From an optimization exercise on the open Yosys and OpenROAD flow, aimed at small area and a short achievable clock period; shortcuts taken in it are not production practice.
At most, simulation tests tie the RTL to the original design; equivalence was not proved.
Some runs may be left out. An edit can pass the tests and still lose a function that they never use.
For runs 1, 2 and 5 to 10, only the layout was checked, not whether the RTL still works.

==> flow/design.v, too long to show whole: its modules and the start of the top module <==
// module notch_filter_q15: 16990 lines
// module nf_x2: 3 lines
// module nf_ha: 4 lines
// module nf_fa: 4 lines
module notch_filter_q15 (
    input logic clk,
    input logic reset,
    input logic signed [15:0] x_in,
    output logic signed [15:0] y_out,
    input logic signed [15:0] b0,
    input logic signed [15:0] b1,
    input logic signed [15:0] b2,
    input logic signed [15:0] a1,
    input logic signed [15:0] a2
);
  // ...
==> flow/run.sh <==
#!/bin/bash
# synth_recipe.tcl (not shown) runs the flow's synth.tcl, then flattens the netlist and writes it again
# the make line also repeats each setting of config.mk as NAME=value (left out here)
make -C /OpenROAD-flow-scripts/flow DESIGN_CONFIG=/design/flow/config.mk WORK_HOME=/design/flow/orfs CLKGATE_MAP_FILE= SYNTH_SCRIPT=/design/flow/synth_recipe.tcl finish
==> flow/config.mk <==
export PLATFORM = sky130hd
export DESIGN_NAME = notch_filter_q15
export DESIGN_NICKNAME = notch_filter_q15
export VERILOG_FILES = /design/flow/design.v
export SDC_FILE = /design/flow/constraint.sdc
export NUM_CORES = 4
export LEC_CHECK = 0
export ABC_AREA = 1
export CAP_MARGIN = 20
export CORE_MARGIN = 2
export CORE_UTILIZATION = 40
export SLEW_MARGIN = 20
export SYNTH_HIERARCHICAL = 1
export SYNTH_MINIMUM_KEEP_SIZE = 0
==> flow/constraint.sdc <==
create_clock -name core_clock -period 20.5 [get_ports {clk}]
set_input_delay 4.1000 -clock core_clock [delete_from_list [all_inputs] [get_ports {clk}]]
set_output_delay 4.1000 -clock core_clock [all_outputs]
set_load 0.01 [all_outputs]
Figure 1. Metal layers overlaid (run 1).
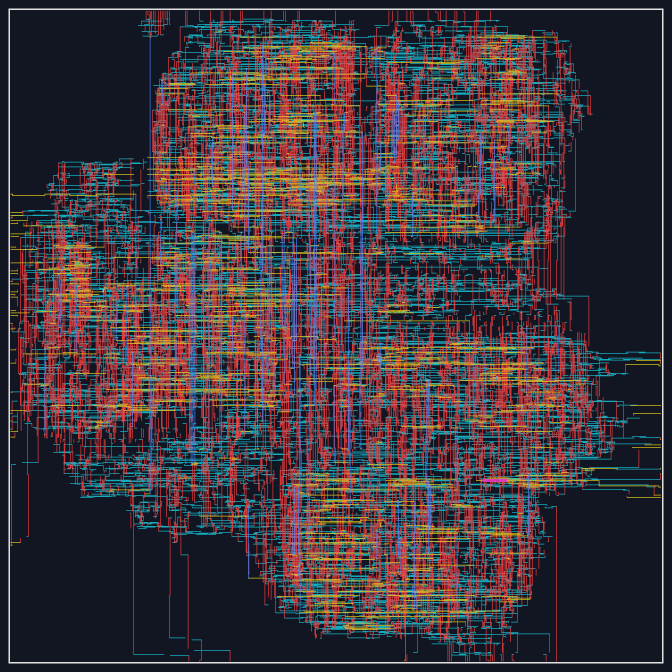
- blue: M4 (wire length 6,640 um)
- red: M2 (wire length 67.6 mm)
- yellow: M3 (wire length 11,800 um)
- cyan: M1 (wire length 58.0 mm)
- magenta: M5 (wire length 11.0 um)
DRT Wirelength: 144,000 um
Overall Global Routing Usage: 0.2544
DR WL/cell: 23.10 um

Figure 2. Clock wires, drivers and flops (run 1).
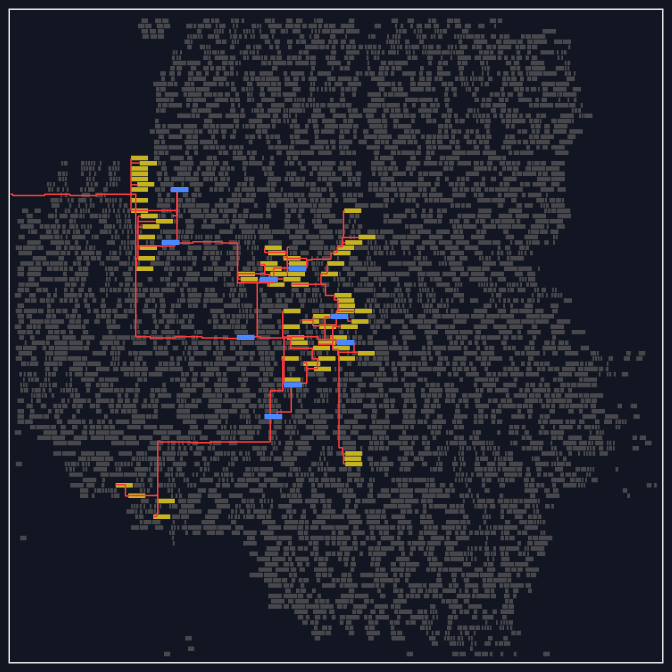
- red: clock wires (length 1,220 um)
- yellow: flip-flops (count 68)
- blue: clock-net drivers (count 9)
- routed clock nets: 10
setup clock skew after layout: 0.01837 ns
Clk Latency, worst-skew pair: 0.36 ns

Figure 3. The clock tree on the layout (run 1).
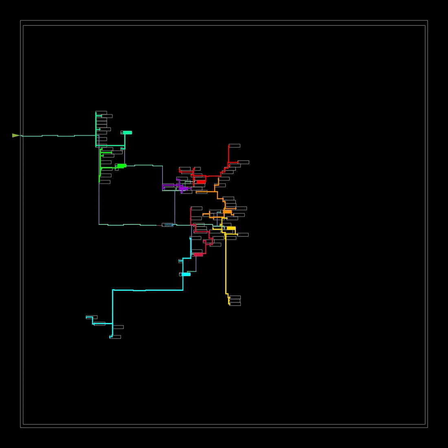
number of sequential storage elements: 68
maximum level of the CTS H-tree: 3
TritonCTS Buffers: 9
number of sinks driven by the clock tree: 68
library cell used as clock root buffer: sky130_fd_sc_hd__clkbuf_16

==> summary.txt, run 1 <==
====================================================================================================
Result of the run .....................................................................  timing/DRC/antenna clean
Residual antenna-violating net count after detailed routing ...........................            0
Global-route congestion overflow total ................................................            0
RSZ-0062 raised after global routing ..................................................           no
Count of placed standard cells including taps .........................................        6,215
Maximum count of clock buffers along a single path ....................................            2
Count of final setup violators ........................................................            0
Dominant cell type by area after synthesis ............................................ sky130_fd_sc_hd__fa_1
Max capacitance violation total .......................................................            0
Post-layout instance count excluding filler cells .....................................        6,233
Number of different library cells in the post-synthesis netlist .......................           58
Crit path capture type ................................................................    flip-flop
# rows ................................................................................          121
Fill cell count .......................................................................       10,690
Top cells by area in the synthesized netlist .......................................... sky130_fd_sc_hd__fa_1 (37%), sky130_fd_sc_hd__xor2_1 (20%), sky130_fd_sc_hd__o22ai_1 (14%), sky130_fd_sc_hd__ha_1 (6.9%), sky130_fd_sc_hd__dfrtp_1 (3.9%)
Number of flops mapped to enable cells by yosys .......................................            0
Count of endpoints failing hold in the final timing report ............................            0
Sort of element at the start of the critical path ..................................... primary input
Standard cell core area ...............................................................   0.1092 mm2
Top layer in use ......................................................................         met5
Maximum achievable frequency ..........................................................    57.61 MHz
Syn Nets ..............................................................................        6,109
Final standard cell utilization of the core ...........................................       0.4262
Max-slew violation count ..............................................................            0
Met1 WL ...............................................................................    57,980 um
Post-placement worst setup slack ......................................................     2.873 ns
Die boundary width ....................................................................       336 um
Arr. time, crit path ..................................................................     17.62 ns
Most instantiated flip-flop cell in the synthesis netlist ............................. sky130_fd_sc_hd__dfrtp_1
Ys async rst share ....................................................................        1.000
Count of routing violations after the opening detailed-route iteration ................        3,831
Number of ports placed on the die boundary ............................................          114
Global-route wire length before repair ................................................   225,700 um
Number of nets in the layout ..........................................................        5,903
Library cell with the highest instance count after synthesis .......................... sky130_fd_sc_hd__xor2_1
Cell area after synthesis .............................................................  0.04409 mm2
Initial antenna violation count .......................................................            3
Most common cell on crit path ......................................................... sky130_fd_sc_hd__fa_1
Yosys warns ...........................................................................            7
Post-cts sizing count .................................................................            0
Type of the setup path with the least slack ........................................... primary input to flip-flop
Required time of the worst setup path .................................................     20.76 ns
Maximum number of pins on one net before global-route repair ..........................           64
Synth-to-layout area growth ...........................................................       5.517%
Final total negative setup slack ......................................................         0 ns
Worst-case setup margin in the final layout ...........................................     3.143 ns
Tightest slew margin relative to the limit ............................................       0.2106
Weighted congestion reported at the end of routability-driven placement ...............       0.8769
Effective utilization at floorplan ....................................................       0.4039
Commonest non-fill, non-tap cell in the layout ........................................ sky130_fd_sc_hd__xor2_1
Via count normalized by instance count ................................................        6.025
Hold slack final ......................................................................    0.3746 ns
Port Buffers ..........................................................................          113
Via count of the first global-routing pass ............................................       38,520
Most frequent cells in the layout ..................................................... sky130_fd_sc_hd__xor2_1 (1,012), sky130_fd_sc_hd__o22ai_1 (960), sky130_fd_sc_hd__fa_1 (812), sky130_fd_sc_hd__nand2_1 (416), sky130_fd_sc_hd__inv_1 (261)
Met2 wire length ......................................................................    67,570 um
Synth Area per Inst ...................................................................    8.896 um2
Clock tree from TritonCTS .............................................................        built
Layout Cell Area excl Fill ............................................................  0.04652 mm2
Commonest cells post-synth ............................................................ sky130_fd_sc_hd__xor2_1 (1,012), sky130_fd_sc_hd__o22ai_1 (960), sky130_fd_sc_hd__fa_1 (812), sky130_fd_sc_hd__nand2_1 (416), sky130_fd_sc_hd__clkbuf_1 (360)
Met3 layer wire length in the routed design ...........................................    11,810 um
Share of layout cells above drive strength 1 ..........................................      0.05363
Flip-flop and latch count after synthesis .............................................           68
Post-place instance area ..............................................................  0.04621 mm2
Worst reg2reg setup slack .............................................................      7.64 ns
Worst hold path depth .................................................................            0
Cts hold-fix bufs .....................................................................            0
Die height ............................................................................       336 um
Syn Inst Count ........................................................................        4,956
Hold crit path type ................................................................... flip-flop to flip-flop
Worst-path fanout max .................................................................           20
Area fraction of the dominant cell type after synthesis ...............................       0.3687
Post-CTS Setup Inserts ................................................................            0
First drt pass iteration count ........................................................            5
Clock-pin slew reported for the worst setup and hold paths after clock tree synthesis .      0.07 ns
Slowest cell on crit path ............................................................. sky130_fd_sc_hd__clkdlybuf4s50_1
Transition time at the pin with the least slew margin .................................     1.184 ns
Final clock period utilization by the worst path ......................................       0.8467
Half-perimeter wire length after placement ............................................   101,700 um
Min cycle time layout .................................................................     17.36 ns
Die ar. ...............................................................................   0.1129 mm2
Via total after detailed routing ......................................................       37,560
Part of the Yosys area used for sequential elements ...................................      0.03859
Max incr delay on CP ..................................................................      0.94 ns
R2r worst-path depth ..................................................................           47
DRC violation count after routing .....................................................            0
====================================================================================================
==> run 1: critical path, delay by kind of cell <==
| kind | cells | cell delay [ns] |
|---|---|---|
| AOI/OAI and AO/OA | 4 | 1.64 |
| and+or+nand+nor | 20 | 3.17 |
| buffers and inverters | 5 | 1.48 |
| adders and majority gates | 18 | 6.71 |
| xor gates and xnor gates | 3 | 0.48 |
==> run 1: logic make-up after synthesis <==
group	share of synthesized area
flops	0.03859
simple gates	0.07864
buf+inv	0.06706
xor+xnor	0.2064
compound gates	0.1712
fa+ha+maj	0.4381
==> run 1: routing by layer <==
layer / GRT usage / up-vias
li1: - / 16420
met1: 0.3428 / 18880
met2: 0.4090 / 1910
met3: 0.03189 / 346
met4: 0.1161 / 2
met5: 0 / -
==> run 1: layout make-up <==
cell class | count | area (um2) | area share
clock inverter | 6 | 63.81 | 0.001372
sequential | 68 | 1702 | 0.03658
timing repair buffer | 251 | 2077 | 0.04465
clock buffer | 10 | 239.0 | 0.005137
tap | 1476 | 1847 | 0.03970
inverter | 289 | 1086 | 0.02334
multi-input combinational | 4131 | 39500 | 0.8491
antenna | 2 | 5.005 | 0.0001076
Figure 4. Sequential cells grouped by signal name (run 1).
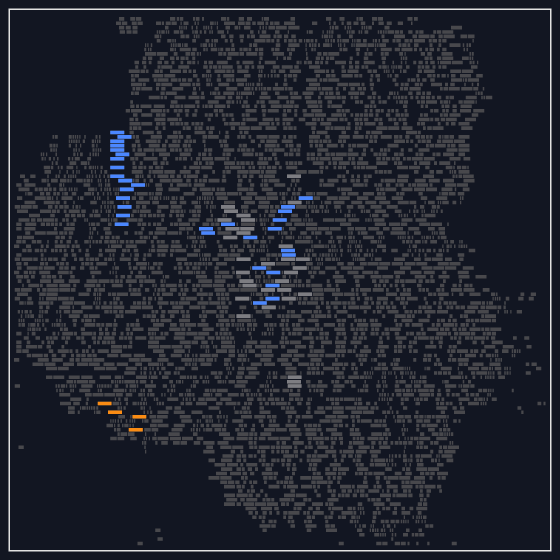

==> run 2, diff against run 1 <==
--- a/flow/config.mk
+++ b/flow/config.mk
@@ -10,4 +10,5 @@
 export CORE_MARGIN = 2
 export CORE_UTILIZATION = 40
+export SETUP_SLACK_MARGIN = 5
 export SLEW_MARGIN = 20
 export SYNTH_HIERARCHICAL = 1
Figure 5. Sequential cells grouped by signal name (run 2).
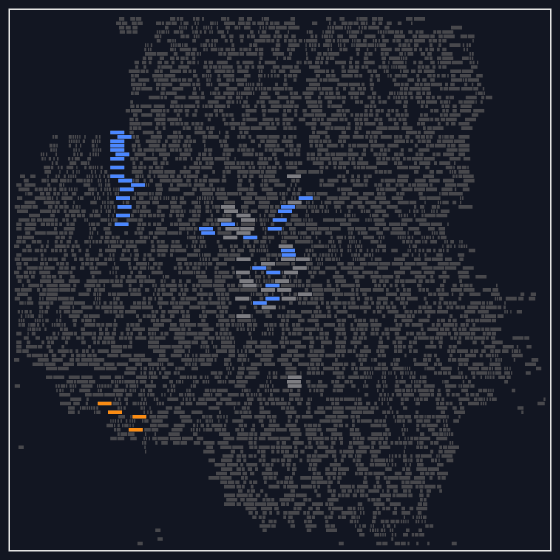
- blue: `w1` (sequential cells 32)
- orange: `yq` (sequential cells 4; where lower left)
area taken by flip-flops and latches: 0.001702 mm2

Figure 6. Metal layers overlaid (run 2).
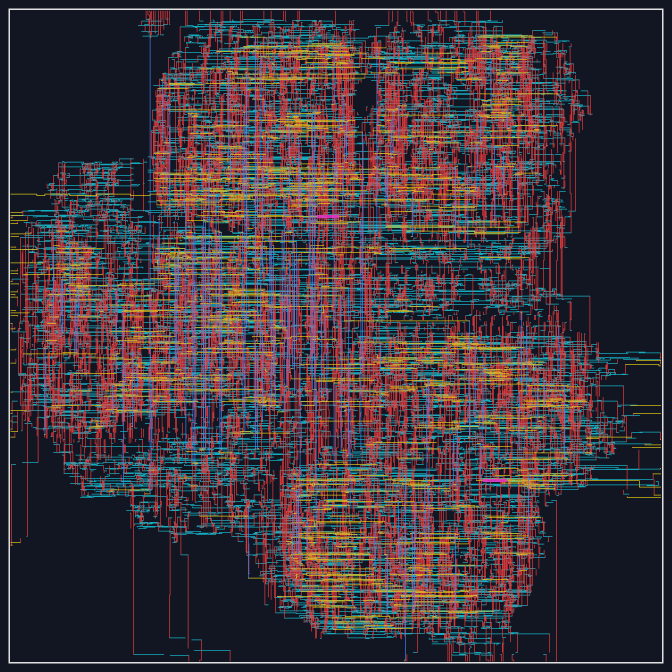
- cyan: M1 (wire length 58.3 mm)
- magenta: M5 (wire length 21.2 um)
- red: M2 (wire length 67.8 mm)
- blue: M4 (wire length 6,850 um)
- yellow: M3 (wire length 11,800 um)
via total after detailed routing: 37,640
DRT Wirelength: 144,700 um
DR WL/cell: 23.15 um

Figure 7. Clock wires, drivers and flops (run 2).
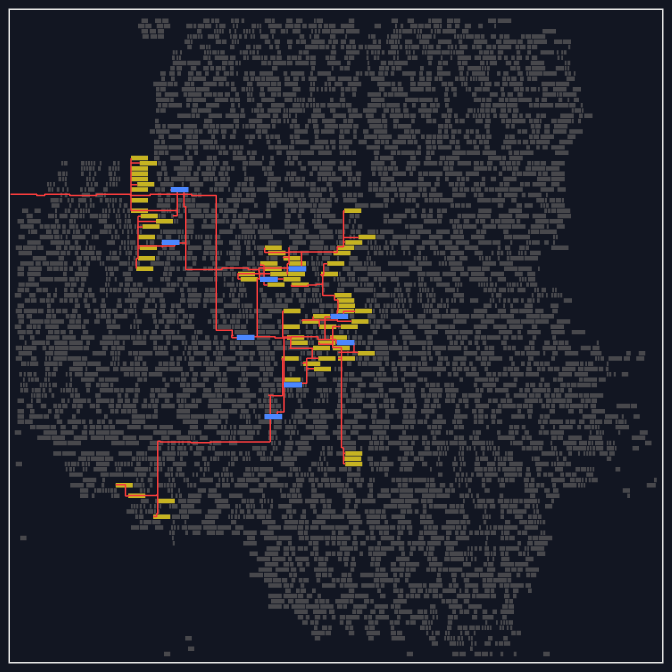
- yellow: flip-flops (count 68)
- blue: clock-net drivers (count 9)
- red: clock wires (length 1,210 um)
- routed clock nets: 10
setup clock skew after layout: 0.01706 ns

Figure 8. The clock tree on the layout (run 2).
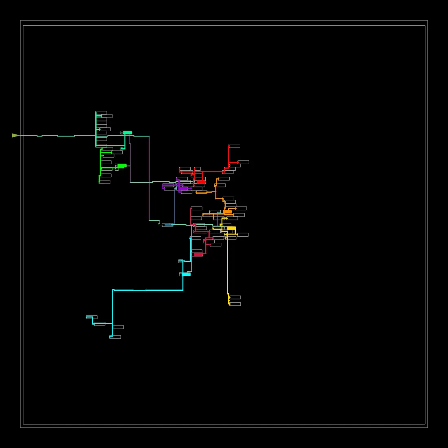

==> run 2 against run 1 <==
  * First-iteration DRC count fell by 5.5%
  * Critical path depth did not move
  * Highest routed layer unchanged
  * Largest cell class unchanged
==> summary.txt, run 2 <==
====================================================================================================
Result of the run .....................................................................  timing/DRC/antenna clean
Die height ............................................................................       336 um   unchanged
Maximum number of pins on one net before global-route repair ..........................           64   unchanged
Number of sinks driven by the clock tree ..............................................           68   unchanged
Sort of element at the start of the critical path ..................................... primary input
Count of final setup violators ........................................................            0   unchanged
Maximum achievable frequency ..........................................................    67.04 MHz   +16%
Yosys warns ...........................................................................            7   unchanged
Effective utilization at floorplan ....................................................       0.4039   unchanged
Number of different library cells in the post-synthesis netlist .......................           58   unchanged
Met1 WL ...............................................................................    58,280 um   +0.52%
Most frequent cells in the layout ..................................................... sky130_fd_sc_hd__xor2_1 (1,011), sky130_fd_sc_hd__o22ai_1 (957), sky130_fd_sc_hd__fa_1 (809), sky130_fd_sc_hd__nand2_1 (403), sky130_fd_sc_hd__inv_1 (259)
Number of nets in the layout ..........................................................        5,922   +0.32%
Share of layout cells above drive strength 1 ..........................................      0.06682   +0.01319
Synth Area per Inst ...................................................................    8.896 um2   unchanged
Complex-gate fraction of the synthesized area .........................................       0.1712   unchanged
Port Buffers ..........................................................................          113   unchanged
Max capacitance violation total .......................................................            0   unchanged
RSZ-0062 raised after global routing ..................................................           no
Worst hold path depth .................................................................            0   unchanged
Maximum count of clock buffers along a single path ....................................            2   unchanged
Syn Nets ..............................................................................        6,109   unchanged
Transition time at the pin with the least slew margin .................................     1.095 ns   -0.08898 ns
Post-Synth XOR/XNOR Area ..............................................................       0.2064   unchanged
DRC violation count after routing .....................................................            0   unchanged
Top cells by area in the synthesized netlist .......................................... sky130_fd_sc_hd__fa_1 (37%), sky130_fd_sc_hd__xor2_1 (20%), sky130_fd_sc_hd__o22ai_1 (14%), sky130_fd_sc_hd__ha_1 (6.9%), sky130_fd_sc_hd__dfrtp_1 (3.9%)
Commonest cells post-synth ............................................................ sky130_fd_sc_hd__xor2_1 (1,012), sky130_fd_sc_hd__o22ai_1 (960), sky130_fd_sc_hd__fa_1 (812), sky130_fd_sc_hd__nand2_1 (416), sky130_fd_sc_hd__clkbuf_1 (360)
Number of ports placed on the die boundary ............................................          114   unchanged
Worst-path fanout max .................................................................           30   +50%
Weighted congestion reported at the end of routability-driven placement ...............       0.8769   unchanged
Global-route track usage on met3 ......................................................      0.03235   +0.0004614
Overall Global Routing Usage ..........................................................       0.2546   about the same
Commonest non-fill, non-tap cell in the layout ........................................ sky130_fd_sc_hd__xor2_1
Worst reg2reg setup slack .............................................................      9.02 ns   +1.38 ns
Most common cell on crit path ......................................................... sky130_fd_sc_hd__fa_1
R2r worst-path depth ..................................................................           44   -6.4%
Mux contribution to synthesized area ..................................................            0   unchanged
Crit path capture type ................................................................    flip-flop
Global-route congestion overflow total ................................................            0   unchanged
Global-route wire length before repair ................................................   225,800 um   about the same
Top layer in use ......................................................................         met5
Count of routing violations after the opening detailed-route iteration ................        3,619   -5.5%
Library cell with the highest instance count after synthesis .......................... sky130_fd_sc_hd__xor2_1
Syn Inst Count ........................................................................        4,956   unchanged
Residual antenna-violating net count after detailed routing ...........................            0   unchanged
Met2 wire length ......................................................................    67,820 um   +0.37%
Largest family of logic cells by synthesized area .....................................  adder cells
# rows ................................................................................          121   unchanged
Peak-usage layer in the global routing report .........................................         met2
Final standard cell utilization of the core ...........................................       0.4327   +0.006465
Cell area after synthesis .............................................................  0.04409 mm2   unchanged
Die boundary width ....................................................................       336 um   unchanged
Hold slack final ......................................................................    0.3769 ns   +0.002262 ns
Hold crit path type ................................................................... flip-flop to flip-flop
Clock-pin slew reported for the worst setup and hold paths after clock tree synthesis .      0.07 ns   about the same
Layout Cell Area excl Fill ............................................................  0.04723 mm2   +1.5%
Basic-gate share of the synthesized area counting and, or, nand and nor cells .........      0.07864   unchanged
Half-perimeter wire length after placement ............................................   101,700 um   unchanged
Slowest cell on crit path ............................................................. sky130_fd_sc_hd__fa_1
Cts hold-fix bufs .....................................................................            0   unchanged
Met3 layer wire length in the routed design ...........................................    11,780 um   -0.32%
TritonCTS Buffers .....................................................................            9   unchanged
Final clock period utilization by the worst path ......................................       0.7276   -0.1191
Library cell used as clock root buffer ................................................ sky130_fd_sc_hd__clkbuf_16
Ys async rst share ....................................................................        1.000   unchanged
Count of placed standard cells including taps .........................................        6,215   unchanged
First drt pass iteration count ........................................................            7   +2
Most instantiated flip-flop cell in the synthesis netlist ............................. sky130_fd_sc_hd__dfrtp_1
Met1 track utilization from global routing ............................................       0.3425   about the same
Post-synthesis adder-cell area fraction ...............................................       0.4381   unchanged
Count of endpoints failing hold in the final timing report ............................            0   unchanged
Maximum level of the CTS H-tree .......................................................            3   unchanged
Clock tree from TritonCTS .............................................................        built
Worst-case setup margin in the final layout ...........................................     5.584 ns   +2.442 ns
Part of the Yosys area used for sequential elements ...................................      0.03859   unchanged
Type of the setup path with the least slack ........................................... primary input to flip-flop
Max-slew violation count ..............................................................            0   unchanged
Initial antenna violation count .......................................................            3   unchanged
Die ar. ...............................................................................   0.1129 mm2   unchanged
Via count normalized by instance count ................................................        6.020   about the same
Via count of the first global-routing pass ............................................       38,520   +0.0052%
Multi-input logic area ................................................................  0.03977 mm2   +0.67%
Flip-flop and latch count after synthesis .............................................           68   unchanged
Arr. time, crit path ..................................................................     15.17 ns   -2.45 ns
Number of flops mapped to enable cells by yosys .......................................            0   unchanged
Clk Latency, worst-skew pair ..........................................................      0.36 ns   about the same
Min cycle time layout .................................................................     14.92 ns   -2.442 ns
Standard cell core area ...............................................................   0.1092 mm2   unchanged
Post-layout instance count excluding filler cells .....................................        6,252   +0.30%
Fill cell count .......................................................................       10,630   -0.53%
Final total negative setup slack ......................................................         0 ns   unchanged
Area fraction of the dominant cell type after synthesis ...............................       0.3687   unchanged
Met2 Use GR ...........................................................................       0.4096   +0.0006594
Required time of the worst setup path .................................................     20.76 ns   about the same
Post-placement worst setup slack ......................................................     2.873 ns   unchanged
Post-place instance area ..............................................................  0.04621 mm2   unchanged
Dominant cell type by area after synthesis ............................................ sky130_fd_sc_hd__fa_1
Synth-to-layout area growth ...........................................................       7.117%
Tightest slew margin relative to the limit ............................................       0.2691   +0.05852
Max incr delay on CP ..................................................................      0.55 ns   -0.39 ns
====================================================================================================
==> run 2: cell counts after synthesis <==
No cell type changed its count.
==> run 2: final cells by class <==
cell class,instances,area share
Multi-Input combinational cell,4131,0.8420
Timing Repair Buffer,270,0.05243
Tap cell,1476,0.03910
Sequential cell,68,0.03603
Inverter,289,0.02390
Clock buffer,10,0.005060
Clock inverter,6,0.001351
Antenna cell,2,0.0001060
==> run 2: kinds of logic (layout without fill, tap and decap cells) <==
kind of cell | count (synthesis) | after routing
compound gates | 1217 | 1217
fa+ha+maj | 1057 | 1057
xor+xnor | 1034 | 1034
simple gates | 823 | 823
buf+inv | 757 | 575
flops | 68 | 68
other cells | 0 | 2
==> run 2: critical path: cells and delay by family <==
kind | cells | cell delay [ns]
AOI/OAI and AO/OA | 5 | 0.84
buffers and inverters | 7 | 1.15
adders and majority gates | 18 | 7.00
and+or+nand+nor | 17 | 1.48
xor gates and xnor gates | 3 | 0.59
==> run 2: repair_timing <==
item,4_1_cts,5_1_grt
resized for setup,56,95
cloned,0,5
endpoints found under the setup margin,4,4
setup buffers,1,13
pin swaps,0,9
Figure 9. Pin placement (run 2).
Pins as bars across the die edge, other pins in gray.
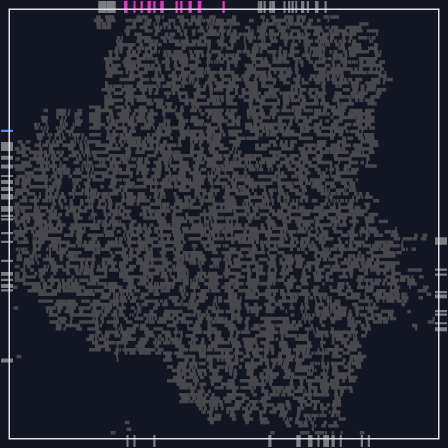

==> run 3: too many edits to list; what changed since run 2 <==
flow/design.v: 17001 -> 16851 lines; modules unchanged: 3
  notch_filter_q15: edited, 16990 -> 16840 lines
==> flow/flow/run.sh (new file) <==
#!/bin/bash
export SETUP_SLACK_MARGIN=${NF_SETUP_MARGIN:-8}
bash standard.sh > standard.log 2>&1
==> flow/standard.sh (new file) <==
#!/bin/bash
# synth_recipe.tcl (not shown) runs the flow's synth.tcl, then flattens the netlist and writes it again
# the make line also repeats each setting of config.mk as NAME=value (left out here)
make -C /OpenROAD-flow-scripts/flow DESIGN_CONFIG=/design/flow/config.mk WORK_HOME=/design/flow/orfs CLKGATE_MAP_FILE= SYNTH_SCRIPT=/design/flow/synth_recipe.tcl "${@:-finish}"
--- a/flow/config.mk
+++ b/flow/config.mk
@@ -10,5 +10,4 @@
 export CORE_MARGIN = 2
 export CORE_UTILIZATION = 40
-export SETUP_SLACK_MARGIN = 5
 export SLEW_MARGIN = 20
 export SYNTH_HIERARCHICAL = 1
removed: flow/run.sh
Figure 10. Pin placement (run 3).
Pins as bars across the die edge, other pins in gray.
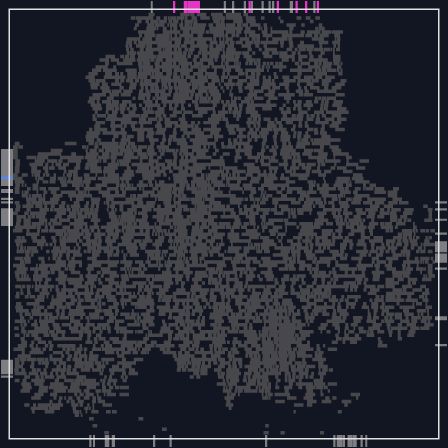
- blue: `clk` (pins 1; direction input; edge left)
- magenta: `b1` (pins 16; direction input; edge top)
die boundary width: 334.1 um
die height: 334.1 um
Port Buffers: 113

Figure 11. The clock tree on the layout (run 3).
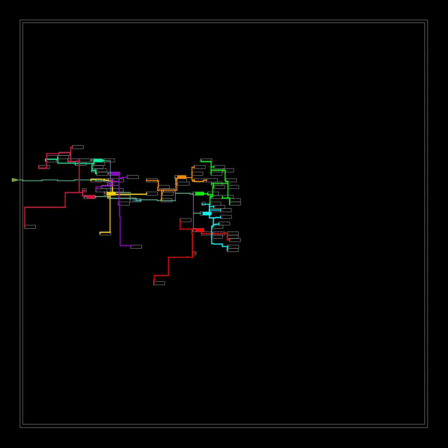

Figure 12. Sequential cells grouped by signal name (run 3).
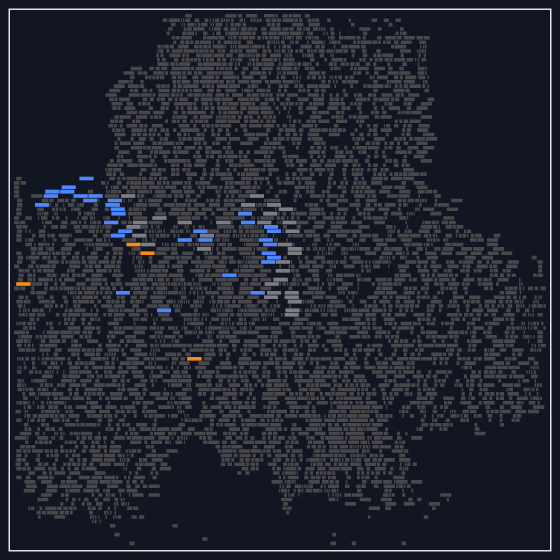
- orange: `yq` (sequential cells 4; where middle left)
- blue: `w1` (sequential cells 32; where middle left)
- not colored: 32
share of cell area taken by flip-flops and latches: 0.03384
final standard cell utilization of the core: 0.4639

Figure 13. Metal layers overlaid (run 3).
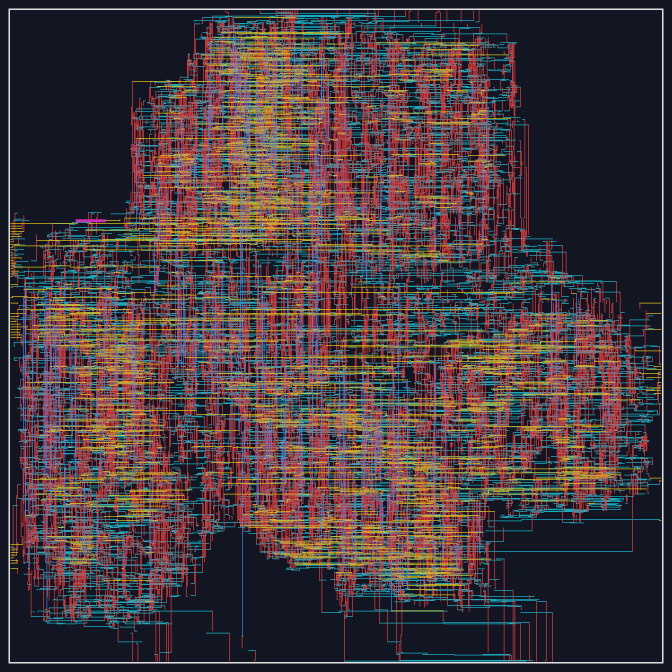
- cyan: M1 (wire length 61.9 mm)
- yellow: M3 (wire length 17,500 um)
- red: M2 (wire length 73.1 mm)
- magenta: M5 (wire length 13.8 um)
- blue: M4 (wire length 7,960 um)
DR WL/cell: 25.92 um
DRT Wirelength: 160,500 um
via total after detailed routing: 39,070
Overall Global Routing Usage: 0.2831

==> run 3 against run 2 <==
  * Non-clock buffer count is 145 higher
  * Critical path depth is 5 lower
  * Die area is 1.1% lower
  * Synthesized cell count is 3.1% lower
  * Global-route usage is 2.8 points higher
  * Wire length is 11% higher
  * Fmax is 2.3% higher
  * Cell area is 6.5% higher
  * Synthesized area is 1.2% lower
==> summary.txt, run 3 <==
====================================================================================================
Commonest non-fill, non-tap cell in the layout ........................................ sky130_fd_sc_hd__xor2_1
Final clock period utilization by the worst path ......................................       0.7113   -0.01626
Sort of element at the start of the critical path ..................................... primary input
Clk Latency, worst-skew pair ..........................................................      0.35 ns   about the same
Count of endpoints failing hold in the final timing report ............................            0   unchanged
Synth-to-layout area growth ...........................................................       15.40%
Cts hold-fix bufs .....................................................................            0   unchanged
Global-route wire length before repair ................................................   246,500 um   +9.2%
Weighted congestion reported at the end of routability-driven placement ...............       0.9052   +3.2%
Peak-usage layer in the global routing report .........................................         met2
Met2 wire length ......................................................................    73,090 um   +7.8%
Standard cell core area ...............................................................   0.1084 mm2   -0.69%
Global-route track usage on met3 ......................................................      0.06436   +0.03201
Post-layout instance count excluding filler cells .....................................        6,193   -0.94%
Hold crit path type ................................................................... flip-flop to flip-flop
First drt pass iteration count ........................................................            8   +1
Tightest slew margin relative to the limit ............................................       0.2621   -0.007021
Count of final setup violators ........................................................            0   unchanged
Final total negative setup slack ......................................................         0 ns   unchanged
Most common cell on crit path ......................................................... sky130_fd_sc_hd__fa_1
R2r worst-path depth ..................................................................           42   -4.5%
Residual antenna-violating net count after detailed routing ...........................            0   unchanged
Half-perimeter wire length after placement ............................................   104,500 um   +2.7%
Worst-path fanout max .................................................................           18   -40%
Arr. time, crit path ..................................................................     14.82 ns   -0.35 ns
Via count normalized by instance count ................................................        6.308   +4.8%
Ys async rst share ....................................................................        1.000   unchanged
Result of the run .....................................................................  timing/DRC/antenna clean
Worst hold path depth .................................................................            0   unchanged
Layout Cell Area excl Fill ............................................................  0.05029 mm2   +6.5%
Number of ports placed on the die boundary ............................................          114   unchanged
Syn Inst Count ........................................................................        4,803   -3.1%
Setup clock skew after layout .........................................................   0.01803 ns   +0.0009753 ns
Max capacitance violation total .......................................................            0   unchanged
Type of the setup path with the least slack ........................................... primary input to flip-flop
Post-placement worst setup slack ......................................................     3.578 ns   +0.7045 ns
Max incr delay on CP ..................................................................      0.59 ns   +0.04 ns
Initial antenna violation count .......................................................            2   -1
Library cell with the highest instance count after synthesis .......................... sky130_fd_sc_hd__xor2_1
Area fraction of the dominant cell type after synthesis ...............................       0.3730   +0.004330
Die ar. ...............................................................................   0.1116 mm2   -1.1%
Part of the Yosys area used for sequential elements ...................................      0.03905   +0.0004532
Share of layout cells above drive strength 1 ..........................................       0.1398   +0.07302
Clock tree from TritonCTS .............................................................        built
Yosys warns ...........................................................................            7   unchanged
Slowest cell on crit path ............................................................. sky130_fd_sc_hd__fa_1
Transition time at the pin with the least slew margin .................................     1.104 ns   +0.009064 ns
Number of sinks driven by the clock tree ..............................................           68   unchanged
Count of routing violations after the opening detailed-route iteration ................        4,251   +17%
Hold slack final ......................................................................    0.3729 ns   -0.003939 ns
Cell area after synthesis .............................................................  0.04358 mm2   -1.2%
# rows ................................................................................          121   unchanged
Count of placed standard cells including taps .........................................        5,998   -3.5%
Required time of the worst setup path .................................................     20.74 ns   -0.02 ns
Number of flops mapped to enable cells by yosys .......................................            0   unchanged
TritonCTS Buffers .....................................................................            9   unchanged
Effective utilization at floorplan ....................................................       0.4020   -0.001900
Library cell used as clock root buffer ................................................ sky130_fd_sc_hd__clkbuf_16
Clock-pin slew reported for the worst setup and hold paths after clock tree synthesis .      0.06 ns   about the same
Maximum number of pins on one net before global-route repair ..........................           68   +6.3%
Maximum level of the CTS H-tree .......................................................            3   unchanged
Global-route congestion overflow total ................................................            0   unchanged
Max-slew violation count ..............................................................            0   unchanged
Syn Nets ..............................................................................        5,971   -2.3%
Commonest cells post-synth ............................................................ sky130_fd_sc_hd__xor2_1 (1,011), sky130_fd_sc_hd__o22ai_1 (969), sky130_fd_sc_hd__fa_1 (812), sky130_fd_sc_hd__clkbuf_1 (363), sky130_fd_sc_hd__nand2_1 (346)
Top cells by area in the synthesized netlist .......................................... sky130_fd_sc_hd__fa_1 (37%), sky130_fd_sc_hd__xor2_1 (20%), sky130_fd_sc_hd__o22ai_1 (14%), sky130_fd_sc_hd__ha_1 (7.4%), sky130_fd_sc_hd__dfrtp_1 (3.9%)
Number of different library cells in the post-synthesis netlist .......................           54   -6.9%
Dominant cell type by area after synthesis ............................................ sky130_fd_sc_hd__fa_1
Met1 track utilization from global routing ............................................       0.3731   +0.03065
Top layer in use ......................................................................         met5
Number of nets in the layout ..........................................................        5,940   +0.30%
DRC violation count after routing .....................................................            0   unchanged
Met3 layer wire length in the routed design ...........................................    17,540 um   +49%
Maximum achievable frequency ..........................................................    68.58 MHz   +2.3%
Post-place instance area ..............................................................  0.04587 mm2   -0.75%
Most instantiated flip-flop cell in the synthesis netlist ............................. sky130_fd_sc_hd__dfrtp_1
Crit path capture type ................................................................    flip-flop
Most frequent cells in the layout ..................................................... sky130_fd_sc_hd__xor2_1 (1,001), sky130_fd_sc_hd__o22ai_1 (935), sky130_fd_sc_hd__fa_1 (765), sky130_fd_sc_hd__nand2_1 (300), sky130_fd_sc_hd__inv_1 (233)
Worst-case setup margin in the final layout ...........................................     5.918 ns   +0.3334 ns
Flip-flop and latch count after synthesis .............................................           68   unchanged
Maximum count of clock buffers along a single path ....................................            2   unchanged
Met1 WL ...............................................................................    61,930 um   +6.3%
Worst reg2reg setup slack .............................................................      9.04 ns   +0.02 ns
Via count of the first global-routing pass ............................................       39,940   +3.7%
Synth Area per Inst ...................................................................    9.073 um2   +2.0%
Min cycle time layout .................................................................     14.58 ns   -0.3334 ns
RSZ-0062 raised after global routing ..................................................          yes
Met2 Use GR ...........................................................................       0.4496   +0.04002
====================================================================================================
==> run 3: worst max-delay path: cells and delay by family <==
family	cells	cell delay (ns)
adders and majority gates	20	7.62
and+or+nand+nor	5	0.38
AOI/OAI and AO/OA	9	1.32
xor gates and xnor gates	3	0.41
buffers and inverters	8	0.97
==> run 3: cells by family after synthesis <==
kind of cell	after synthesis	share of synthesized area
xor gates and xnor gates	1039	0.2094
and+or+nand+nor	672	0.06388
DFF	68	0.03905
AOI/OAI and AO/OA	1216	0.1744
adders and majority gates	1070	0.4471
buffers and inverters	738	0.06612
==> run 3: layout make-up <==
| type | count | area (um2) |
|---|---|---|
| multi-input cells | 4007 | 40920 |
| inverters | 269 | 1094 |
| flip-flops and latches | 68 | 1702 |
| repair buffers | 415 | 4474 |
| repair inverters | 2 | 20.02 |
| well taps | 1414 | 1769 |
| clock buffers | 9 | 225.2 |
| clock inverters | 7 | 83.83 |
| diodes | 2 | 5.005 |
| fillers | 10180 | 58110 |
==> run 3: what timing repair did <==
action                     in CTS  in global routing
pin swaps                     105                 86
setup buffers                 110                 28
gates resized for setup       369                 93
setup endpoints to repair      19                  6
cloned                         36                  3
Figure 14. Clock wires, drivers and flops (run 3).
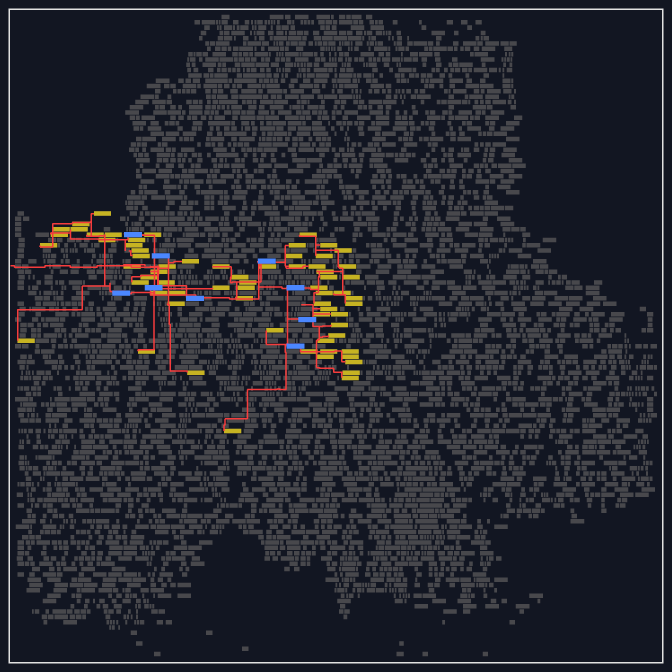

==> run 4, diff against run 3 <==
==> flow/run.sh (new file) <==
#!/bin/bash
# synth_recipe.tcl (not shown) runs the flow's synth.tcl, then flattens the netlist and writes it again
# the make line also repeats each setting of config.mk as NAME=value (left out here)
make -C /OpenROAD-flow-scripts/flow DESIGN_CONFIG=/design/flow/config.mk WORK_HOME=/design/flow/orfs CLKGATE_MAP_FILE= SYNTH_SCRIPT=/design/flow/synth_recipe.tcl finish
--- a/flow/config.mk
+++ b/flow/config.mk
@@ -10,4 +10,5 @@
 export CORE_MARGIN = 2
 export CORE_UTILIZATION = 40
+export SETUP_SLACK_MARGIN = 5
 export SLEW_MARGIN = 20
 export SYNTH_HIERARCHICAL = 1
removed: flow/flow/run.sh
removed: flow/standard.sh
Figure 15. Clock wires, drivers and flops (run 4).
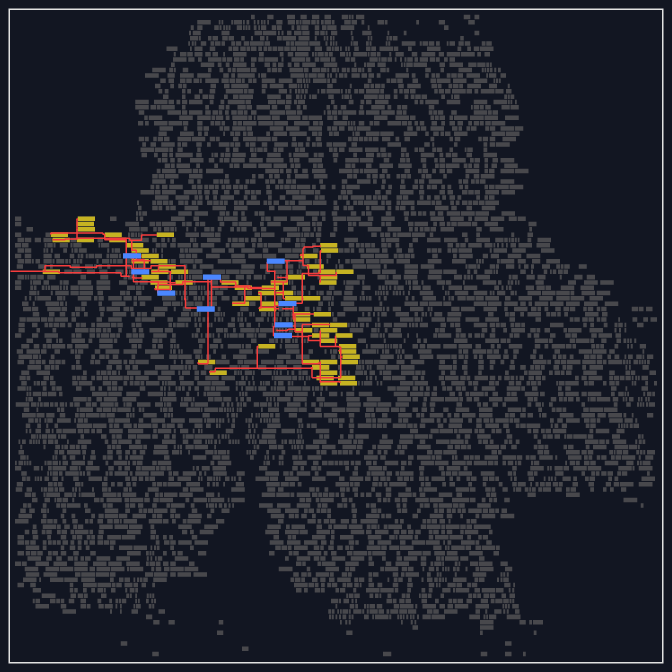
- blue: clock-net drivers (count 9)
- red: clock wires (length 1,080 um)
- yellow: flip-flops (count 68)
- routed clock nets: 10
Clk Latency, worst-skew pair: 0.34 ns
setup clock skew after layout: 0.01651 ns

Figure 16. Sequential cells grouped by signal name (run 4).
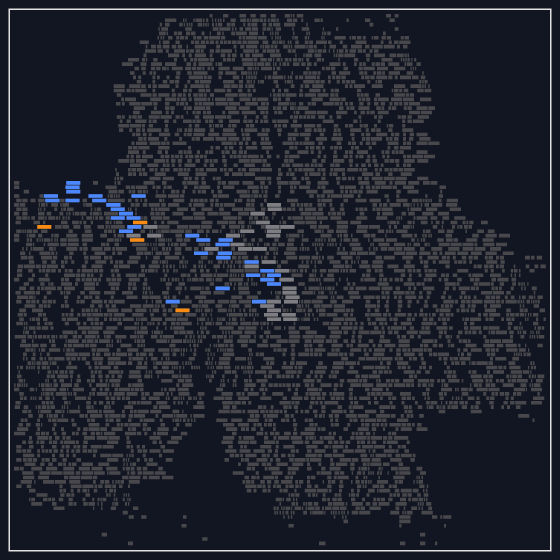
- orange: `yq` (sequential cells 4; where middle left)
- blue: `w1` (sequential cells 32)
- not colored: 32
final standard cell utilization of the core: 0.4378
share of cell area taken by flip-flops and latches: 0.03585

==> run 4 against run 3 <==
  * Still clean on timing, DRC and antenna
  * Sequential share of layout area is 0.20 points higher
  * Register-to-register slack got worse by 0.24 ns
  * Fmax down 3.5%
  * Worst hold slack improved by 0.0052 ns
  * First-iteration DRC count shrank 8.3%
  * Global-route usage shrank 1.6 points
  * Count of clock-buffer cells in the layout unchanged
  * Worst setup slack lost 0.53 ns
  * Via count fell by 3.2%
  * Wire length is 4.8% lower
  * Critical path type unchanged
  * Largest cell class unchanged
  * Highest routed layer is now met4
==> summary.txt, run 4 <==
====================================================================================================
Transition time at the pin with the least slew margin .................................     1.116 ns   +0.01235 ns
Effective utilization at floorplan ....................................................       0.4020   unchanged
DRT Wirelength ........................................................................   152,900 um   -4.8%
Synth Area per Inst ...................................................................    9.073 um2   unchanged
Global-route track usage on met3 ......................................................      0.04181   -0.02256
Die height ............................................................................     334.1 um   unchanged
Worst reg2reg setup slack .............................................................      8.80 ns   -0.24 ns
Final clock period utilization by the worst path ......................................       0.7370   +0.02566
Global-route wire length before repair ................................................   233,300 um   -5.4%
Crit path capture type ................................................................    flip-flop
Clock-pin slew reported for the worst setup and hold paths after clock tree synthesis .      0.05 ns   about the same
TritonCTS Buffers .....................................................................            9   unchanged
RSZ-0062 raised after global routing ..................................................           no
Met1 track utilization from global routing ............................................       0.3630   -0.01018
Worst-path fanout max .................................................................           18   unchanged
Weighted congestion reported at the end of routability-driven placement ...............       0.9123   +0.78%
Yosys warns ...........................................................................            7   unchanged
Peak-usage layer in the global routing report .........................................         met2
Maximum achievable frequency ..........................................................    66.19 MHz   -3.5%
R2r worst-path depth ..................................................................           40   -4.8%
Met2 Use GR ...........................................................................       0.4279   -0.02176
DRC violation count after routing .....................................................            0   unchanged
Number of flops mapped to enable cells by yosys .......................................            0   unchanged
Maximum level of the CTS H-tree .......................................................            3   unchanged
Fill cell count .......................................................................       10,480   +3.0%
Result of the run .....................................................................  timing/DRC/antenna clean
Most common cell on crit path ......................................................... sky130_fd_sc_hd__fa_1
Sort of element at the start of the critical path ..................................... primary input
Max capacitance violation total .......................................................            0   unchanged
Residual antenna-violating net count after detailed routing ...........................            0   unchanged
Min cycle time layout .................................................................     15.11 ns   +0.5260 ns
Basic-gate share of the synthesized area counting and, or, nand and nor cells .........      0.06388   unchanged
Post-Synth XOR/XNOR Area ..............................................................       0.2094   unchanged
Max incr delay on CP ..................................................................      0.56 ns   -0.03 ns
Buffers plus inverters on the worst setup path ........................................            5   -3
Most frequent cells in the layout ..................................................... sky130_fd_sc_hd__xor2_1 (1,011), sky130_fd_sc_hd__o22ai_1 (963), sky130_fd_sc_hd__fa_1 (799), sky130_fd_sc_hd__nand2_1 (330), sky130_fd_sc_hd__ha_1 (250)
Die ar. ...............................................................................   0.1116 mm2   unchanged
Commonest non-fill, non-tap cell in the layout ........................................ sky130_fd_sc_hd__xor2_1
Tightest slew margin relative to the limit ............................................       0.2557   -0.006452
Arr. time, crit path ..................................................................     15.33 ns   +0.51 ns
Hold crit path type ................................................................... flip-flop to flip-flop
Top cells by area in the synthesized netlist .......................................... sky130_fd_sc_hd__fa_1 (37%), sky130_fd_sc_hd__xor2_1 (20%), sky130_fd_sc_hd__o22ai_1 (14%), sky130_fd_sc_hd__ha_1 (7.4%), sky130_fd_sc_hd__dfrtp_1 (3.9%)
First drt pass iteration count ........................................................            6   -2
Count of placed standard cells including taps .........................................        6,001   +0.050%
Ys async rst share ....................................................................        1.000   unchanged
Post-layout instance count excluding filler cells .....................................        6,088   -1.7%
Standard cell core area ...............................................................   0.1084 mm2   unchanged
Half-perimeter wire length after placement ............................................   105,000 um   +0.56%
Port Buffers ..........................................................................          113   unchanged
Area fraction of the dominant cell type after synthesis ...............................       0.3730   unchanged
Largest family of logic cells by synthesized area .....................................  adder cells
Slowest cell on crit path ............................................................. sky130_fd_sc_hd__fa_1
Count of routing violations after the opening detailed-route iteration ................        3,897   -8.3%
Number of different library cells in the post-synthesis netlist .......................           54   unchanged
Part of the Yosys area used for sequential elements ...................................      0.03905   unchanged
Hold slack final ......................................................................    0.3781 ns   +0.005190 ns
Library cell used as clock root buffer ................................................ sky130_fd_sc_hd__clkbuf_16
Worst hold path depth .................................................................            0   unchanged
Clock tree from TritonCTS .............................................................        built
Number of sinks driven by the clock tree ..............................................           68   unchanged
Post-place instance area ..............................................................  0.04563 mm2   -0.51%
Via count normalized by instance count ................................................        6.214   -1.5%
Maximum number of pins on one net before global-route repair ..........................           69   +1.5%
Complex-gate fraction of the synthesized area .........................................       0.1744   unchanged
Most instantiated flip-flop cell in the synthesis netlist ............................. sky130_fd_sc_hd__dfrtp_1
Via count of the first global-routing pass ............................................       38,150   -4.5%
Mux contribution to synthesized area ..................................................            0   unchanged
Count of endpoints failing hold in the final timing report ............................            0   unchanged
Die boundary width ....................................................................     334.1 um   unchanged
DR WL/cell ............................................................................     25.11 um   -3.1%
Layout Cell Area excl Fill ............................................................  0.04746 mm2   -5.6%
====================================================================================================
Figure 17. The clock tree on the layout (run 4).
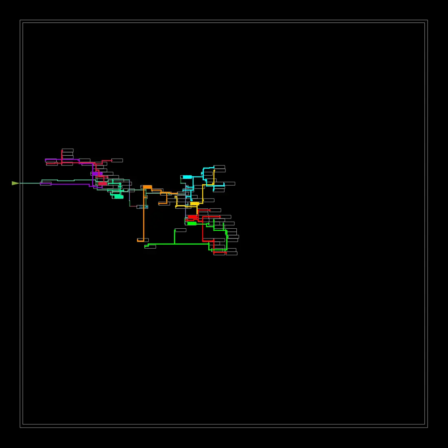

Figure 18. Pin placement (run 4).
Pins as bars across the die edge, other pins in gray.
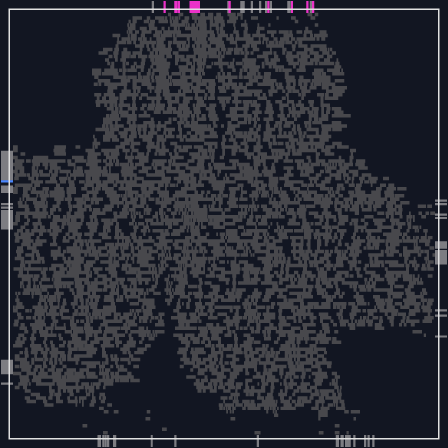
- blue: `clk` (pins 1; direction input; edge left)
- magenta: `b1` (pins 16; direction input; edge top)

[run 4: cell count changes in the layout (fill, tap and decap cells not counted), sizes merged, moves of 7 or more]
cell	delta
buf	-91
nand2	-7
clkdlybuf4s50	+12
clkbuf	+8
dlygate4sd2	-11
bufbuf	-17
[run 4: per-stage QoR]
step             util  setup slack [ns]
6_report       0.4378             5.392
5_1_grt        0.4378             4.962
4_1_cts        0.4270             5.006
3_5_place_dp   0.4210             3.085
3_3_place_gp   0.4210             3.355
2_1_floorplan       -             5.529
[run 4: routing by layer]
metal,vias up,part of all wire
li1,16160,-
met1,19110,0.40
met2,2214,0.47
met3,349,0.093
met4,0,0.039
met5,-,0
[run 4: area by class of cell]
cell class	count	area [um2]	area share
repair inverters	2	15.01	0.0003163
clock inverters	7	75.07	0.001582
inverters	269	1057	0.02228
diodes	1	2.502	0.00005272
well taps	1414	1769	0.03728
repair buffers	318	3053	0.06432
flip-flops and latches	68	1702	0.03585
clock buffers	9	225.2	0.004745
multi-input cells	4000	39560	0.8336
[run 4: timing repair]
action                                  CTS  global route
setup buffers                            13            38
resized for setup                        63           158
endpoints found under the setup margin    4             4
hold buffers                              0             0
gates cloned                              2            17
pin swaps                                 3            21
Figure 19. Metal layers overlaid (run 4).
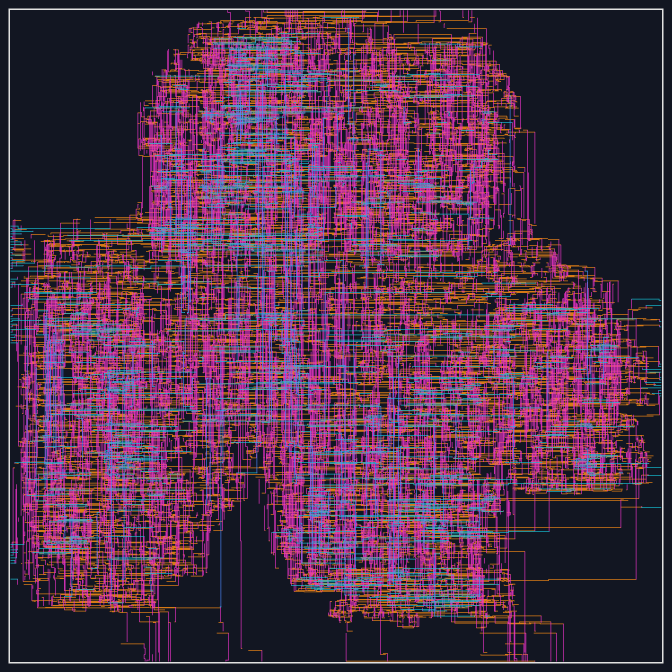

## Run 5: large edit since run 4, in outline
flow/design.v: 16851 -> 17143 lines; modules unchanged: 3
  notch_filter_q15: edited, 16840 -> 17132 lines
Figure 20. Metal layers overlaid (run 5).
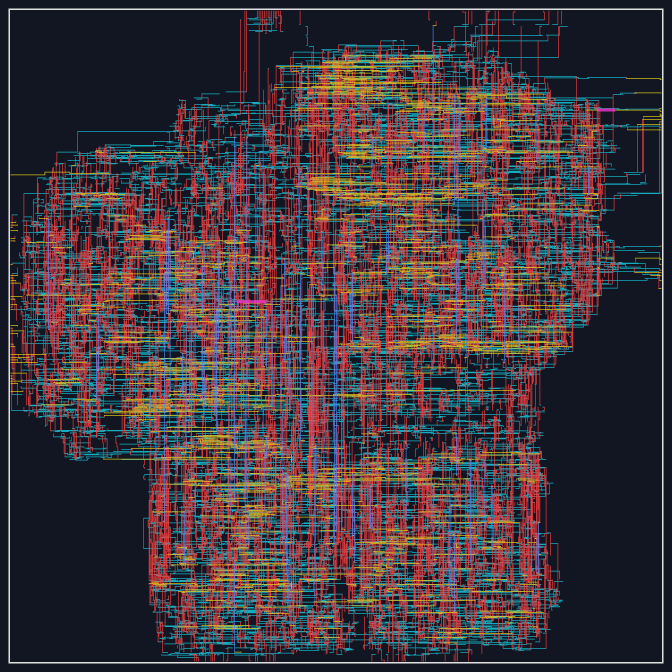
- red: M2 (wire length 70.0 mm)
- cyan: M1 (wire length 60.4 mm)
- yellow: M3 (wire length 12,100 um)
- magenta: M5 (wire length 21.2 um)
- blue: M4 (wire length 6,650 um)
DRT Wirelength: 149,200 um
via total after detailed routing: 37,750
DR WL/cell: 24.41 um

Figure 21. Clock wires, drivers and flops (run 5).
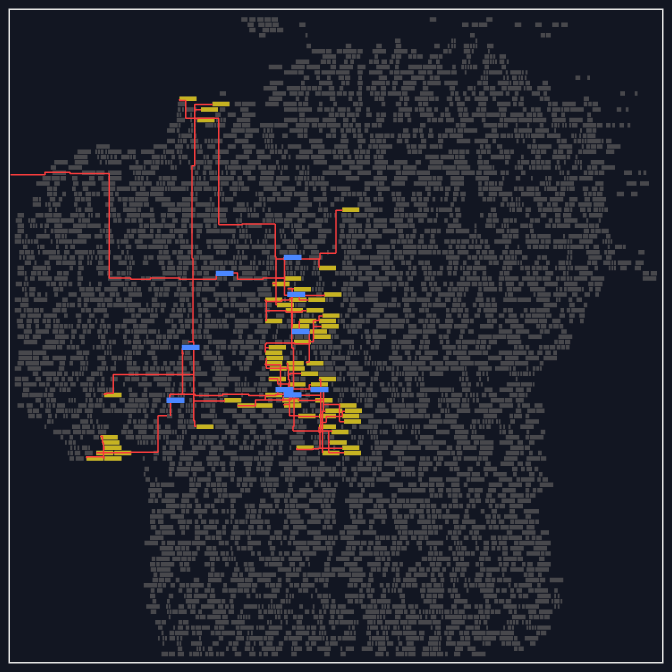
setup clock skew after layout: 0.02739 ns
Clk Latency, worst-skew pair: 0.37 ns

Figure 22. Sequential cells grouped by signal name (run 5).
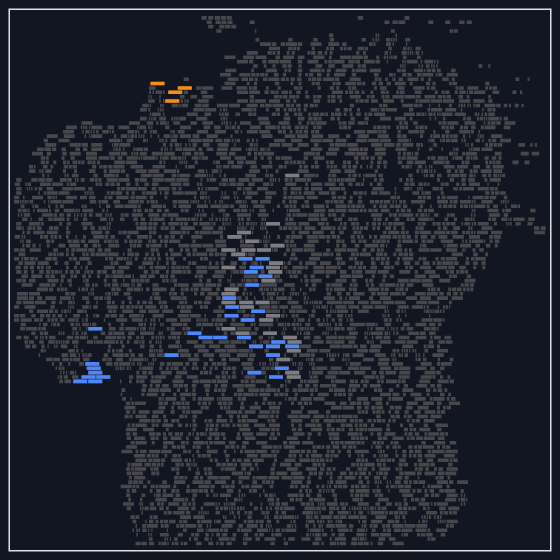
final standard cell utilization of the core: 0.4366

Figure 23. The clock tree on the layout (run 5).
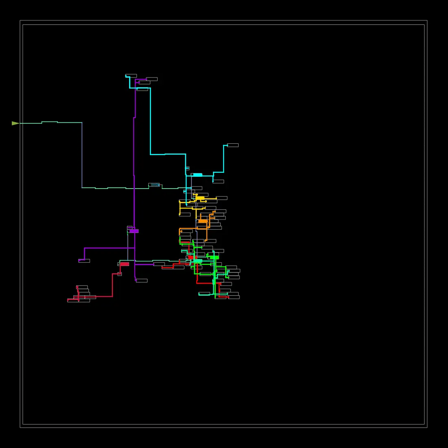

==> run 5 against run 4 <==
  * Critical path depth is 14 higher
  * Largest cell class unchanged
  * Wire length is 2.4% lower
  * Cell area is 0.13% higher
  * Register-to-register slack better by 0.07 ns
  * Count of clock-buffer cells in the layout stayed put
  * Global-route usage is 0.47 points lower
  * Sequential share of layout area hardly changed
  * Die area is 0.77% higher
  * Critical endpoint unchanged
  * Synthesized area is 0.78% higher
  * Sequential cell count stayed put
==> summary.txt, run 5 <==
====================================================================================================
Via count of the first global-routing pass ............................................       38,970   +2.2%
Standard cell core area ...............................................................   0.1089 mm2   +0.42%
Fraction of area in multi-input gates .................................................       0.8400   +0.006399
Most common cell on crit path ......................................................... sky130_fd_sc_hd__nand2_1
Flip-flop and latch count after synthesis .............................................           68
Buffer count excluding the clock tree in the final layout .............................          295   -7.2%
Cell kind with the greatest summed area ............................................... multi-input combinational cells
Library cell with the highest instance count after synthesis .......................... sky130_fd_sc_hd__xor2_1
Library cell used as clock root buffer ................................................ sky130_fd_sc_hd__clkbuf_16
First drt pass iteration count ........................................................            6   unchanged
Clock tree from TritonCTS .............................................................        built
Arr. time, crit path ..................................................................     15.24 ns   -0.09 ns
Number of nets in the layout ..........................................................        5,889
Syn Inst Count ........................................................................        4,853
Yosys warns ...........................................................................            7   unchanged
Effective utilization at floorplan ....................................................       0.4035   +0.001461
Max capacitance violation total .......................................................            0   unchanged
Met1 WL ...............................................................................    60,420 um   -1.5%
Multi-input comb cells ................................................................        4,063   +1.6%
Die ar. ...............................................................................   0.1125 mm2   +0.77%
Worst reg2reg setup slack .............................................................      8.87 ns   +0.07 ns
Number of non-clock inverters .........................................................          254   -6.3%
Slowest cell on crit path ............................................................. sky130_fd_sc_hd__fa_2
Final non-clock buffer share ..........................................................      0.05979   -0.004531
Commonest non-fill, non-tap cell in the layout ........................................ sky130_fd_sc_hd__xor2_1
Weighted congestion reported at the end of routability-driven placement ...............       0.8795   -3.6%
Tightest slew margin relative to the limit ............................................       0.2195   -0.03621
Complex-gate fraction of the synthesized area .........................................       0.1723   -0.002097
Die boundary width ....................................................................     335.4 um   +0.39%
TritonCTS Buffers .....................................................................            9   unchanged
Ys async rst share ....................................................................        1.000   unchanged
Result of the run .....................................................................  timing/DRC/antenna clean
Met2 wire length ......................................................................    69,950 um   -2.0%
Met3 layer wire length in the routed design ...........................................    12,130 um   -14%
Worst hold path depth .................................................................            0   unchanged
Top layer in use ......................................................................         met5
Maximum count of clock buffers along a single path ....................................            2
Via count normalized by instance count ................................................        6.177   -0.60%
Most frequent cells in the layout ..................................................... sky130_fd_sc_hd__xor2_1 (1,013), sky130_fd_sc_hd__o22ai_1 (964), sky130_fd_sc_hd__fa_1 (782), sky130_fd_sc_hd__nand2_1 (315), sky130_fd_sc_hd__ha_1 (303)
Cts hold-fix bufs .....................................................................            0   unchanged
Min cycle time layout .................................................................     14.98 ns   -0.1281 ns
Max-slew violation count ..............................................................            0
Max incr delay on CP ..................................................................      0.63 ns   +0.07 ns
DRC violation count after routing .....................................................            0   unchanged
Type of the setup path with the least slack ........................................... primary input to flip-flop
Number of ports placed on the die boundary ............................................          114
Worst-path fanout max .................................................................           33   +15
Basic-gate share of the synthesized area counting and, or, nand and nor cells .........      0.06481   +0.0009276
Area taken by flip-flops and latches .................................................. 0.001702 mm2   unchanged
Global-route track usage on met3 ......................................................      0.03511   -0.006695
Global-route congestion overflow total ................................................            0
Synth-to-layout area growth ...........................................................       8.202%
Met2 Use GR ...........................................................................       0.4291   +0.001216
Fill cell count .......................................................................       10,420   -0.59%
RSZ-0062 raised after global routing ..................................................           no
Count of endpoints failing hold in the final timing report ............................            0   unchanged
Final clock period utilization by the worst path ......................................       0.7307   -0.006247
Clock Buffer Count ....................................................................            9   unchanged
Half-perimeter wire length after placement ............................................   103,900 um   -1.1%
Maximum achievable frequency ..........................................................    66.75 MHz   +0.85%
Number of different library cells in the post-synthesis netlist .......................           58   +7.4%
Mux contribution to synthesized area ..................................................            0   unchanged
Dominant cell type by area after synthesis ............................................ sky130_fd_sc_hd__fa_1
Peak-usage layer in the global routing report .........................................         met2
Area fraction of the dominant cell type after synthesis ...............................       0.3628   -0.01019
Maximum level of the CTS H-tree .......................................................            3   unchanged
Post-layout instance count excluding filler cells .....................................        6,111   +0.38%
Ant. Diodes ...........................................................................            1   unchanged
Number of tap cells added at floorplan ................................................        1,414   unchanged
Hold crit path type ................................................................... flip-flop to flip-flop
Top cells by area in the synthesized netlist .......................................... sky130_fd_sc_hd__fa_1 (36%), sky130_fd_sc_hd__xor2_1 (20%), sky130_fd_sc_hd__o22ai_1 (14%), sky130_fd_sc_hd__ha_1 (8.7%), sky130_fd_sc_hd__dfrtp_1 (3.9%)
Residual antenna-violating net count after detailed routing ...........................            0   unchanged
Overall Global Routing Usage ..........................................................       0.2620
Die height ............................................................................     335.4 um   +0.39%
Share of layout cells above drive strength 1 ..........................................      0.07517
Multi-input logic area ................................................................  0.03992 mm2   +0.90%
Count of placed standard cells including taps .........................................        6,057   +0.93%
Sort of element at the start of the critical path ..................................... primary input
Cell area after synthesis .............................................................  0.04392 mm2
Proportion of cell area spent on the clock network ....................................     0.006477   +0.0001500
Post-Synth XOR/XNOR Area ..............................................................       0.2110   +0.001562
Post-synthesis adder-cell area fraction ...............................................       0.4499
Maximum number of pins on one net before global-route repair ..........................           69   unchanged
Required time of the worst setup path .................................................     20.76 ns
Number of sequential storage elements .................................................           68   unchanged
Crit path capture type ................................................................    flip-flop
Part of the Yosys area used for sequential elements ...................................      0.03874   -0.0003037
Met1 track utilization from global routing ............................................       0.3494   -0.01358
Largest family of logic cells by synthesized area .....................................  adder cells
Initial antenna violation count .......................................................            3
Number of sinks driven by the clock tree ..............................................           68   unchanged
Port Buffers ..........................................................................          113   unchanged
Number of flops mapped to enable cells by yosys .......................................            0   unchanged
Clock-pin slew reported for the worst setup and hold paths after clock tree synthesis .      0.09 ns   +0.04 ns
Syn Nets ..............................................................................        6,051
Transition time at the pin with the least slew margin .................................     1.167 ns   +0.05036 ns
Count of routing violations after the opening detailed-route iteration ................        3,853   -1.1%
Share of cell area taken by flip-flops and latches ....................................      0.03581   -0.00004527
Most instantiated flip-flop cell in the synthesis netlist ............................. sky130_fd_sc_hd__dfrtp_1
Synth Area per Inst ...................................................................    9.050 um2   -0.25%
Global-route wire length before repair ................................................   231,500 um   -0.78%
R2r worst-path depth ..................................................................           46   +15%
====================================================================================================
==> run 5: changes by cell type in the layout (fill, tap and decap cells not counted), sizes merged, moves of 7 or more <==
cell and delta:
ha +46, nor2 +44, buf -17, nand2 -17
fa -16, inv -10, clkbuf -9, clkinv -8
xnor2 +8, a22o -7
==> run 5: per-stage QoR <==
stage	cell area [um2]	hold slack (ns)	setup WS, ns	util
after floorplan	43920	0.3537	5.428	-
after global placement	46110	0.3612	3.147	0.4236
after detailed placement	46110	0.3599	2.798	0.4236
after CTS	46560	0.3752	5.032	0.4277
after global routing	47520	0.3818	4.919	0.4365
final	47520	0.3739	5.520	0.4366
==> run 5: what timing repair did <==
| action | CTS | global route |
|---|---|---|
| cloned | 0 | 12 |
| endpoints found under the setup margin | 4 | 3 |
| buffers inserted | 2 | 23 |
| pin swaps | 1 | 29 |
| endpoints found under the hold margin | 0 | 0 |
| resized for setup | 34 | 153 |
==> run 5: critical path, delay by kind of cell <==
family	cells	cell delay (ns)
xor+xnor	4	0.62
compound gates	6	0.81
simple gates	24	2.58
buf+inv	6	0.79
fa+ha+maj	17	6.31
Figure 24. Pin placement (run 5).
Pins as bars across the die edge, other pins in gray.
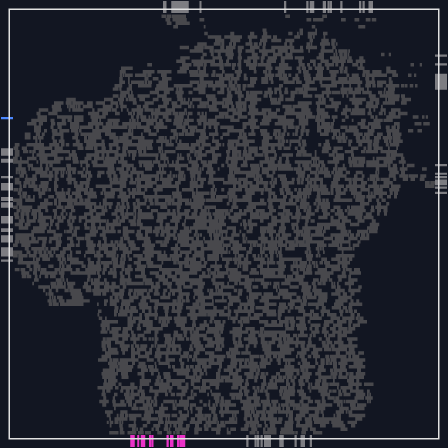

==> run 6, diff against run 5 <==
--- a/flow/config.mk
+++ b/flow/config.mk
@@ -9,5 +9,6 @@
 export CAP_MARGIN = 20
 export CORE_MARGIN = 2
-export CORE_UTILIZATION = 40
+export CORE_UTILIZATION = 60
+export PLACE_DENSITY = 0.75
 export SETUP_SLACK_MARGIN = 5
 export SLEW_MARGIN = 20
Figure 25. Pin placement (run 6).
Pins as bars across the die edge, other pins in gray.
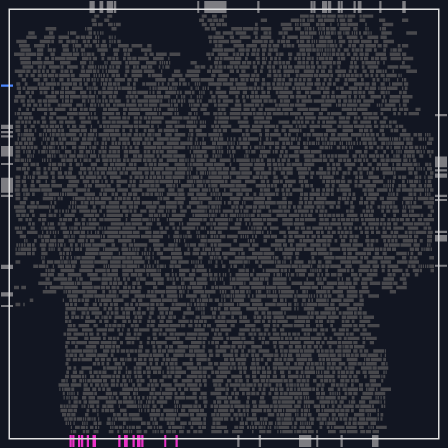
die boundary width: 274.6 um
die height: 274.6 um

Figure 26. The clock tree on the layout (run 6).
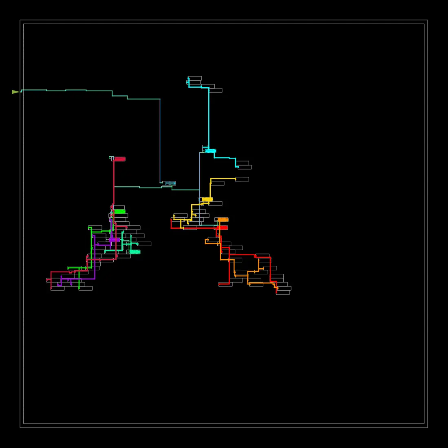

==> run 6 against run 5 <==
  * First-iteration DRC count grew 20%
  * Synthesized area unchanged
  * Fmax is 0.26% lower
  * Count of clock-buffer cells in the layout increased by 1
  * Critical endpoint unchanged
  * Critical path type unchanged
  * Global-route usage rose by 12 points
  * Still clean on timing, DRC and antenna
==> summary.txt, run 6 <==
====================================================================================================
Syn Nets ..............................................................................        6,051   unchanged
Most instantiated flip-flop cell in the synthesis netlist ............................. sky130_fd_sc_hd__dfrtp_1
Global-route wire length before repair ................................................   222,000 um   -4.1%
Library cell used as clock root buffer ................................................ sky130_fd_sc_hd__clkbuf_16
Transition time at the pin with the least slew margin .................................     1.159 ns   -0.008345 ns
Cell area after synthesis .............................................................  0.04392 mm2   unchanged
Standard cell core area ...............................................................  0.07271 mm2   -33%
Weighted congestion reported at the end of routability-driven placement ...............       0.9434   +7.3%
Sort of element at the start of the critical path ..................................... primary input
Via count of the first global-routing pass ............................................       39,750   +2.0%
Effective utilization at floorplan ....................................................       0.6040   +0.2006
Layout Cell Area excl Fill ............................................................  0.04717 mm2   -0.74%
Global-route congestion overflow total ................................................            0   unchanged
Maximum number of pins on one net before global-route repair ..........................           69   unchanged
Dominant cell type by area after synthesis ............................................ sky130_fd_sc_hd__fa_1
Via count normalized by instance count ................................................        6.883   +11%
Worst hold path depth .................................................................            0   unchanged
Multi-input logic area ................................................................  0.03997 mm2   +0.13%
Most common cell on crit path ......................................................... sky130_fd_sc_hd__nand2_1
Hold crit path type ................................................................... flip-flop to flip-flop
Clock-pin slew reported for the worst setup and hold paths after clock tree synthesis .      0.07 ns   -0.02 ns
Number of different library cells in the post-synthesis netlist .......................           58   unchanged
DRT Wirelength ........................................................................   143,700 um   -3.6%
RSZ-0062 raised after global routing ..................................................           no
Min cycle time layout .................................................................     15.02 ns   +0.03843 ns
Overall Global Routing Usage ..........................................................       0.3772   +0.1152
Count of placed standard cells including taps .........................................        5,598   -7.6%
Maximum count of clock buffers along a single path ....................................            2   unchanged
Number of ports placed on the die boundary ............................................          114   unchanged
Residual antenna-violating net count after detailed routing ...........................            0   unchanged
Required time of the worst setup path .................................................     20.74 ns   -0.02 ns
Flip-flop and latch count after synthesis .............................................           68   unchanged
Slowest cell on crit path ............................................................. sky130_fd_sc_hd__fa_1
Initial antenna violation count .......................................................            3   unchanged
Result of the run .....................................................................  timing/DRC/antenna clean
Number of nets in the layout ..........................................................        5,898   +0.15%
Die ar. ...............................................................................  0.07538 mm2   -33%
Worst-case setup margin in the final layout ...........................................     5.481 ns   -0.03843 ns
Yosys warns ...........................................................................            7   unchanged
R2r worst-path depth ..................................................................           39   -15%
Hold slack final ......................................................................    0.3760 ns   +0.002172 ns
Post-layout instance count excluding filler cells .....................................        5,666   -7.3%
Buffers plus inverters on the worst setup path ........................................            4   -2
Port Buffers ..........................................................................          113   unchanged
Most frequent cells in the layout ..................................................... sky130_fd_sc_hd__xor2_1 (1,009), sky130_fd_sc_hd__o22ai_1 (965), sky130_fd_sc_hd__fa_1 (778), sky130_fd_sc_hd__nand2_1 (314), sky130_fd_sc_hd__ha_1 (302)
DRC violation count after routing .....................................................            0   unchanged
Stages on the worst setup path ........................................................           48   -16%
Area fraction of the dominant cell type after synthesis ...............................       0.3628   unchanged
Arr. time, crit path ..................................................................     15.26 ns   +0.02 ns
Max-slew violation count ..............................................................            0   unchanged
Area taken by flip-flops and latches .................................................. 0.001702 mm2   unchanged
Maximum achievable frequency ..........................................................    66.58 MHz   -0.26%
Peak-usage layer in the global routing report .........................................         met2
Worst reg2reg setup slack .............................................................      9.10 ns   +0.23 ns
Met2 Use GR ...........................................................................       0.5931   +0.1640
Cts hold-fix bufs .....................................................................            0   unchanged
Count of routing violations after the opening detailed-route iteration ................        4,637   +20%
Met2 wire length ......................................................................    65,140 um   -6.9%
Ys async rst share ....................................................................        1.000   unchanged
Post-place instance area ..............................................................  0.04550 mm2   -1.3%
Maximum level of the CTS H-tree .......................................................            3   unchanged
Max capacitance violation total .......................................................            0   unchanged
# rows ................................................................................           99
Post-cts sizing count .................................................................           47   +38%
Post-CTS Setup Inserts ................................................................            4   +2
Type of the setup path with the least slack ........................................... primary input to flip-flop
First drt pass iteration count ........................................................            9   +3
Crit path capture type ................................................................    flip-flop
Final clock period utilization by the worst path ......................................       0.7326   +0.001875
Count of endpoints failing hold in the final timing report ............................            0   unchanged
Share of layout cells above drive strength 1 ..........................................      0.07779   +0.002619
Synth Area per Inst ...................................................................    9.050 um2   unchanged
Met1 track utilization from global routing ............................................       0.4894   +0.1400
Fill cell count .......................................................................        5,884   -44%
Tightest slew margin relative to the limit ............................................       0.2268   +0.007350
Top layer in use ......................................................................         met5
Library cell with the highest instance count after synthesis .......................... sky130_fd_sc_hd__xor2_1
Family of cells with the greatest summed delay on the critical path ...................  adder cells
Final standard cell utilization of the core ...........................................       0.6487   +0.2122
Met1 WL ...............................................................................    52,330 um   -13%
Max incr delay on CP ..................................................................      0.56 ns   -0.07 ns
Worst-path fanout max .................................................................           18   -45%
TritonCTS Buffers .....................................................................            9   unchanged
Number of flops mapped to enable cells by yosys .......................................            0   unchanged
====================================================================================================
Figure 27. Sequential cells grouped by signal name (run 6).
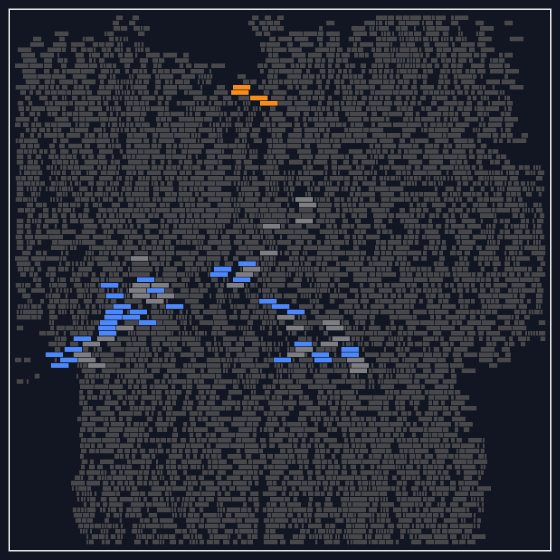
- blue: `w1` (sequential cells 32)
- orange: `yq` (sequential cells 4; where top center)
share of cell area taken by flip-flops and latches: 0.03608

Figure 28. Clock wires, drivers and flops (run 6).
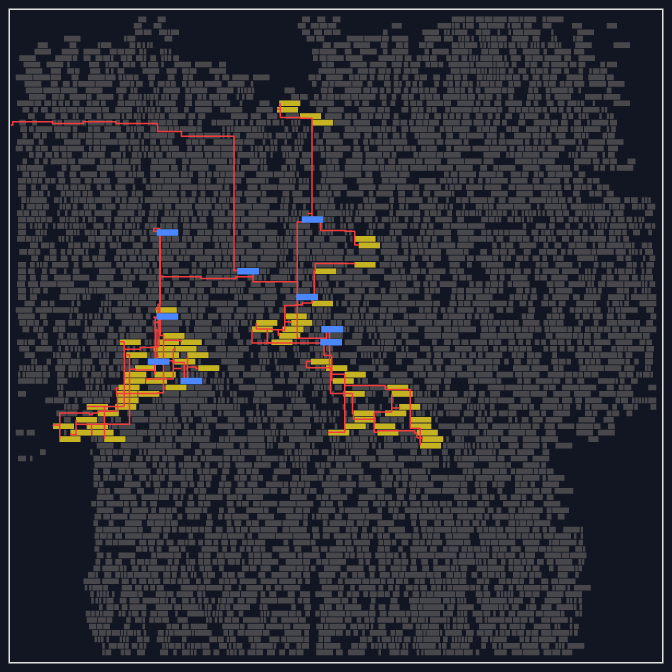
setup clock skew after layout: 0.01466 ns
Clk Latency, worst-skew pair: 0.35 ns

[run 6: cell counts after synthesis]
No cell type changed its count.
[run 6: cell families (layout without fill, tap and decap cells)]
| logic type | count (synthesis) | after routing | share of synthesized area |
|---|---|---|---|
| other cells | 0 | 2 | 0 |
| simple gates | 689 | 690 | 0.06481 |
| xor+xnor | 1052 | 1052 | 0.2110 |
| fa+ha+maj | 1102 | 1102 | 0.4499 |
| compound gates | 1217 | 1217 | 0.1723 |
| flops | 68 | 68 | 0.03874 |
| buf+inv | 725 | 576 | 0.06324 |
[run 6: area by class of cell]
type,instances,share of cell area
Inverter,253,0.02072
Timing Repair Buffer,304,0.06308
Clock buffer,10,0.004854
Timing Repair inverter,3,0.0004775
Antenna cell,2,0.0001061
Tap cell,959,0.02544
Sequential cell,68,0.03608
Multi-Input combinational cell,4061,0.8474
Clock inverter,6,0.001857
Figure 29. Metal layers overlaid (run 6).
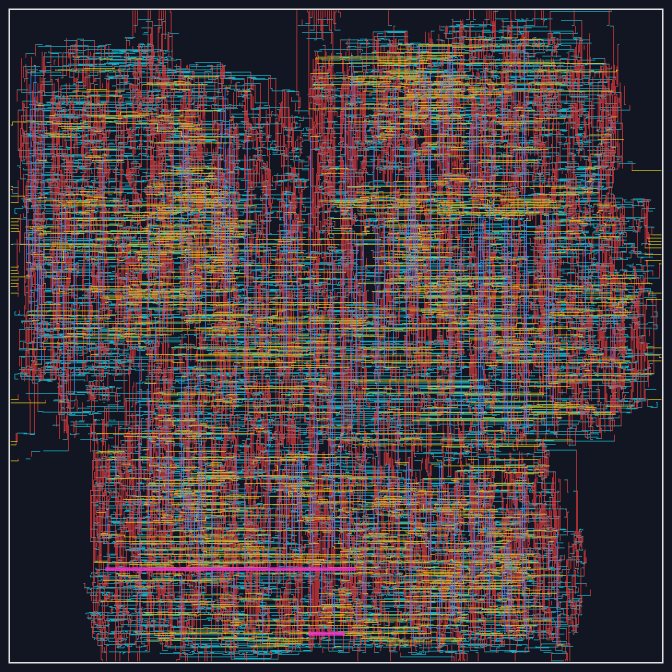

==> run 7, diff against run 6 <==
--- a/flow/config.mk
+++ b/flow/config.mk
@@ -9,6 +9,5 @@
 export CAP_MARGIN = 20
 export CORE_MARGIN = 2
-export CORE_UTILIZATION = 60
-export PLACE_DENSITY = 0.75
+export CORE_UTILIZATION = 55
 export SETUP_SLACK_MARGIN = 5
 export SLEW_MARGIN = 20
Figure 30. Metal layers overlaid (run 7).
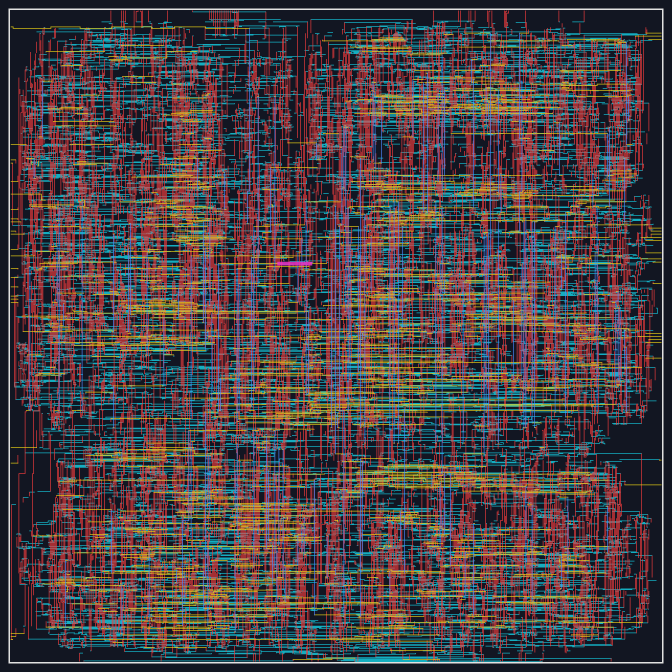
- cyan: M1 (wire length 60.9 mm)
- yellow: M3 (wire length 14,800 um)
- blue: M4 (wire length 6,940 um)
- red: M2 (wire length 68.0 mm)
- magenta: M5 (wire length 13.8 um)
via total after detailed routing: 37,830
Overall Global Routing Usage: 0.3662
DR WL/cell: 26.22 um
DRT Wirelength: 150,700 um

Figure 31. Pin placement (run 7).
Pins as bars across the die edge, other pins in gray.
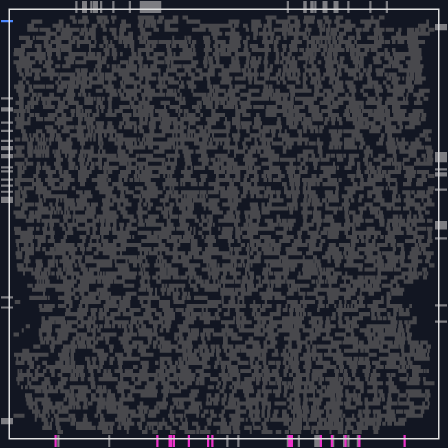
die height: 286.6 um
die boundary width: 286.6 um

==> run 7 against run 6 <==
  * First-iteration DRC count fell by 23%
  * Cell count rose by 1.5%
  * Register-to-register slack got worse by 0.56 ns
  * Global-route usage fell by 1.1 points
  * Synthesized area did not move
  * Count of clock-buffer cells in the layout did not move
  * Non-clock buffer count fell by 7
==> summary.txt, run 7 <==
====================================================================================================
Result of the run .....................................................................  timing/DRC/antenna clean
Min cycle time layout .................................................................     15.07 ns   +0.04845 ns
Global-route wire length before repair ................................................   230,900 um   +4.0%
Part of the Yosys area used for sequential elements ...................................      0.03874
Maximum achievable frequency ..........................................................    66.37 MHz   -0.32%
Area fraction of the dominant cell type after synthesis ...............................       0.3628   unchanged
Most common cell on crit path ......................................................... sky130_fd_sc_hd__fa_1
Count of routing violations after the opening detailed-route iteration ................        3,587   -23%
Maximum level of the CTS H-tree .......................................................            3   unchanged
Count of endpoints failing hold in the final timing report ............................            0   unchanged
Max capacitance violation total .......................................................            0   unchanged
Die ar. ...............................................................................  0.08213 mm2   +9.0%
Max-slew violation count ..............................................................            0   unchanged
Number of different library cells in the post-synthesis netlist .......................           58   unchanged
Synth-to-layout area growth ...........................................................       6.888%
Maximum number of pins on one net before global-route repair ..........................           69   unchanged
Number of sinks driven by the clock tree ..............................................           68
Most instantiated flip-flop cell in the synthesis netlist ............................. sky130_fd_sc_hd__dfrtp_1
# rows ................................................................................          103   +4.0%
Multi-input logic area ................................................................  0.03981 mm2   -0.39%
Type of the setup path with the least slack ........................................... primary input to flip-flop
Flip-flop and latch count after synthesis .............................................           68   unchanged
Clock tree from TritonCTS .............................................................        built
Worst hold path depth .................................................................            0   unchanged
Basic-gate share of the synthesized area counting and, or, nand and nor cells .........      0.06481   unchanged
Hold crit path type ................................................................... flip-flop to flip-flop
Final clock period utilization by the worst path ......................................       0.7350   +0.002363
Cts hold-fix bufs .....................................................................            0   unchanged
Layout Cell Area excl Fill ............................................................  0.04695 mm2   -0.47%
Residual antenna-violating net count after detailed routing ...........................            0   unchanged
Sort of element at the start of the critical path ..................................... primary input
Share of layout cells above drive strength 1 ..........................................      0.07070   -0.007091
DRC violation count after routing .....................................................            0   unchanged
Worst reg2reg setup slack .............................................................      8.54 ns   -0.56 ns
Post-place instance area ..............................................................  0.04565 mm2   +0.32%
Final total negative setup slack ......................................................         0 ns
Worst-path fanout max .................................................................           27   +9
Crit path capture type ................................................................    flip-flop
Count of final setup violators ........................................................            0
Post-synthesis adder-cell area fraction ...............................................       0.4499   unchanged
Worst-case setup margin in the final layout ...........................................     5.433 ns   -0.04845 ns
RSZ-0062 raised after global routing ..................................................           no
Top cells by area in the synthesized netlist .......................................... sky130_fd_sc_hd__fa_1 (36%), sky130_fd_sc_hd__xor2_1 (20%), sky130_fd_sc_hd__o22ai_1 (14%), sky130_fd_sc_hd__ha_1 (8.7%), sky130_fd_sc_hd__dfrtp_1 (3.9%)
First drt pass iteration count ........................................................            6   -3
R2r worst-path depth ..................................................................           40   +2.6%
Half-perimeter wire length after placement ............................................   106,300 um
Hold slack final ......................................................................    0.3580 ns   -0.01803 ns
Cell area after synthesis .............................................................  0.04392 mm2   unchanged
Port Buffers ..........................................................................          113   unchanged
Number of nets in the layout ..........................................................        5,890   -0.14%
Most frequent cells in the layout ..................................................... sky130_fd_sc_hd__xor2_1 (1,013), sky130_fd_sc_hd__o22ai_1 (970), sky130_fd_sc_hd__fa_1 (789), sky130_fd_sc_hd__nand2_1 (317), sky130_fd_sc_hd__ha_1 (304)
Buffers plus inverters on the worst setup path ........................................            5   +1
Largest family of logic cells by synthesized area .....................................  adder cells
Number of flops mapped to enable cells by yosys .......................................            0   unchanged
Post-cts sizing count .................................................................           38   -19%
Mux contribution to synthesized area ..................................................            0   unchanged
Via count normalized by instance count ................................................        6.578   -4.4%
Count of placed standard cells including taps .........................................        5,689   +1.6%
Effective utilization at floorplan ....................................................       0.5559   -0.04808
Standard cell core area ...............................................................  0.07900 mm2   +8.6%
Area taken by flip-flops and latches .................................................. 0.001702 mm2   unchanged
Clock-pin slew reported for the worst setup and hold paths after clock tree synthesis .      0.07 ns   about the same
Transition time at the pin with the least slew margin .................................     1.171 ns   +0.01200 ns
Commonest cells post-synth ............................................................ sky130_fd_sc_hd__xor2_1 (1,015), sky130_fd_sc_hd__o22ai_1 (975), sky130_fd_sc_hd__fa_1 (796), sky130_fd_sc_hd__clkbuf_1 (397), sky130_fd_sc_hd__nand2_1 (329)
Fill cell count .......................................................................        7,065   +20%
Max incr delay on CP ..................................................................      0.71 ns   +0.15 ns
Tightest slew margin relative to the limit ............................................       0.2197   -0.007146
Global-route congestion overflow total ................................................            0   unchanged
Syn Nets ..............................................................................        6,051   unchanged
Required time of the worst setup path .................................................     20.77 ns   +0.03 ns
Via count of the first global-routing pass ............................................       38,280   -3.7%
Maximum count of clock buffers along a single path ....................................            2   unchanged
Post-layout instance count excluding filler cells .....................................        5,750   +1.5%
Synth Area per Inst ...................................................................    9.050 um2   unchanged
Syn Inst Count ........................................................................        4,853
Commonest non-fill, non-tap cell in the layout ........................................ sky130_fd_sc_hd__xor2_1
Yosys warns ...........................................................................            7   unchanged
Library cell used as clock root buffer ................................................ sky130_fd_sc_hd__clkbuf_16
Library cell with the highest instance count after synthesis .......................... sky130_fd_sc_hd__xor2_1
Arr. time, crit path ..................................................................     15.33 ns   +0.07 ns
Dominant cell type by area after synthesis ............................................ sky130_fd_sc_hd__fa_1
Initial antenna violation count .......................................................            7   +4
Slowest cell on crit path ............................................................. sky130_fd_sc_hd__clkinv_1
Weighted congestion reported at the end of routability-driven placement ...............       0.9503   +0.73%
Family of cells with the greatest summed delay on the critical path ...................  adder cells
Post-CTS Setup Inserts ................................................................            4   unchanged
Complex-gate fraction of the synthesized area .........................................       0.1723   unchanged
Stages on the worst setup path ........................................................           48   unchanged
Ys async rst share ....................................................................        1.000   unchanged
Post-Synth XOR/XNOR Area ..............................................................       0.2110   unchanged
Post-placement worst setup slack ......................................................     2.529 ns
TritonCTS Buffers .....................................................................            9   unchanged
Number of ports placed on the die boundary ............................................          114   unchanged
====================================================================================================
Figure 32. Clock wires, drivers and flops (run 7).
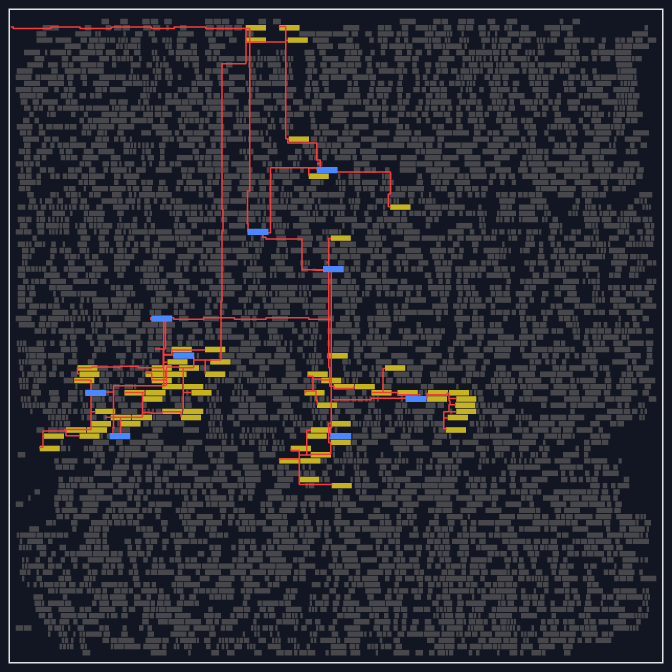
Clk Latency, worst-skew pair: 0.38 ns
setup clock skew after layout: 0.02166 ns

Figure 33. Sequential cells grouped by signal name (run 7).
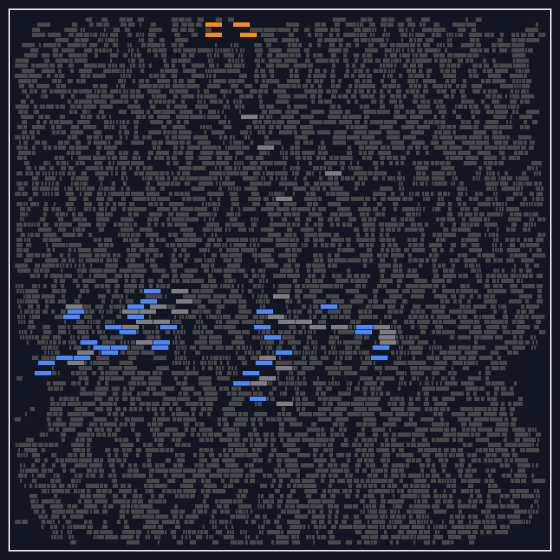
- orange: `yq` (sequential cells 4; where top center)
- blue: `w1` (sequential cells 32)
- not colored: 32
share of cell area taken by flip-flops and latches: 0.03625
final standard cell utilization of the core: 0.5942

[run 7: cell families (layout without fill, tap and decap cells)]
logic type,count (synthesis),count (layout)
flip-flops,68,68
AND/OR/NAND/NOR,689,689
buffers and inverters,725,567
other,0,4
adder cells (fa/ha/maj),1102,1102
AO/OA/AOI/OAI,1217,1218
XOR/XNOR,1052,1052
[run 7: metal layers]
metal,GRT usage,part of all wire,up-vias
li1,-,-,16330
met2,0.5659,0.45,2160
met5,0,0.000086,-
met4,0.1565,0.046,2
met3,0.07536,0.098,344
met1,0.5005,0.40,18990
[run 7: area by class of cell]
cell class / count / area share
flip-flops and latches: 68 / 0.03625
clock buffers: 10 / 0.004877
multi-input cells: 4061 / 0.8481
repair inverters: 2 / 0.0002932
diodes: 4 / 0.0002132
well taps: 1050 / 0.02799
repair buffers: 297 / 0.06087
inverters: 253 / 0.02076
clock inverters: 5 / 0.0006397
Figure 34. The clock tree on the layout (run 7).
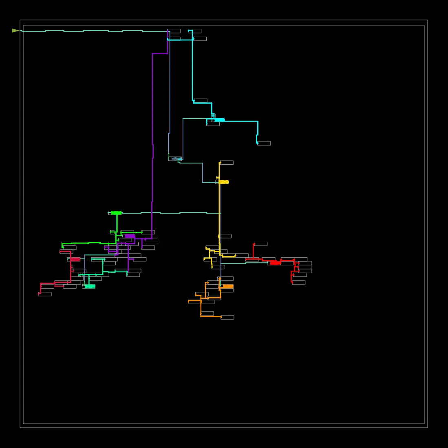

## Run 8: large edit since run 7, in outline
flow/design.v: 17143 -> 17149 lines; modules unchanged: 3
  notch_filter_q15: edited, 17132 -> 17138 lines
--- a/flow/config.mk
+++ b/flow/config.mk
@@ -9,5 +9,5 @@
 export CAP_MARGIN = 20
 export CORE_MARGIN = 2
-export CORE_UTILIZATION = 55
+export CORE_UTILIZATION = 40
 export SETUP_SLACK_MARGIN = 5
 export SLEW_MARGIN = 20
Figure 35. The clock tree on the layout (run 8).
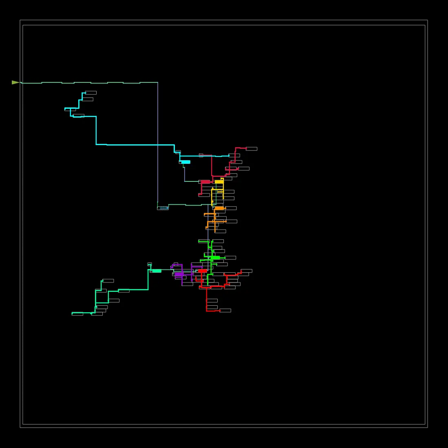

Figure 36. Clock wires, drivers and flops (run 8).
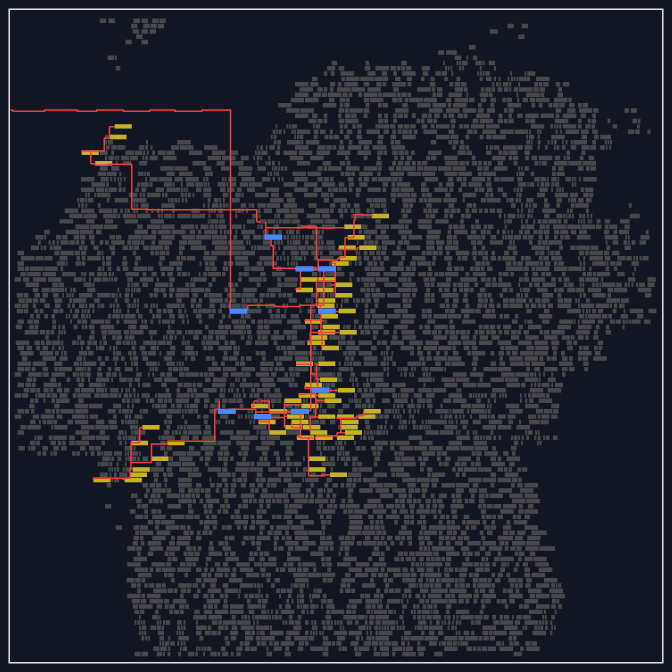
setup clock skew after layout: 0.02534 ns
Clk Latency, worst-skew pair: 0.36 ns

Figure 37. Metal layers overlaid (run 8).
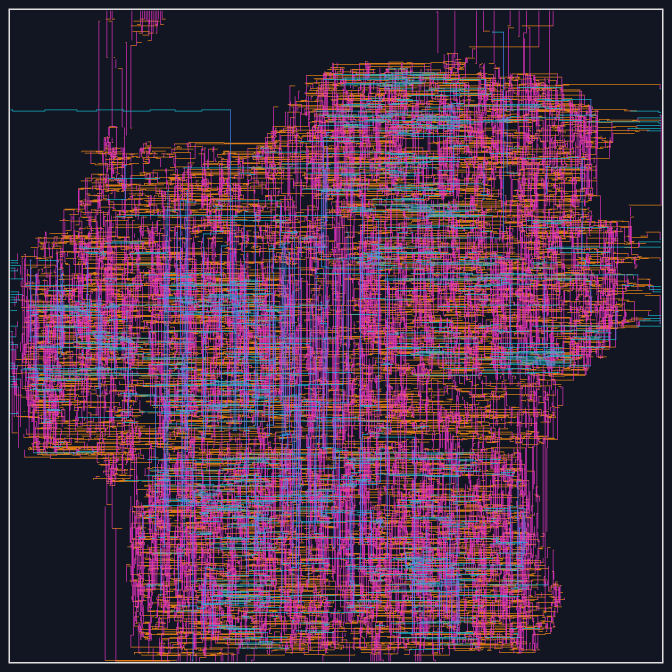
- orange: M1 (wire length 61.4 mm)
- magenta: M2 (wire length 68.8 mm)
- cyan: M3 (wire length 13,800 um)
- blue: M4 (wire length 7,180 um)
via total after detailed routing: 37,950
Overall Global Routing Usage: 0.2645
DR WL/cell: 24.31 um

Figure 38. Sequential cells grouped by signal name (run 8).
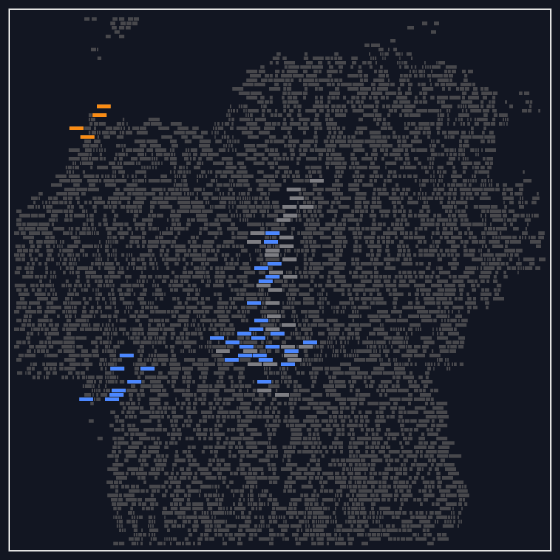
share of cell area taken by flip-flops and latches: 0.03559
final standard cell utilization of the core: 0.4380

==> run 8 against run 7 <==
  * Critical path type unchanged
  * First-iteration DRC count rose by 5.4%
  * Largest cell class unchanged
  * Die area rose by 38%
  * Cell area rose by 1.8%
  * Count of clock-buffer cells in the layout fell by 1
==> summary.txt, run 8 <==
====================================================================================================
Slowest cell on crit path ............................................................. sky130_fd_sc_hd__fa_2
Crit path capture type ................................................................    flip-flop
Met2 wire length ......................................................................    68,790 um   +1.1%
Cell area after synthesis .............................................................  0.04411 mm2   +0.43%
Die ar. ...............................................................................   0.1129 mm2   +38%
Syn Inst Count ........................................................................        4,903   +1.0%
Max-slew violation count ..............................................................            0   unchanged
Fraction of area in multi-input gates .................................................       0.8381   -0.009981
Maximum achievable frequency ..........................................................    66.16 MHz   -0.31%
Number of sequential storage elements .................................................           68   unchanged
Largest family of logic cells by synthesized area .....................................  adder cells
Mux contribution to synthesized area ..................................................            0   unchanged
Multi-input logic area ................................................................  0.04007 mm2   +0.64%
Final total negative setup slack ......................................................         0 ns   unchanged
Clock tree from TritonCTS .............................................................        built
Most frequent cells in the layout ..................................................... sky130_fd_sc_hd__xor2_1 (1,008), sky130_fd_sc_hd__o22ai_1 (959), sky130_fd_sc_hd__fa_1 (786), sky130_fd_sc_hd__nand2_1 (335), sky130_fd_sc_hd__ha_1 (303)
Number of non-clock inverters .........................................................          259   +1.6%
Maximum level of the CTS H-tree .......................................................            3   unchanged
Weighted congestion reported at the end of routability-driven placement ...............       0.9219   -3.0%
Post-synthesis adder-cell area fraction ...............................................       0.4481   -0.001801
Transition time at the pin with the least slew margin .................................     1.205 ns   +0.03405 ns
Stages on the worst setup path ........................................................           55   +15%
DRT Wirelength ........................................................................   151,200 um   +0.30%
Worst-case setup margin in the final layout ...........................................     5.385 ns   -0.04755 ns
Worst hold path depth .................................................................            0   unchanged
Cts hold-fix bufs .....................................................................            0   unchanged
Number of ports placed on the die boundary ............................................          114   unchanged
Die boundary width ....................................................................     336.1 um   +17%
Required time of the worst setup path .................................................     20.79 ns   +0.02 ns
Port Buffers ..........................................................................          113   unchanged
Most common cell on crit path ......................................................... sky130_fd_sc_hd__nand2_1
Yosys warns ...........................................................................            7   unchanged
Post-Synth XOR/XNOR Area ..............................................................       0.2075   -0.003479
Count of endpoints failing hold in the final timing report ............................            0   unchanged
Count of routing violations after the opening detailed-route iteration ................        3,781   +5.4%
# rows ................................................................................          121   +17%
Arr. time, crit path ..................................................................     15.40 ns   +0.07 ns
Maximum count of clock buffers along a single path ....................................            2   unchanged
Number of nets in the layout ..........................................................        5,935   +0.76%
Top layer in use ......................................................................         met4
Fill cell count .......................................................................       10,630   +50%
Max incr delay on CP ..................................................................      0.64 ns   -0.07 ns
Number of flops mapped to enable cells by yosys .......................................            0   unchanged
Worst-path fanout max .................................................................           13   -52%
DRC violation count after routing .....................................................            0   unchanged
Basic-gate share of the synthesized area counting and, or, nand and nor cells .........      0.07234   +0.007525
Die height ............................................................................     336.1 um   +17%
Type of the setup path with the least slack ........................................... primary input to flip-flop
Met3 layer wire length in the routed design ...........................................    13,780 um   -7.0%
Final clock period utilization by the worst path ......................................       0.7373   +0.002320
Clock-pin slew reported for the worst setup and hold paths after clock tree synthesis .      0.08 ns   about the same
Top cells by area in the synthesized netlist .......................................... sky130_fd_sc_hd__fa_1 (36%), sky130_fd_sc_hd__xor2_1 (20%), sky130_fd_sc_hd__o22ai_1 (14%), sky130_fd_sc_hd__ha_1 (8.7%), sky130_fd_sc_hd__dfrtp_1 (3.9%)
Syn Nets ..............................................................................        6,103   +0.86%
Synth Area per Inst ...................................................................    8.996 um2   -0.60%
Final non-clock buffer share ..........................................................      0.06033   -0.0005480
Max capacitance violation total .......................................................            0   unchanged
Share of layout cells above drive strength 1 ..........................................      0.07679   +0.006095
Via count normalized by instance count ................................................        6.102   -7.2%
Global-route wire length before repair ................................................   233,100 um   +0.96%
Hold crit path type ................................................................... flip-flop to flip-flop
Commonest non-fill, non-tap cell in the layout ........................................ sky130_fd_sc_hd__xor2_1
Commonest cells post-synth ............................................................ sky130_fd_sc_hd__xor2_1 (1,012), sky130_fd_sc_hd__o22ai_1 (966), sky130_fd_sc_hd__fa_1 (796), sky130_fd_sc_hd__clkbuf_1 (373), sky130_fd_sc_hd__nand2_1 (352)
Result of the run .....................................................................  timing/DRC/antenna clean
First drt pass iteration count ........................................................            6   unchanged
Global-route congestion overflow total ................................................            0   unchanged
Count of final setup violators ........................................................            0   unchanged
RSZ-0062 raised after global routing ..................................................           no
Complex-gate fraction of the synthesized area .........................................       0.1693   -0.003059
Part of the Yosys area used for sequential elements ...................................      0.03858   -0.0001649
Standard cell core area ...............................................................   0.1092 mm2   +38%
Sort of element at the start of the critical path ..................................... primary input
Cell kind with the greatest summed area ............................................... multi-input combinational cells
Maximum number of pins on one net before global-route repair ..........................           69   unchanged
Post-placement worst setup slack ......................................................     3.488 ns   +0.9598 ns
Area taken by flip-flops and latches .................................................. 0.001702 mm2   unchanged
Synth-to-layout area growth ...........................................................       8.388%
Clock Buffer Count ....................................................................            9   -1
Family of cells with the greatest summed delay on the critical path ...................  adder cells
Met2 Use GR ...........................................................................       0.4175   -0.1485
Min cycle time layout .................................................................     15.11 ns   +0.04755 ns
R2r worst-path depth ..................................................................           39   -2.5%
====================================================================================================
-- run 8: timing repair --
item | in CTS | in global routing
buffers inserted | 2 | 26
endpoints found under the hold margin | 0 | 0
pin swaps | 2 | 29
setup endpoints to repair | 4 | 4
cloned | 2 | 12
gates resized for setup | 48 | 135
-- run 8: kinds of logic (layout without fill, tap and decap cells) --
logic type / after synthesis / after routing
flip-flops: 68 / 68
other: 0 / 3
AO/OA/AOI/OAI: 1206 / 1206
buffers and inverters: 729 / 565
AND/OR/NAND/NOR: 756 / 757
XOR/XNOR: 1042 / 1042
adder cells (fa/ha/maj): 1102 / 1102
-- run 8: through the flow --
| step | hold WS (ns) | area, um2 | std cells | utilization |
|---|---|---|---|---|
| 2_1_floorplan | 0.3537 | 44110 | 4903 | - |
| 3_3_place_gp | 0.3606 | 46270 | 6157 | 0.4239 |
| 3_5_place_dp | 0.3668 | 46280 | 6157 | 0.4239 |
| 4_1_cts | 0.3765 | 46800 | 6177 | 0.4287 |
| 5_1_grt | 0.3911 | 47800 | 6218 | 0.4379 |
| 6_report | 0.3763 | 47810 | 6219 | 0.4380 |
Figure 39. Pin placement (run 8).
Pins as bars across the die edge, other pins in gray.
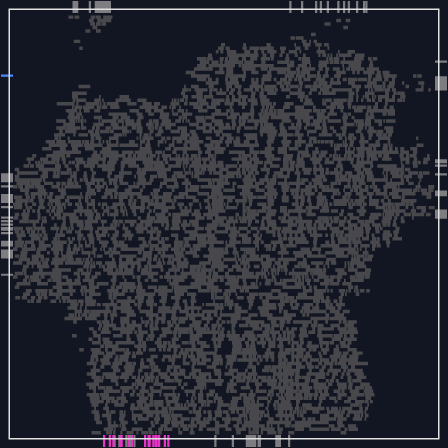

==> run 9, diff against run 8 <==
==> flow/flow/run.sh (new file) <==
#!/bin/bash
# The standard layout (standard.sh), with two changes to how it is made:
#  - every input and output port still gets its own buffer, but a plain
#    buf_1 (the resizer upsizes it where timing needs it) instead of the
#    clkdlybuf4s50_1 that buffer_ports picks by default;
#  - timing repair aims at a setup margin of 5 ns.
# Clock period, constraints and the synthesis are the standard flow's own.
export BUFFER_PORTS_ARGS="-buffer_cell sky130_fd_sc_hd__buf_1"
export SETUP_SLACK_MARGIN=5
bash standard.sh > standard.log 2>&1
==> flow/standard.sh (new file) <==
#!/bin/bash
# synth_recipe.tcl (not shown) runs the flow's synth.tcl, then flattens the netlist and writes it again
# the make line also repeats each setting of config.mk as NAME=value (left out here)
make -C /OpenROAD-flow-scripts/flow DESIGN_CONFIG=/design/flow/config.mk WORK_HOME=/design/flow/orfs CLKGATE_MAP_FILE= SYNTH_SCRIPT=/design/flow/synth_recipe.tcl "${@:-finish}"
--- a/flow/config.mk
+++ b/flow/config.mk
@@ -9,6 +9,6 @@
 export CAP_MARGIN = 20
 export CORE_MARGIN = 2
-export CORE_UTILIZATION = 40
-export SETUP_SLACK_MARGIN = 5
+export CORE_UTILIZATION = 55
+export CTS_BUF_LIST = sky130_fd_sc_hd__clkbuf_4 sky130_fd_sc_hd__clkbuf_8
 export SLEW_MARGIN = 20
 export SYNTH_HIERARCHICAL = 1
removed: flow/run.sh
Figure 40. Pin placement (run 9).
Pins as bars across the die edge, other pins in gray.
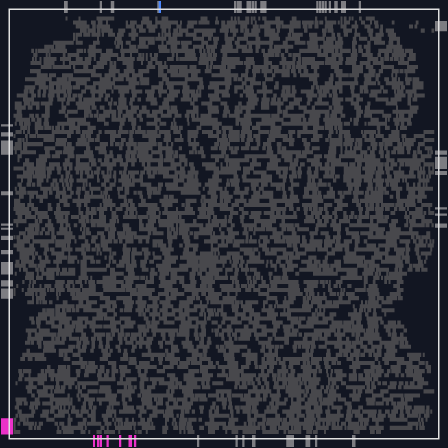
- magenta: `b1` (pins 16; direction input; edge 8 bottom, 8 left)
- blue: `clk` (pins 1; direction input; edge top)
- all pins by edge: 40 left, 31 top, 24 bottom, 19 right
die height: 287.2 um
die boundary width: 287.2 um

Figure 41. Metal layers overlaid (run 9).
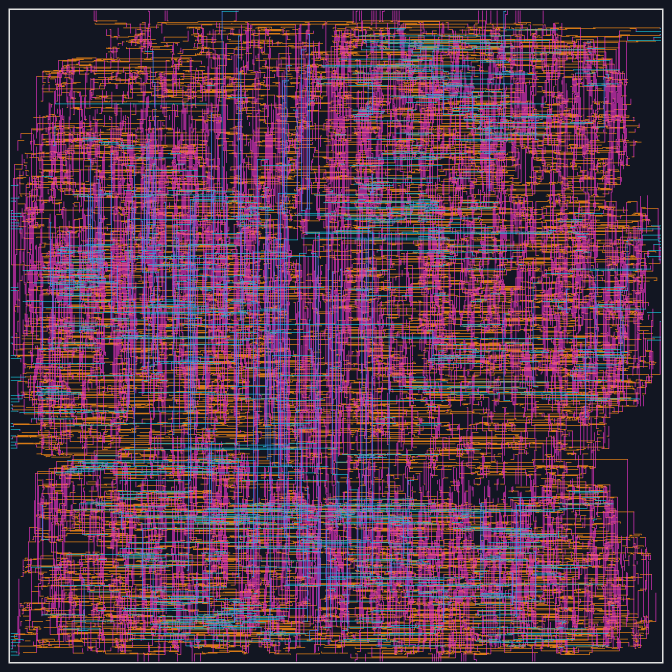
DRT Wirelength: 146,300 um
via total after detailed routing: 37,420
Overall Global Routing Usage: 0.3557

Figure 42. The clock tree on the layout (run 9).
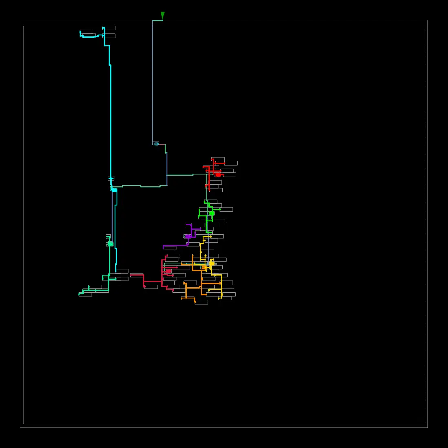
library cell used as clock root buffer: sky130_fd_sc_hd__clkbuf_8

Figure 43. Clock wires, drivers and flops (run 9).
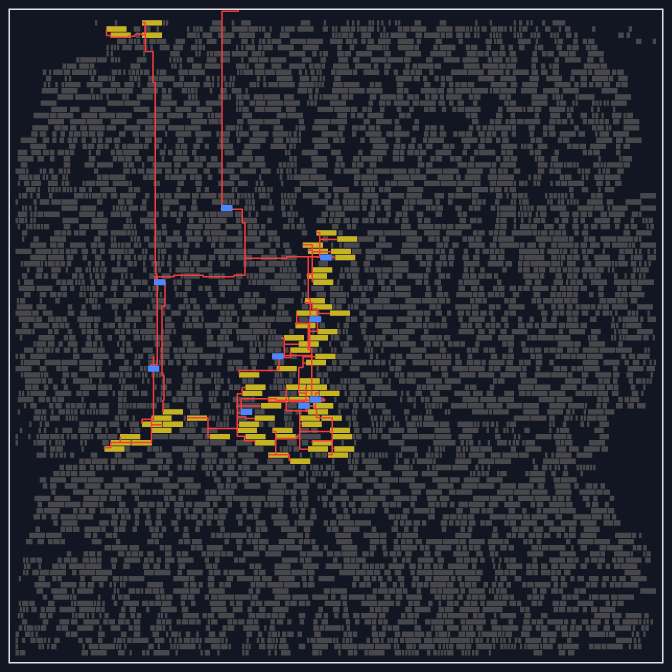
Clk Latency, worst-skew pair: 0.41 ns
setup clock skew after layout: 0.03346 ns

==> run 9 against run 8 <==
  * Critical endpoint unchanged
  * Die area shrank 27%
  * Core utilization up 15 points
  * Largest cell class unchanged
  * Non-clock buffer count increased by 5
  * Highest routed layer unchanged
==> summary.txt, run 9 <==
====================================================================================================
Met2 Use GR ...........................................................................       0.5554   +0.1379
Cts hold-fix bufs .....................................................................            0   unchanged
Max-slew violation count ..............................................................            0   unchanged
Hold crit path type ................................................................... flip-flop to flip-flop
Post-place instance area ..............................................................  0.04514 mm2   -2.4%
# rows ................................................................................          103   -15%
Top cells by area in the synthesized netlist .......................................... sky130_fd_sc_hd__fa_1 (36%), sky130_fd_sc_hd__xor2_1 (20%), sky130_fd_sc_hd__o22ai_1 (14%), sky130_fd_sc_hd__ha_1 (8.7%), sky130_fd_sc_hd__dfrtp_1 (3.9%)
Max incr delay on CP ..................................................................      0.58 ns   -0.06 ns
Cell area after synthesis .............................................................  0.04411 mm2   unchanged
Number of flops mapped to enable cells by yosys .......................................            0   unchanged
Share of layout cells above drive strength 1 ..........................................      0.07420   -0.002594
Die ar. ...............................................................................  0.08248 mm2   -27%
Count of routing violations after the opening detailed-route iteration ................        3,843   +1.6%
Slowest cell on crit path ............................................................. sky130_fd_sc_hd__fa_2
RSZ-0062 raised after global routing ..................................................           no
Maximum number of pins on one net before global-route repair ..........................           69   unchanged
Hold slack final ......................................................................    0.3691 ns   -0.007201 ns
Final non-clock buffer share ..........................................................      0.05086   -0.009464
R2r worst-path depth ..................................................................           49   +26%
Count of endpoints failing hold in the final timing report ............................            0   unchanged
Multi-input logic area ................................................................  0.03992 mm2   -0.37%
Share of cell area taken by flip-flops and latches ....................................      0.03658   +0.0009861
Sort of element at the start of the critical path ..................................... primary input
Fraction of area in multi-input gates .................................................       0.8581   +0.02002
Clock Buffer Count ....................................................................            9   unchanged
DR WL/cell ............................................................................     25.24 um   +3.8%
Layout Cell Area excl Fill ............................................................  0.04652 mm2   -2.7%
Cell kind with the greatest summed area ............................................... multi-input combinational cells
Required time of the worst setup path .................................................     20.85 ns   +0.06 ns
Maximum level of the CTS H-tree .......................................................            3   unchanged
Commonest non-fill, non-tap cell in the layout ........................................ sky130_fd_sc_hd__xor2_1
Count of placed standard cells including taps .........................................        5,733   -6.9%
Family of cells with the greatest summed delay on the critical path ...................  adder cells
Met2 wire length ......................................................................    66,540 um   -3.3%
Part of the Yosys area used for sequential elements ...................................      0.03858   unchanged
Post-CTS Setup Inserts ................................................................            0   -2
Type of the setup path with the least slack ........................................... primary input to flip-flop
Result of the run .....................................................................  timing/DRC/antenna clean
Weighted congestion reported at the end of routability-driven placement ...............       0.9180   -0.42%
Area taken by flip-flops and latches .................................................. 0.001702 mm2   unchanged
Arr. time, crit path ..................................................................     15.27 ns   -0.13 ns
Clock-pin slew reported for the worst setup and hold paths after clock tree synthesis .      0.12 ns   +0.04 ns
Most frequent cells in the layout ..................................................... sky130_fd_sc_hd__xor2_1 (1,009), sky130_fd_sc_hd__o22ai_1 (962), sky130_fd_sc_hd__fa_1 (795), sky130_fd_sc_hd__nand2_1 (335), sky130_fd_sc_hd__ha_1 (306)
Number of non-clock inverters .........................................................          258   -0.39%
Synth-to-layout area growth ...........................................................       5.466%
Stages on the worst setup path ........................................................           54   -1.8%
Transition time at the pin with the least slew margin .................................     1.108 ns   -0.09645 ns
Post-cts sizing count .................................................................           19   -60%
Clock tree from TritonCTS .............................................................        built
Final total negative setup slack ......................................................         0 ns   unchanged
First drt pass iteration count ........................................................            6   unchanged
DRC violation count after routing .....................................................            0   unchanged
Count of final setup violators ........................................................            0   unchanged
Fill cell count .......................................................................        7,196   -32%
Crit path capture type ................................................................    flip-flop
Maximum count of clock buffers along a single path ....................................            2   unchanged
Number of sequential storage elements .................................................           68   unchanged
Met3 layer wire length in the routed design ...........................................    12,910 um   -6.3%
Post-placement worst setup slack ......................................................     3.914 ns   +0.4255 ns
Top layer in use ......................................................................         met4
Global-route congestion overflow total ................................................            0   unchanged
Final standard cell utilization of the core ...........................................       0.5879   +0.1499
====================================================================================================
[run 9: changes by cell type in the layout (fill, tap and decap cells not counted), moves of 9 or more]
cell / before / now
sky130_fd_sc_hd__clkbuf_2: 0 / 23
sky130_fd_sc_hd__fa_2: 10 / 1
sky130_fd_sc_hd__fa_1: 786 / 795
sky130_fd_sc_hd__dlymetal6s2s_1: 9 / 0
sky130_fd_sc_hd__clkdlybuf4s50_1: 83 / 0
sky130_fd_sc_hd__buf_1: 0 / 85
sky130_fd_sc_hd__buf_4: 133 / 142
sky130_fd_sc_hd__buf_2: 17 / 1
[run 9: cells by family after synthesis]
kind of cell	after synthesis	synth area share
AO/OA/AOI/OAI	1206	0.1693
flip-flops	68	0.03858
buffers and inverters	729	0.06422
adder cells (fa/ha/maj)	1102	0.4481
AND/OR/NAND/NOR	756	0.07234
XOR/XNOR	1042	0.2075
Figure 44. Sequential cells grouped by signal name (run 9).
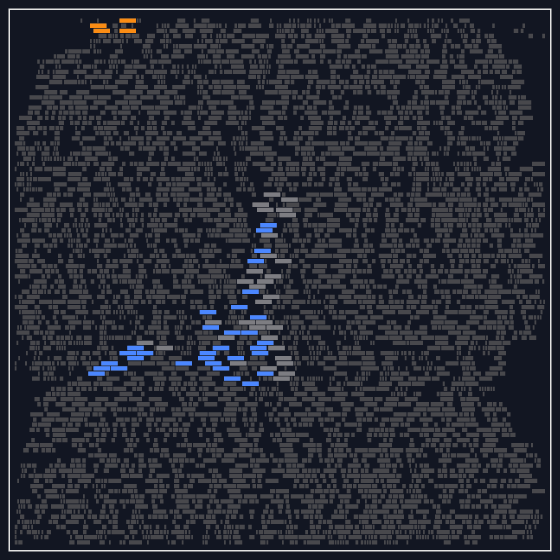

## Run 10: large edit since run 9, in outline
flow/design.v: 17149 -> 17337 lines; modules unchanged: 3
  notch_filter_q15: edited, 17138 -> 17326 lines
--- a/flow/flow/run.sh
+++ b/flow/flow/run.sh
@@ -4,7 +4,7 @@
 #    buf_1 (the resizer upsizes it where timing needs it) instead of the
 #    clkdlybuf4s50_1 that buffer_ports picks by default;
-#  - timing repair aims at a setup margin of 5 ns.
+#  - timing repair aims at a setup margin of 6 ns.
 # Clock period, constraints and the synthesis are the standard flow's own.
 export BUFFER_PORTS_ARGS="-buffer_cell sky130_fd_sc_hd__buf_1"
-export SETUP_SLACK_MARGIN=5
+export SETUP_SLACK_MARGIN=6
 bash standard.sh > standard.log 2>&1
Figure 45. Sequential cells grouped by signal name (run 10).
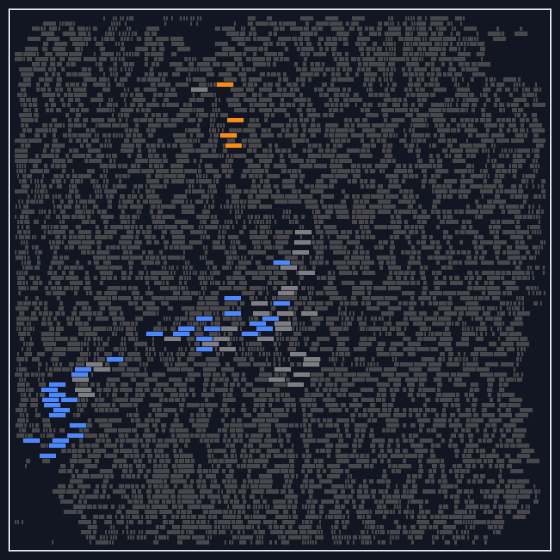
- orange: `yq` (sequential cells 4; where top center)
- blue: `w1` (sequential cells 32)
- not colored: 32
final standard cell utilization of the core: 0.5895

Figure 46. Clock wires, drivers and flops (run 10).
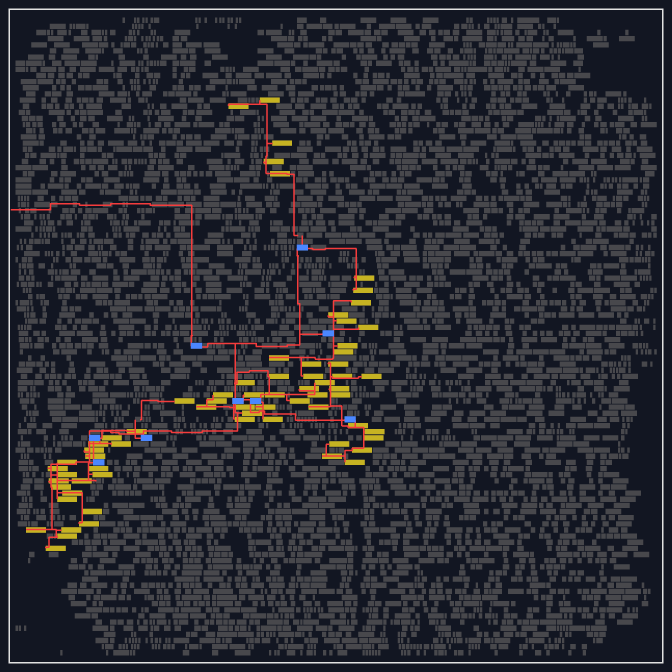
- red: clock wires (length 1,170 um)
- yellow: flip-flops (count 68)
- blue: clock-net drivers (count 9)
- routed clock nets: 10
setup clock skew after layout: 0.02061 ns
Clk Latency, worst-skew pair: 0.39 ns

==> run 10 against run 9 <==
  * Synthesized cell count up 1.7%
  * Non-clock buffer count is 9 higher
  * Register-to-register slack improved by 0.62 ns
  * Cell area is 1.9% higher
  * Cell count up 1.8%
  * Count of clock-buffer cells in the layout unchanged
  * Sequential cell count did not move
==> summary.txt, run 10 <==
====================================================================================================
Result of the run .....................................................................  timing/DRC/antenna clean
Most instantiated flip-flop cell in the synthesis netlist ............................. sky130_fd_sc_hd__dfrtp_1
Met3 layer wire length in the routed design ...........................................    14,550 um   +13%
Fill cell count .......................................................................        7,203   +0.097%
Basic-gate share of the synthesized area counting and, or, nand and nor cells .........      0.07543   +0.003094
Library cell with the highest instance count after synthesis .......................... sky130_fd_sc_hd__xor2_1
Family of cells with the greatest summed delay on the critical path ...................  adder cells
Half-perimeter wire length after placement ............................................   107,700 um
Weighted congestion reported at the end of routability-driven placement ...............       0.8926   -2.8%
Worst hold path depth .................................................................            0
Via total after detailed routing ......................................................       38,310   +2.4%
Port Buffers ..........................................................................          113
Layout Cell Area excl Fill ............................................................  0.04741 mm2   +1.9%
Final clock period utilization by the worst path ......................................       0.6928
Count of final setup violators ........................................................            0   unchanged
Number of flops mapped to enable cells by yosys .......................................            0   unchanged
Residual antenna-violating net count after detailed routing ...........................            0
Global-route congestion overflow total ................................................            0   unchanged
Met1 WL ...............................................................................    60,810 um
Mux contribution to synthesized area ..................................................            0   unchanged
Syn Inst Count ........................................................................        4,984
Die ar. ...............................................................................  0.08339 mm2   +1.1%
Global-route track usage on met3 ......................................................      0.07567
Transition time at the pin with the least slew margin .................................     1.083 ns   -0.02467 ns
Required time of the worst setup path .................................................     20.79 ns   -0.06 ns
Arr. time, crit path ..................................................................     14.50 ns   -0.77 ns
Number of different library cells in the post-synthesis netlist .......................           58
Cts hold-fix bufs .....................................................................            0   unchanged
Maximum count of clock buffers along a single path ....................................            2   unchanged
RSZ-0062 raised after global routing ..................................................          yes
Peak-usage layer in the global routing report .........................................         met2
R2r worst-path depth ..................................................................           36   -27%
First drt pass iteration count ........................................................            5   -1
Ys async rst share ....................................................................        1.000
Sort of element at the start of the critical path ..................................... primary input
Library cell used as clock root buffer ................................................ sky130_fd_sc_hd__clkbuf_8
Yosys warns ...........................................................................            7
Commonest cells post-synth ............................................................ sky130_fd_sc_hd__xor2_1 (1,010), sky130_fd_sc_hd__o22ai_1 (959), sky130_fd_sc_hd__fa_1 (796), sky130_fd_sc_hd__nand2_1 (384), sky130_fd_sc_hd__clkbuf_1 (379)
TritonCTS Buffers .....................................................................            9
Worst-path fanout max .................................................................           15
Max capacitance violation total .......................................................            0
Worst reg2reg setup slack .............................................................      9.54 ns
Crit path capture type ................................................................    flip-flop
Part of the Yosys area used for sequential elements ...................................      0.03815   -0.0004296
Clock-pin slew reported for the worst setup and hold paths after clock tree synthesis .      0.09 ns   -0.03 ns
Max incr delay on CP ..................................................................      0.55 ns   -0.03 ns
Count of endpoints failing hold in the final timing report ............................            0   unchanged
Post-place instance area ..............................................................  0.04566 mm2   +1.1%
Share of layout cells above drive strength 1 ..........................................      0.08046   +0.006256
Maximum level of the CTS H-tree .......................................................            3   unchanged
Count of routing violations after the opening detailed-route iteration ................        3,470   -9.7%
Met1 track utilization from global routing ............................................       0.4837
Standard cell core area ...............................................................  0.08042 mm2
Commonest non-fill, non-tap cell in the layout ........................................ sky130_fd_sc_hd__xor2_1
Slowest cell on crit path ............................................................. sky130_fd_sc_hd__fa_1
Initial antenna violation count .......................................................            7
Number of nets in the layout ..........................................................        6,044
Effective utilization at floorplan ....................................................       0.5547
Largest family of logic cells by synthesized area .....................................  adder cells
Post-Synth XOR/XNOR Area ..............................................................       0.2059   -0.001638
Cell area after synthesis .............................................................  0.04460 mm2   +1.1%
DRC violation count after routing .....................................................            0   unchanged
Synth-to-layout area growth ...........................................................       6.283%
Tightest slew margin relative to the limit ............................................       0.2777
Complex-gate fraction of the synthesized area .........................................       0.1690   -0.0002580
Number of ports placed on the die boundary ............................................          114
Post-cts sizing count .................................................................           52   +33
Area fraction of the dominant cell type after synthesis ...............................       0.3573
Most frequent cells in the layout ..................................................... sky130_fd_sc_hd__xor2_1 (1,010), sky130_fd_sc_hd__o22ai_1 (958), sky130_fd_sc_hd__fa_1 (790), sky130_fd_sc_hd__nand2_1 (367), sky130_fd_sc_hd__ha_1 (320)
Maximum number of pins on one net before global-route repair ..........................           69   unchanged
Via count normalized by instance count ................................................        6.495
Buffers plus inverters on the worst setup path ........................................            5
Top layer in use ......................................................................         met5
Post-CTS Setup Inserts ................................................................            2   +2
Global-route wire length before repair ................................................   232,500 um
Clock tree from TritonCTS .............................................................        built
Top cells by area in the synthesized netlist .......................................... sky130_fd_sc_hd__fa_1 (36%), sky130_fd_sc_hd__xor2_1 (20%), sky130_fd_sc_hd__o22ai_1 (13%), sky130_fd_sc_hd__ha_1 (9.0%), sky130_fd_sc_hd__dfrtp_1 (3.8%)
Most common cell on crit path ......................................................... sky130_fd_sc_hd__nand2_1
# rows ................................................................................          104   +0.97%
Synth Area per Inst ...................................................................    8.949 um2
Dominant cell type by area after synthesis ............................................ sky130_fd_sc_hd__fa_1
Type of the setup path with the least slack ........................................... primary input to flip-flop
Final total negative setup slack ......................................................         0 ns   unchanged
Number of sinks driven by the clock tree ..............................................           68
Stages on the worst setup path ........................................................           48   -11%
Post-synthesis adder-cell area fraction ...............................................       0.4473   -0.0008104
Met2 Use GR ...........................................................................       0.5836   +0.02825
Maximum achievable frequency ..........................................................    70.41 MHz
Met2 wire length ......................................................................    70,910 um   +6.6%
Syn Nets ..............................................................................        6,198
Hold crit path type ................................................................... flip-flop to flip-flop
Max-slew violation count ..............................................................            0   unchanged
Min cycle time layout .................................................................     14.20 ns
Flip-flop and latch count after synthesis .............................................           68
Via count of the first global-routing pass ............................................       38,630
====================================================================================================
Figure 47. Pin placement (run 10).
Pins as bars across the die edge, other pins in gray.
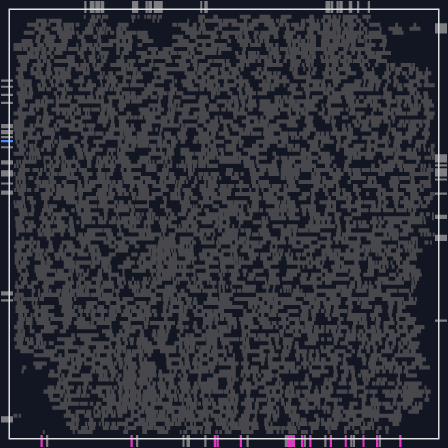
die boundary width: 288.8 um
die height: 288.8 um

Figure 48. Metal layers overlaid (run 10).
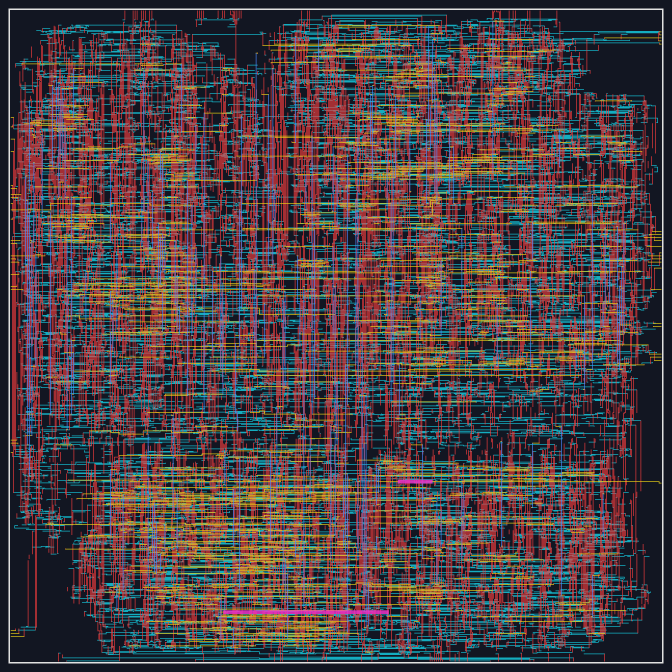
- blue: M4 (wire length 6,450 um)
- yellow: M3 (wire length 14,600 um)
- cyan: M1 (wire length 60.8 mm)
- magenta: M5 (wire length 85.6 um)
- red: M2 (wire length 70.9 mm)
DR WL/cell: 25.91 um
Overall Global Routing Usage: 0.3628
DRT Wirelength: 152,800 um

==> run 10: changes by cell type after synthesis, sizes merged, moves of 7 or more <==
cell    before  now
o221ai       3   10
o22ai      966  959
nand2      368  404
o211ai      10   21
nor2       256  268
ha         306  320
o21ai       62   72
==> run 10: stage by stage <==
step	hold slack, ns	util	worst slack (ns)	instances
floorplan	0.3537	-	6.388	4984
global placement	0.3583	0.5678	4.584	5822
detailed placement	0.3584	0.5678	4.457	5822
CTS	0.3649	0.5734	6.052	5842
global route	0.3795	0.5894	5.850	5895
finish	0.3638	0.5895	6.297	5898
==> run 10: area by class of cell <==
cell class | instances | area (um2) | share of cell area
multi-input combinational | 4181 | 40540 | 0.8551
timing repair buffer | 304 | 2579 | 0.05440
sequential | 68 | 1702 | 0.03589
tap | 1060 | 1326 | 0.02798
inverter | 264 | 1022 | 0.02156
clock buffer | 9 | 123.9 | 0.002613
clock inverter | 7 | 98.84 | 0.002085
timing repair inverter | 2 | 12.51 | 0.0002639
antenna | 3 | 7.507 | 0.0001584

## what the ideal ports hide
How much do the figures lean on ideal ports? The routed layouts below were timed once more, with nothing changed but the port constraints.
Step 1 assumes that a clkbuf_16 drives the clock port and a buf_2 every other input.
Step 2 times the ports against the registers' clock, not the clock port: input delays grow and output delays shrink by t, the midpoint of the rising clock arrivals with the driver on.
Three values: ideal, step 1, step 2; two values: the first two.
| run | shift t [ns] | setup slack, ns | worst setup path at the end | latest minus earliest clock arrival (ns) |
|---|---|---|---|---|
| run 1 | 0.409 | 3.143 / 3.175 / 2.766 | input to register | 0.018 / 0.018 |
| run 2 | 0.406 | 5.584 / 5.572 / 5.166 | input to register | 0.017 / 0.017 |
| run 3 | 0.382 | 5.918 / 5.900 / 5.518 | input to register | 0.018 / 0.018 |
| run 4 | 0.377 | 5.392 / 5.385 / 5.008 | input to register | 0.017 / 0.016 |
| run 5 | 0.406 | 5.520 / 5.553 / 5.147 | input to register | 0.027 / 0.028 |
| run 6 | 0.399 | 5.481 / 5.510 / 5.110 | input to register | 0.015 / 0.015 |
| run 7 | 0.428 | 5.433 / 5.465 / 5.037 | input to register | 0.022 / 0.022 |
| run 8 | 0.406 | 5.385 / 5.423 / 5.017 | input to register | 0.025 / 0.025 |
| run 9 | 0.432 | 5.577 / 5.590 / 5.158 | input to register | 0.033 / 0.034 |
| run 10 | 0.425 | 6.297 / 6.273 / 5.848 | input to register | 0.021 / 0.021 |
After both steps setup and hold are still met in every run listed. For run 10, which loses most, drivers alone change the setup slack by -0.024 ns; drivers and shift together by -0.449 ns.
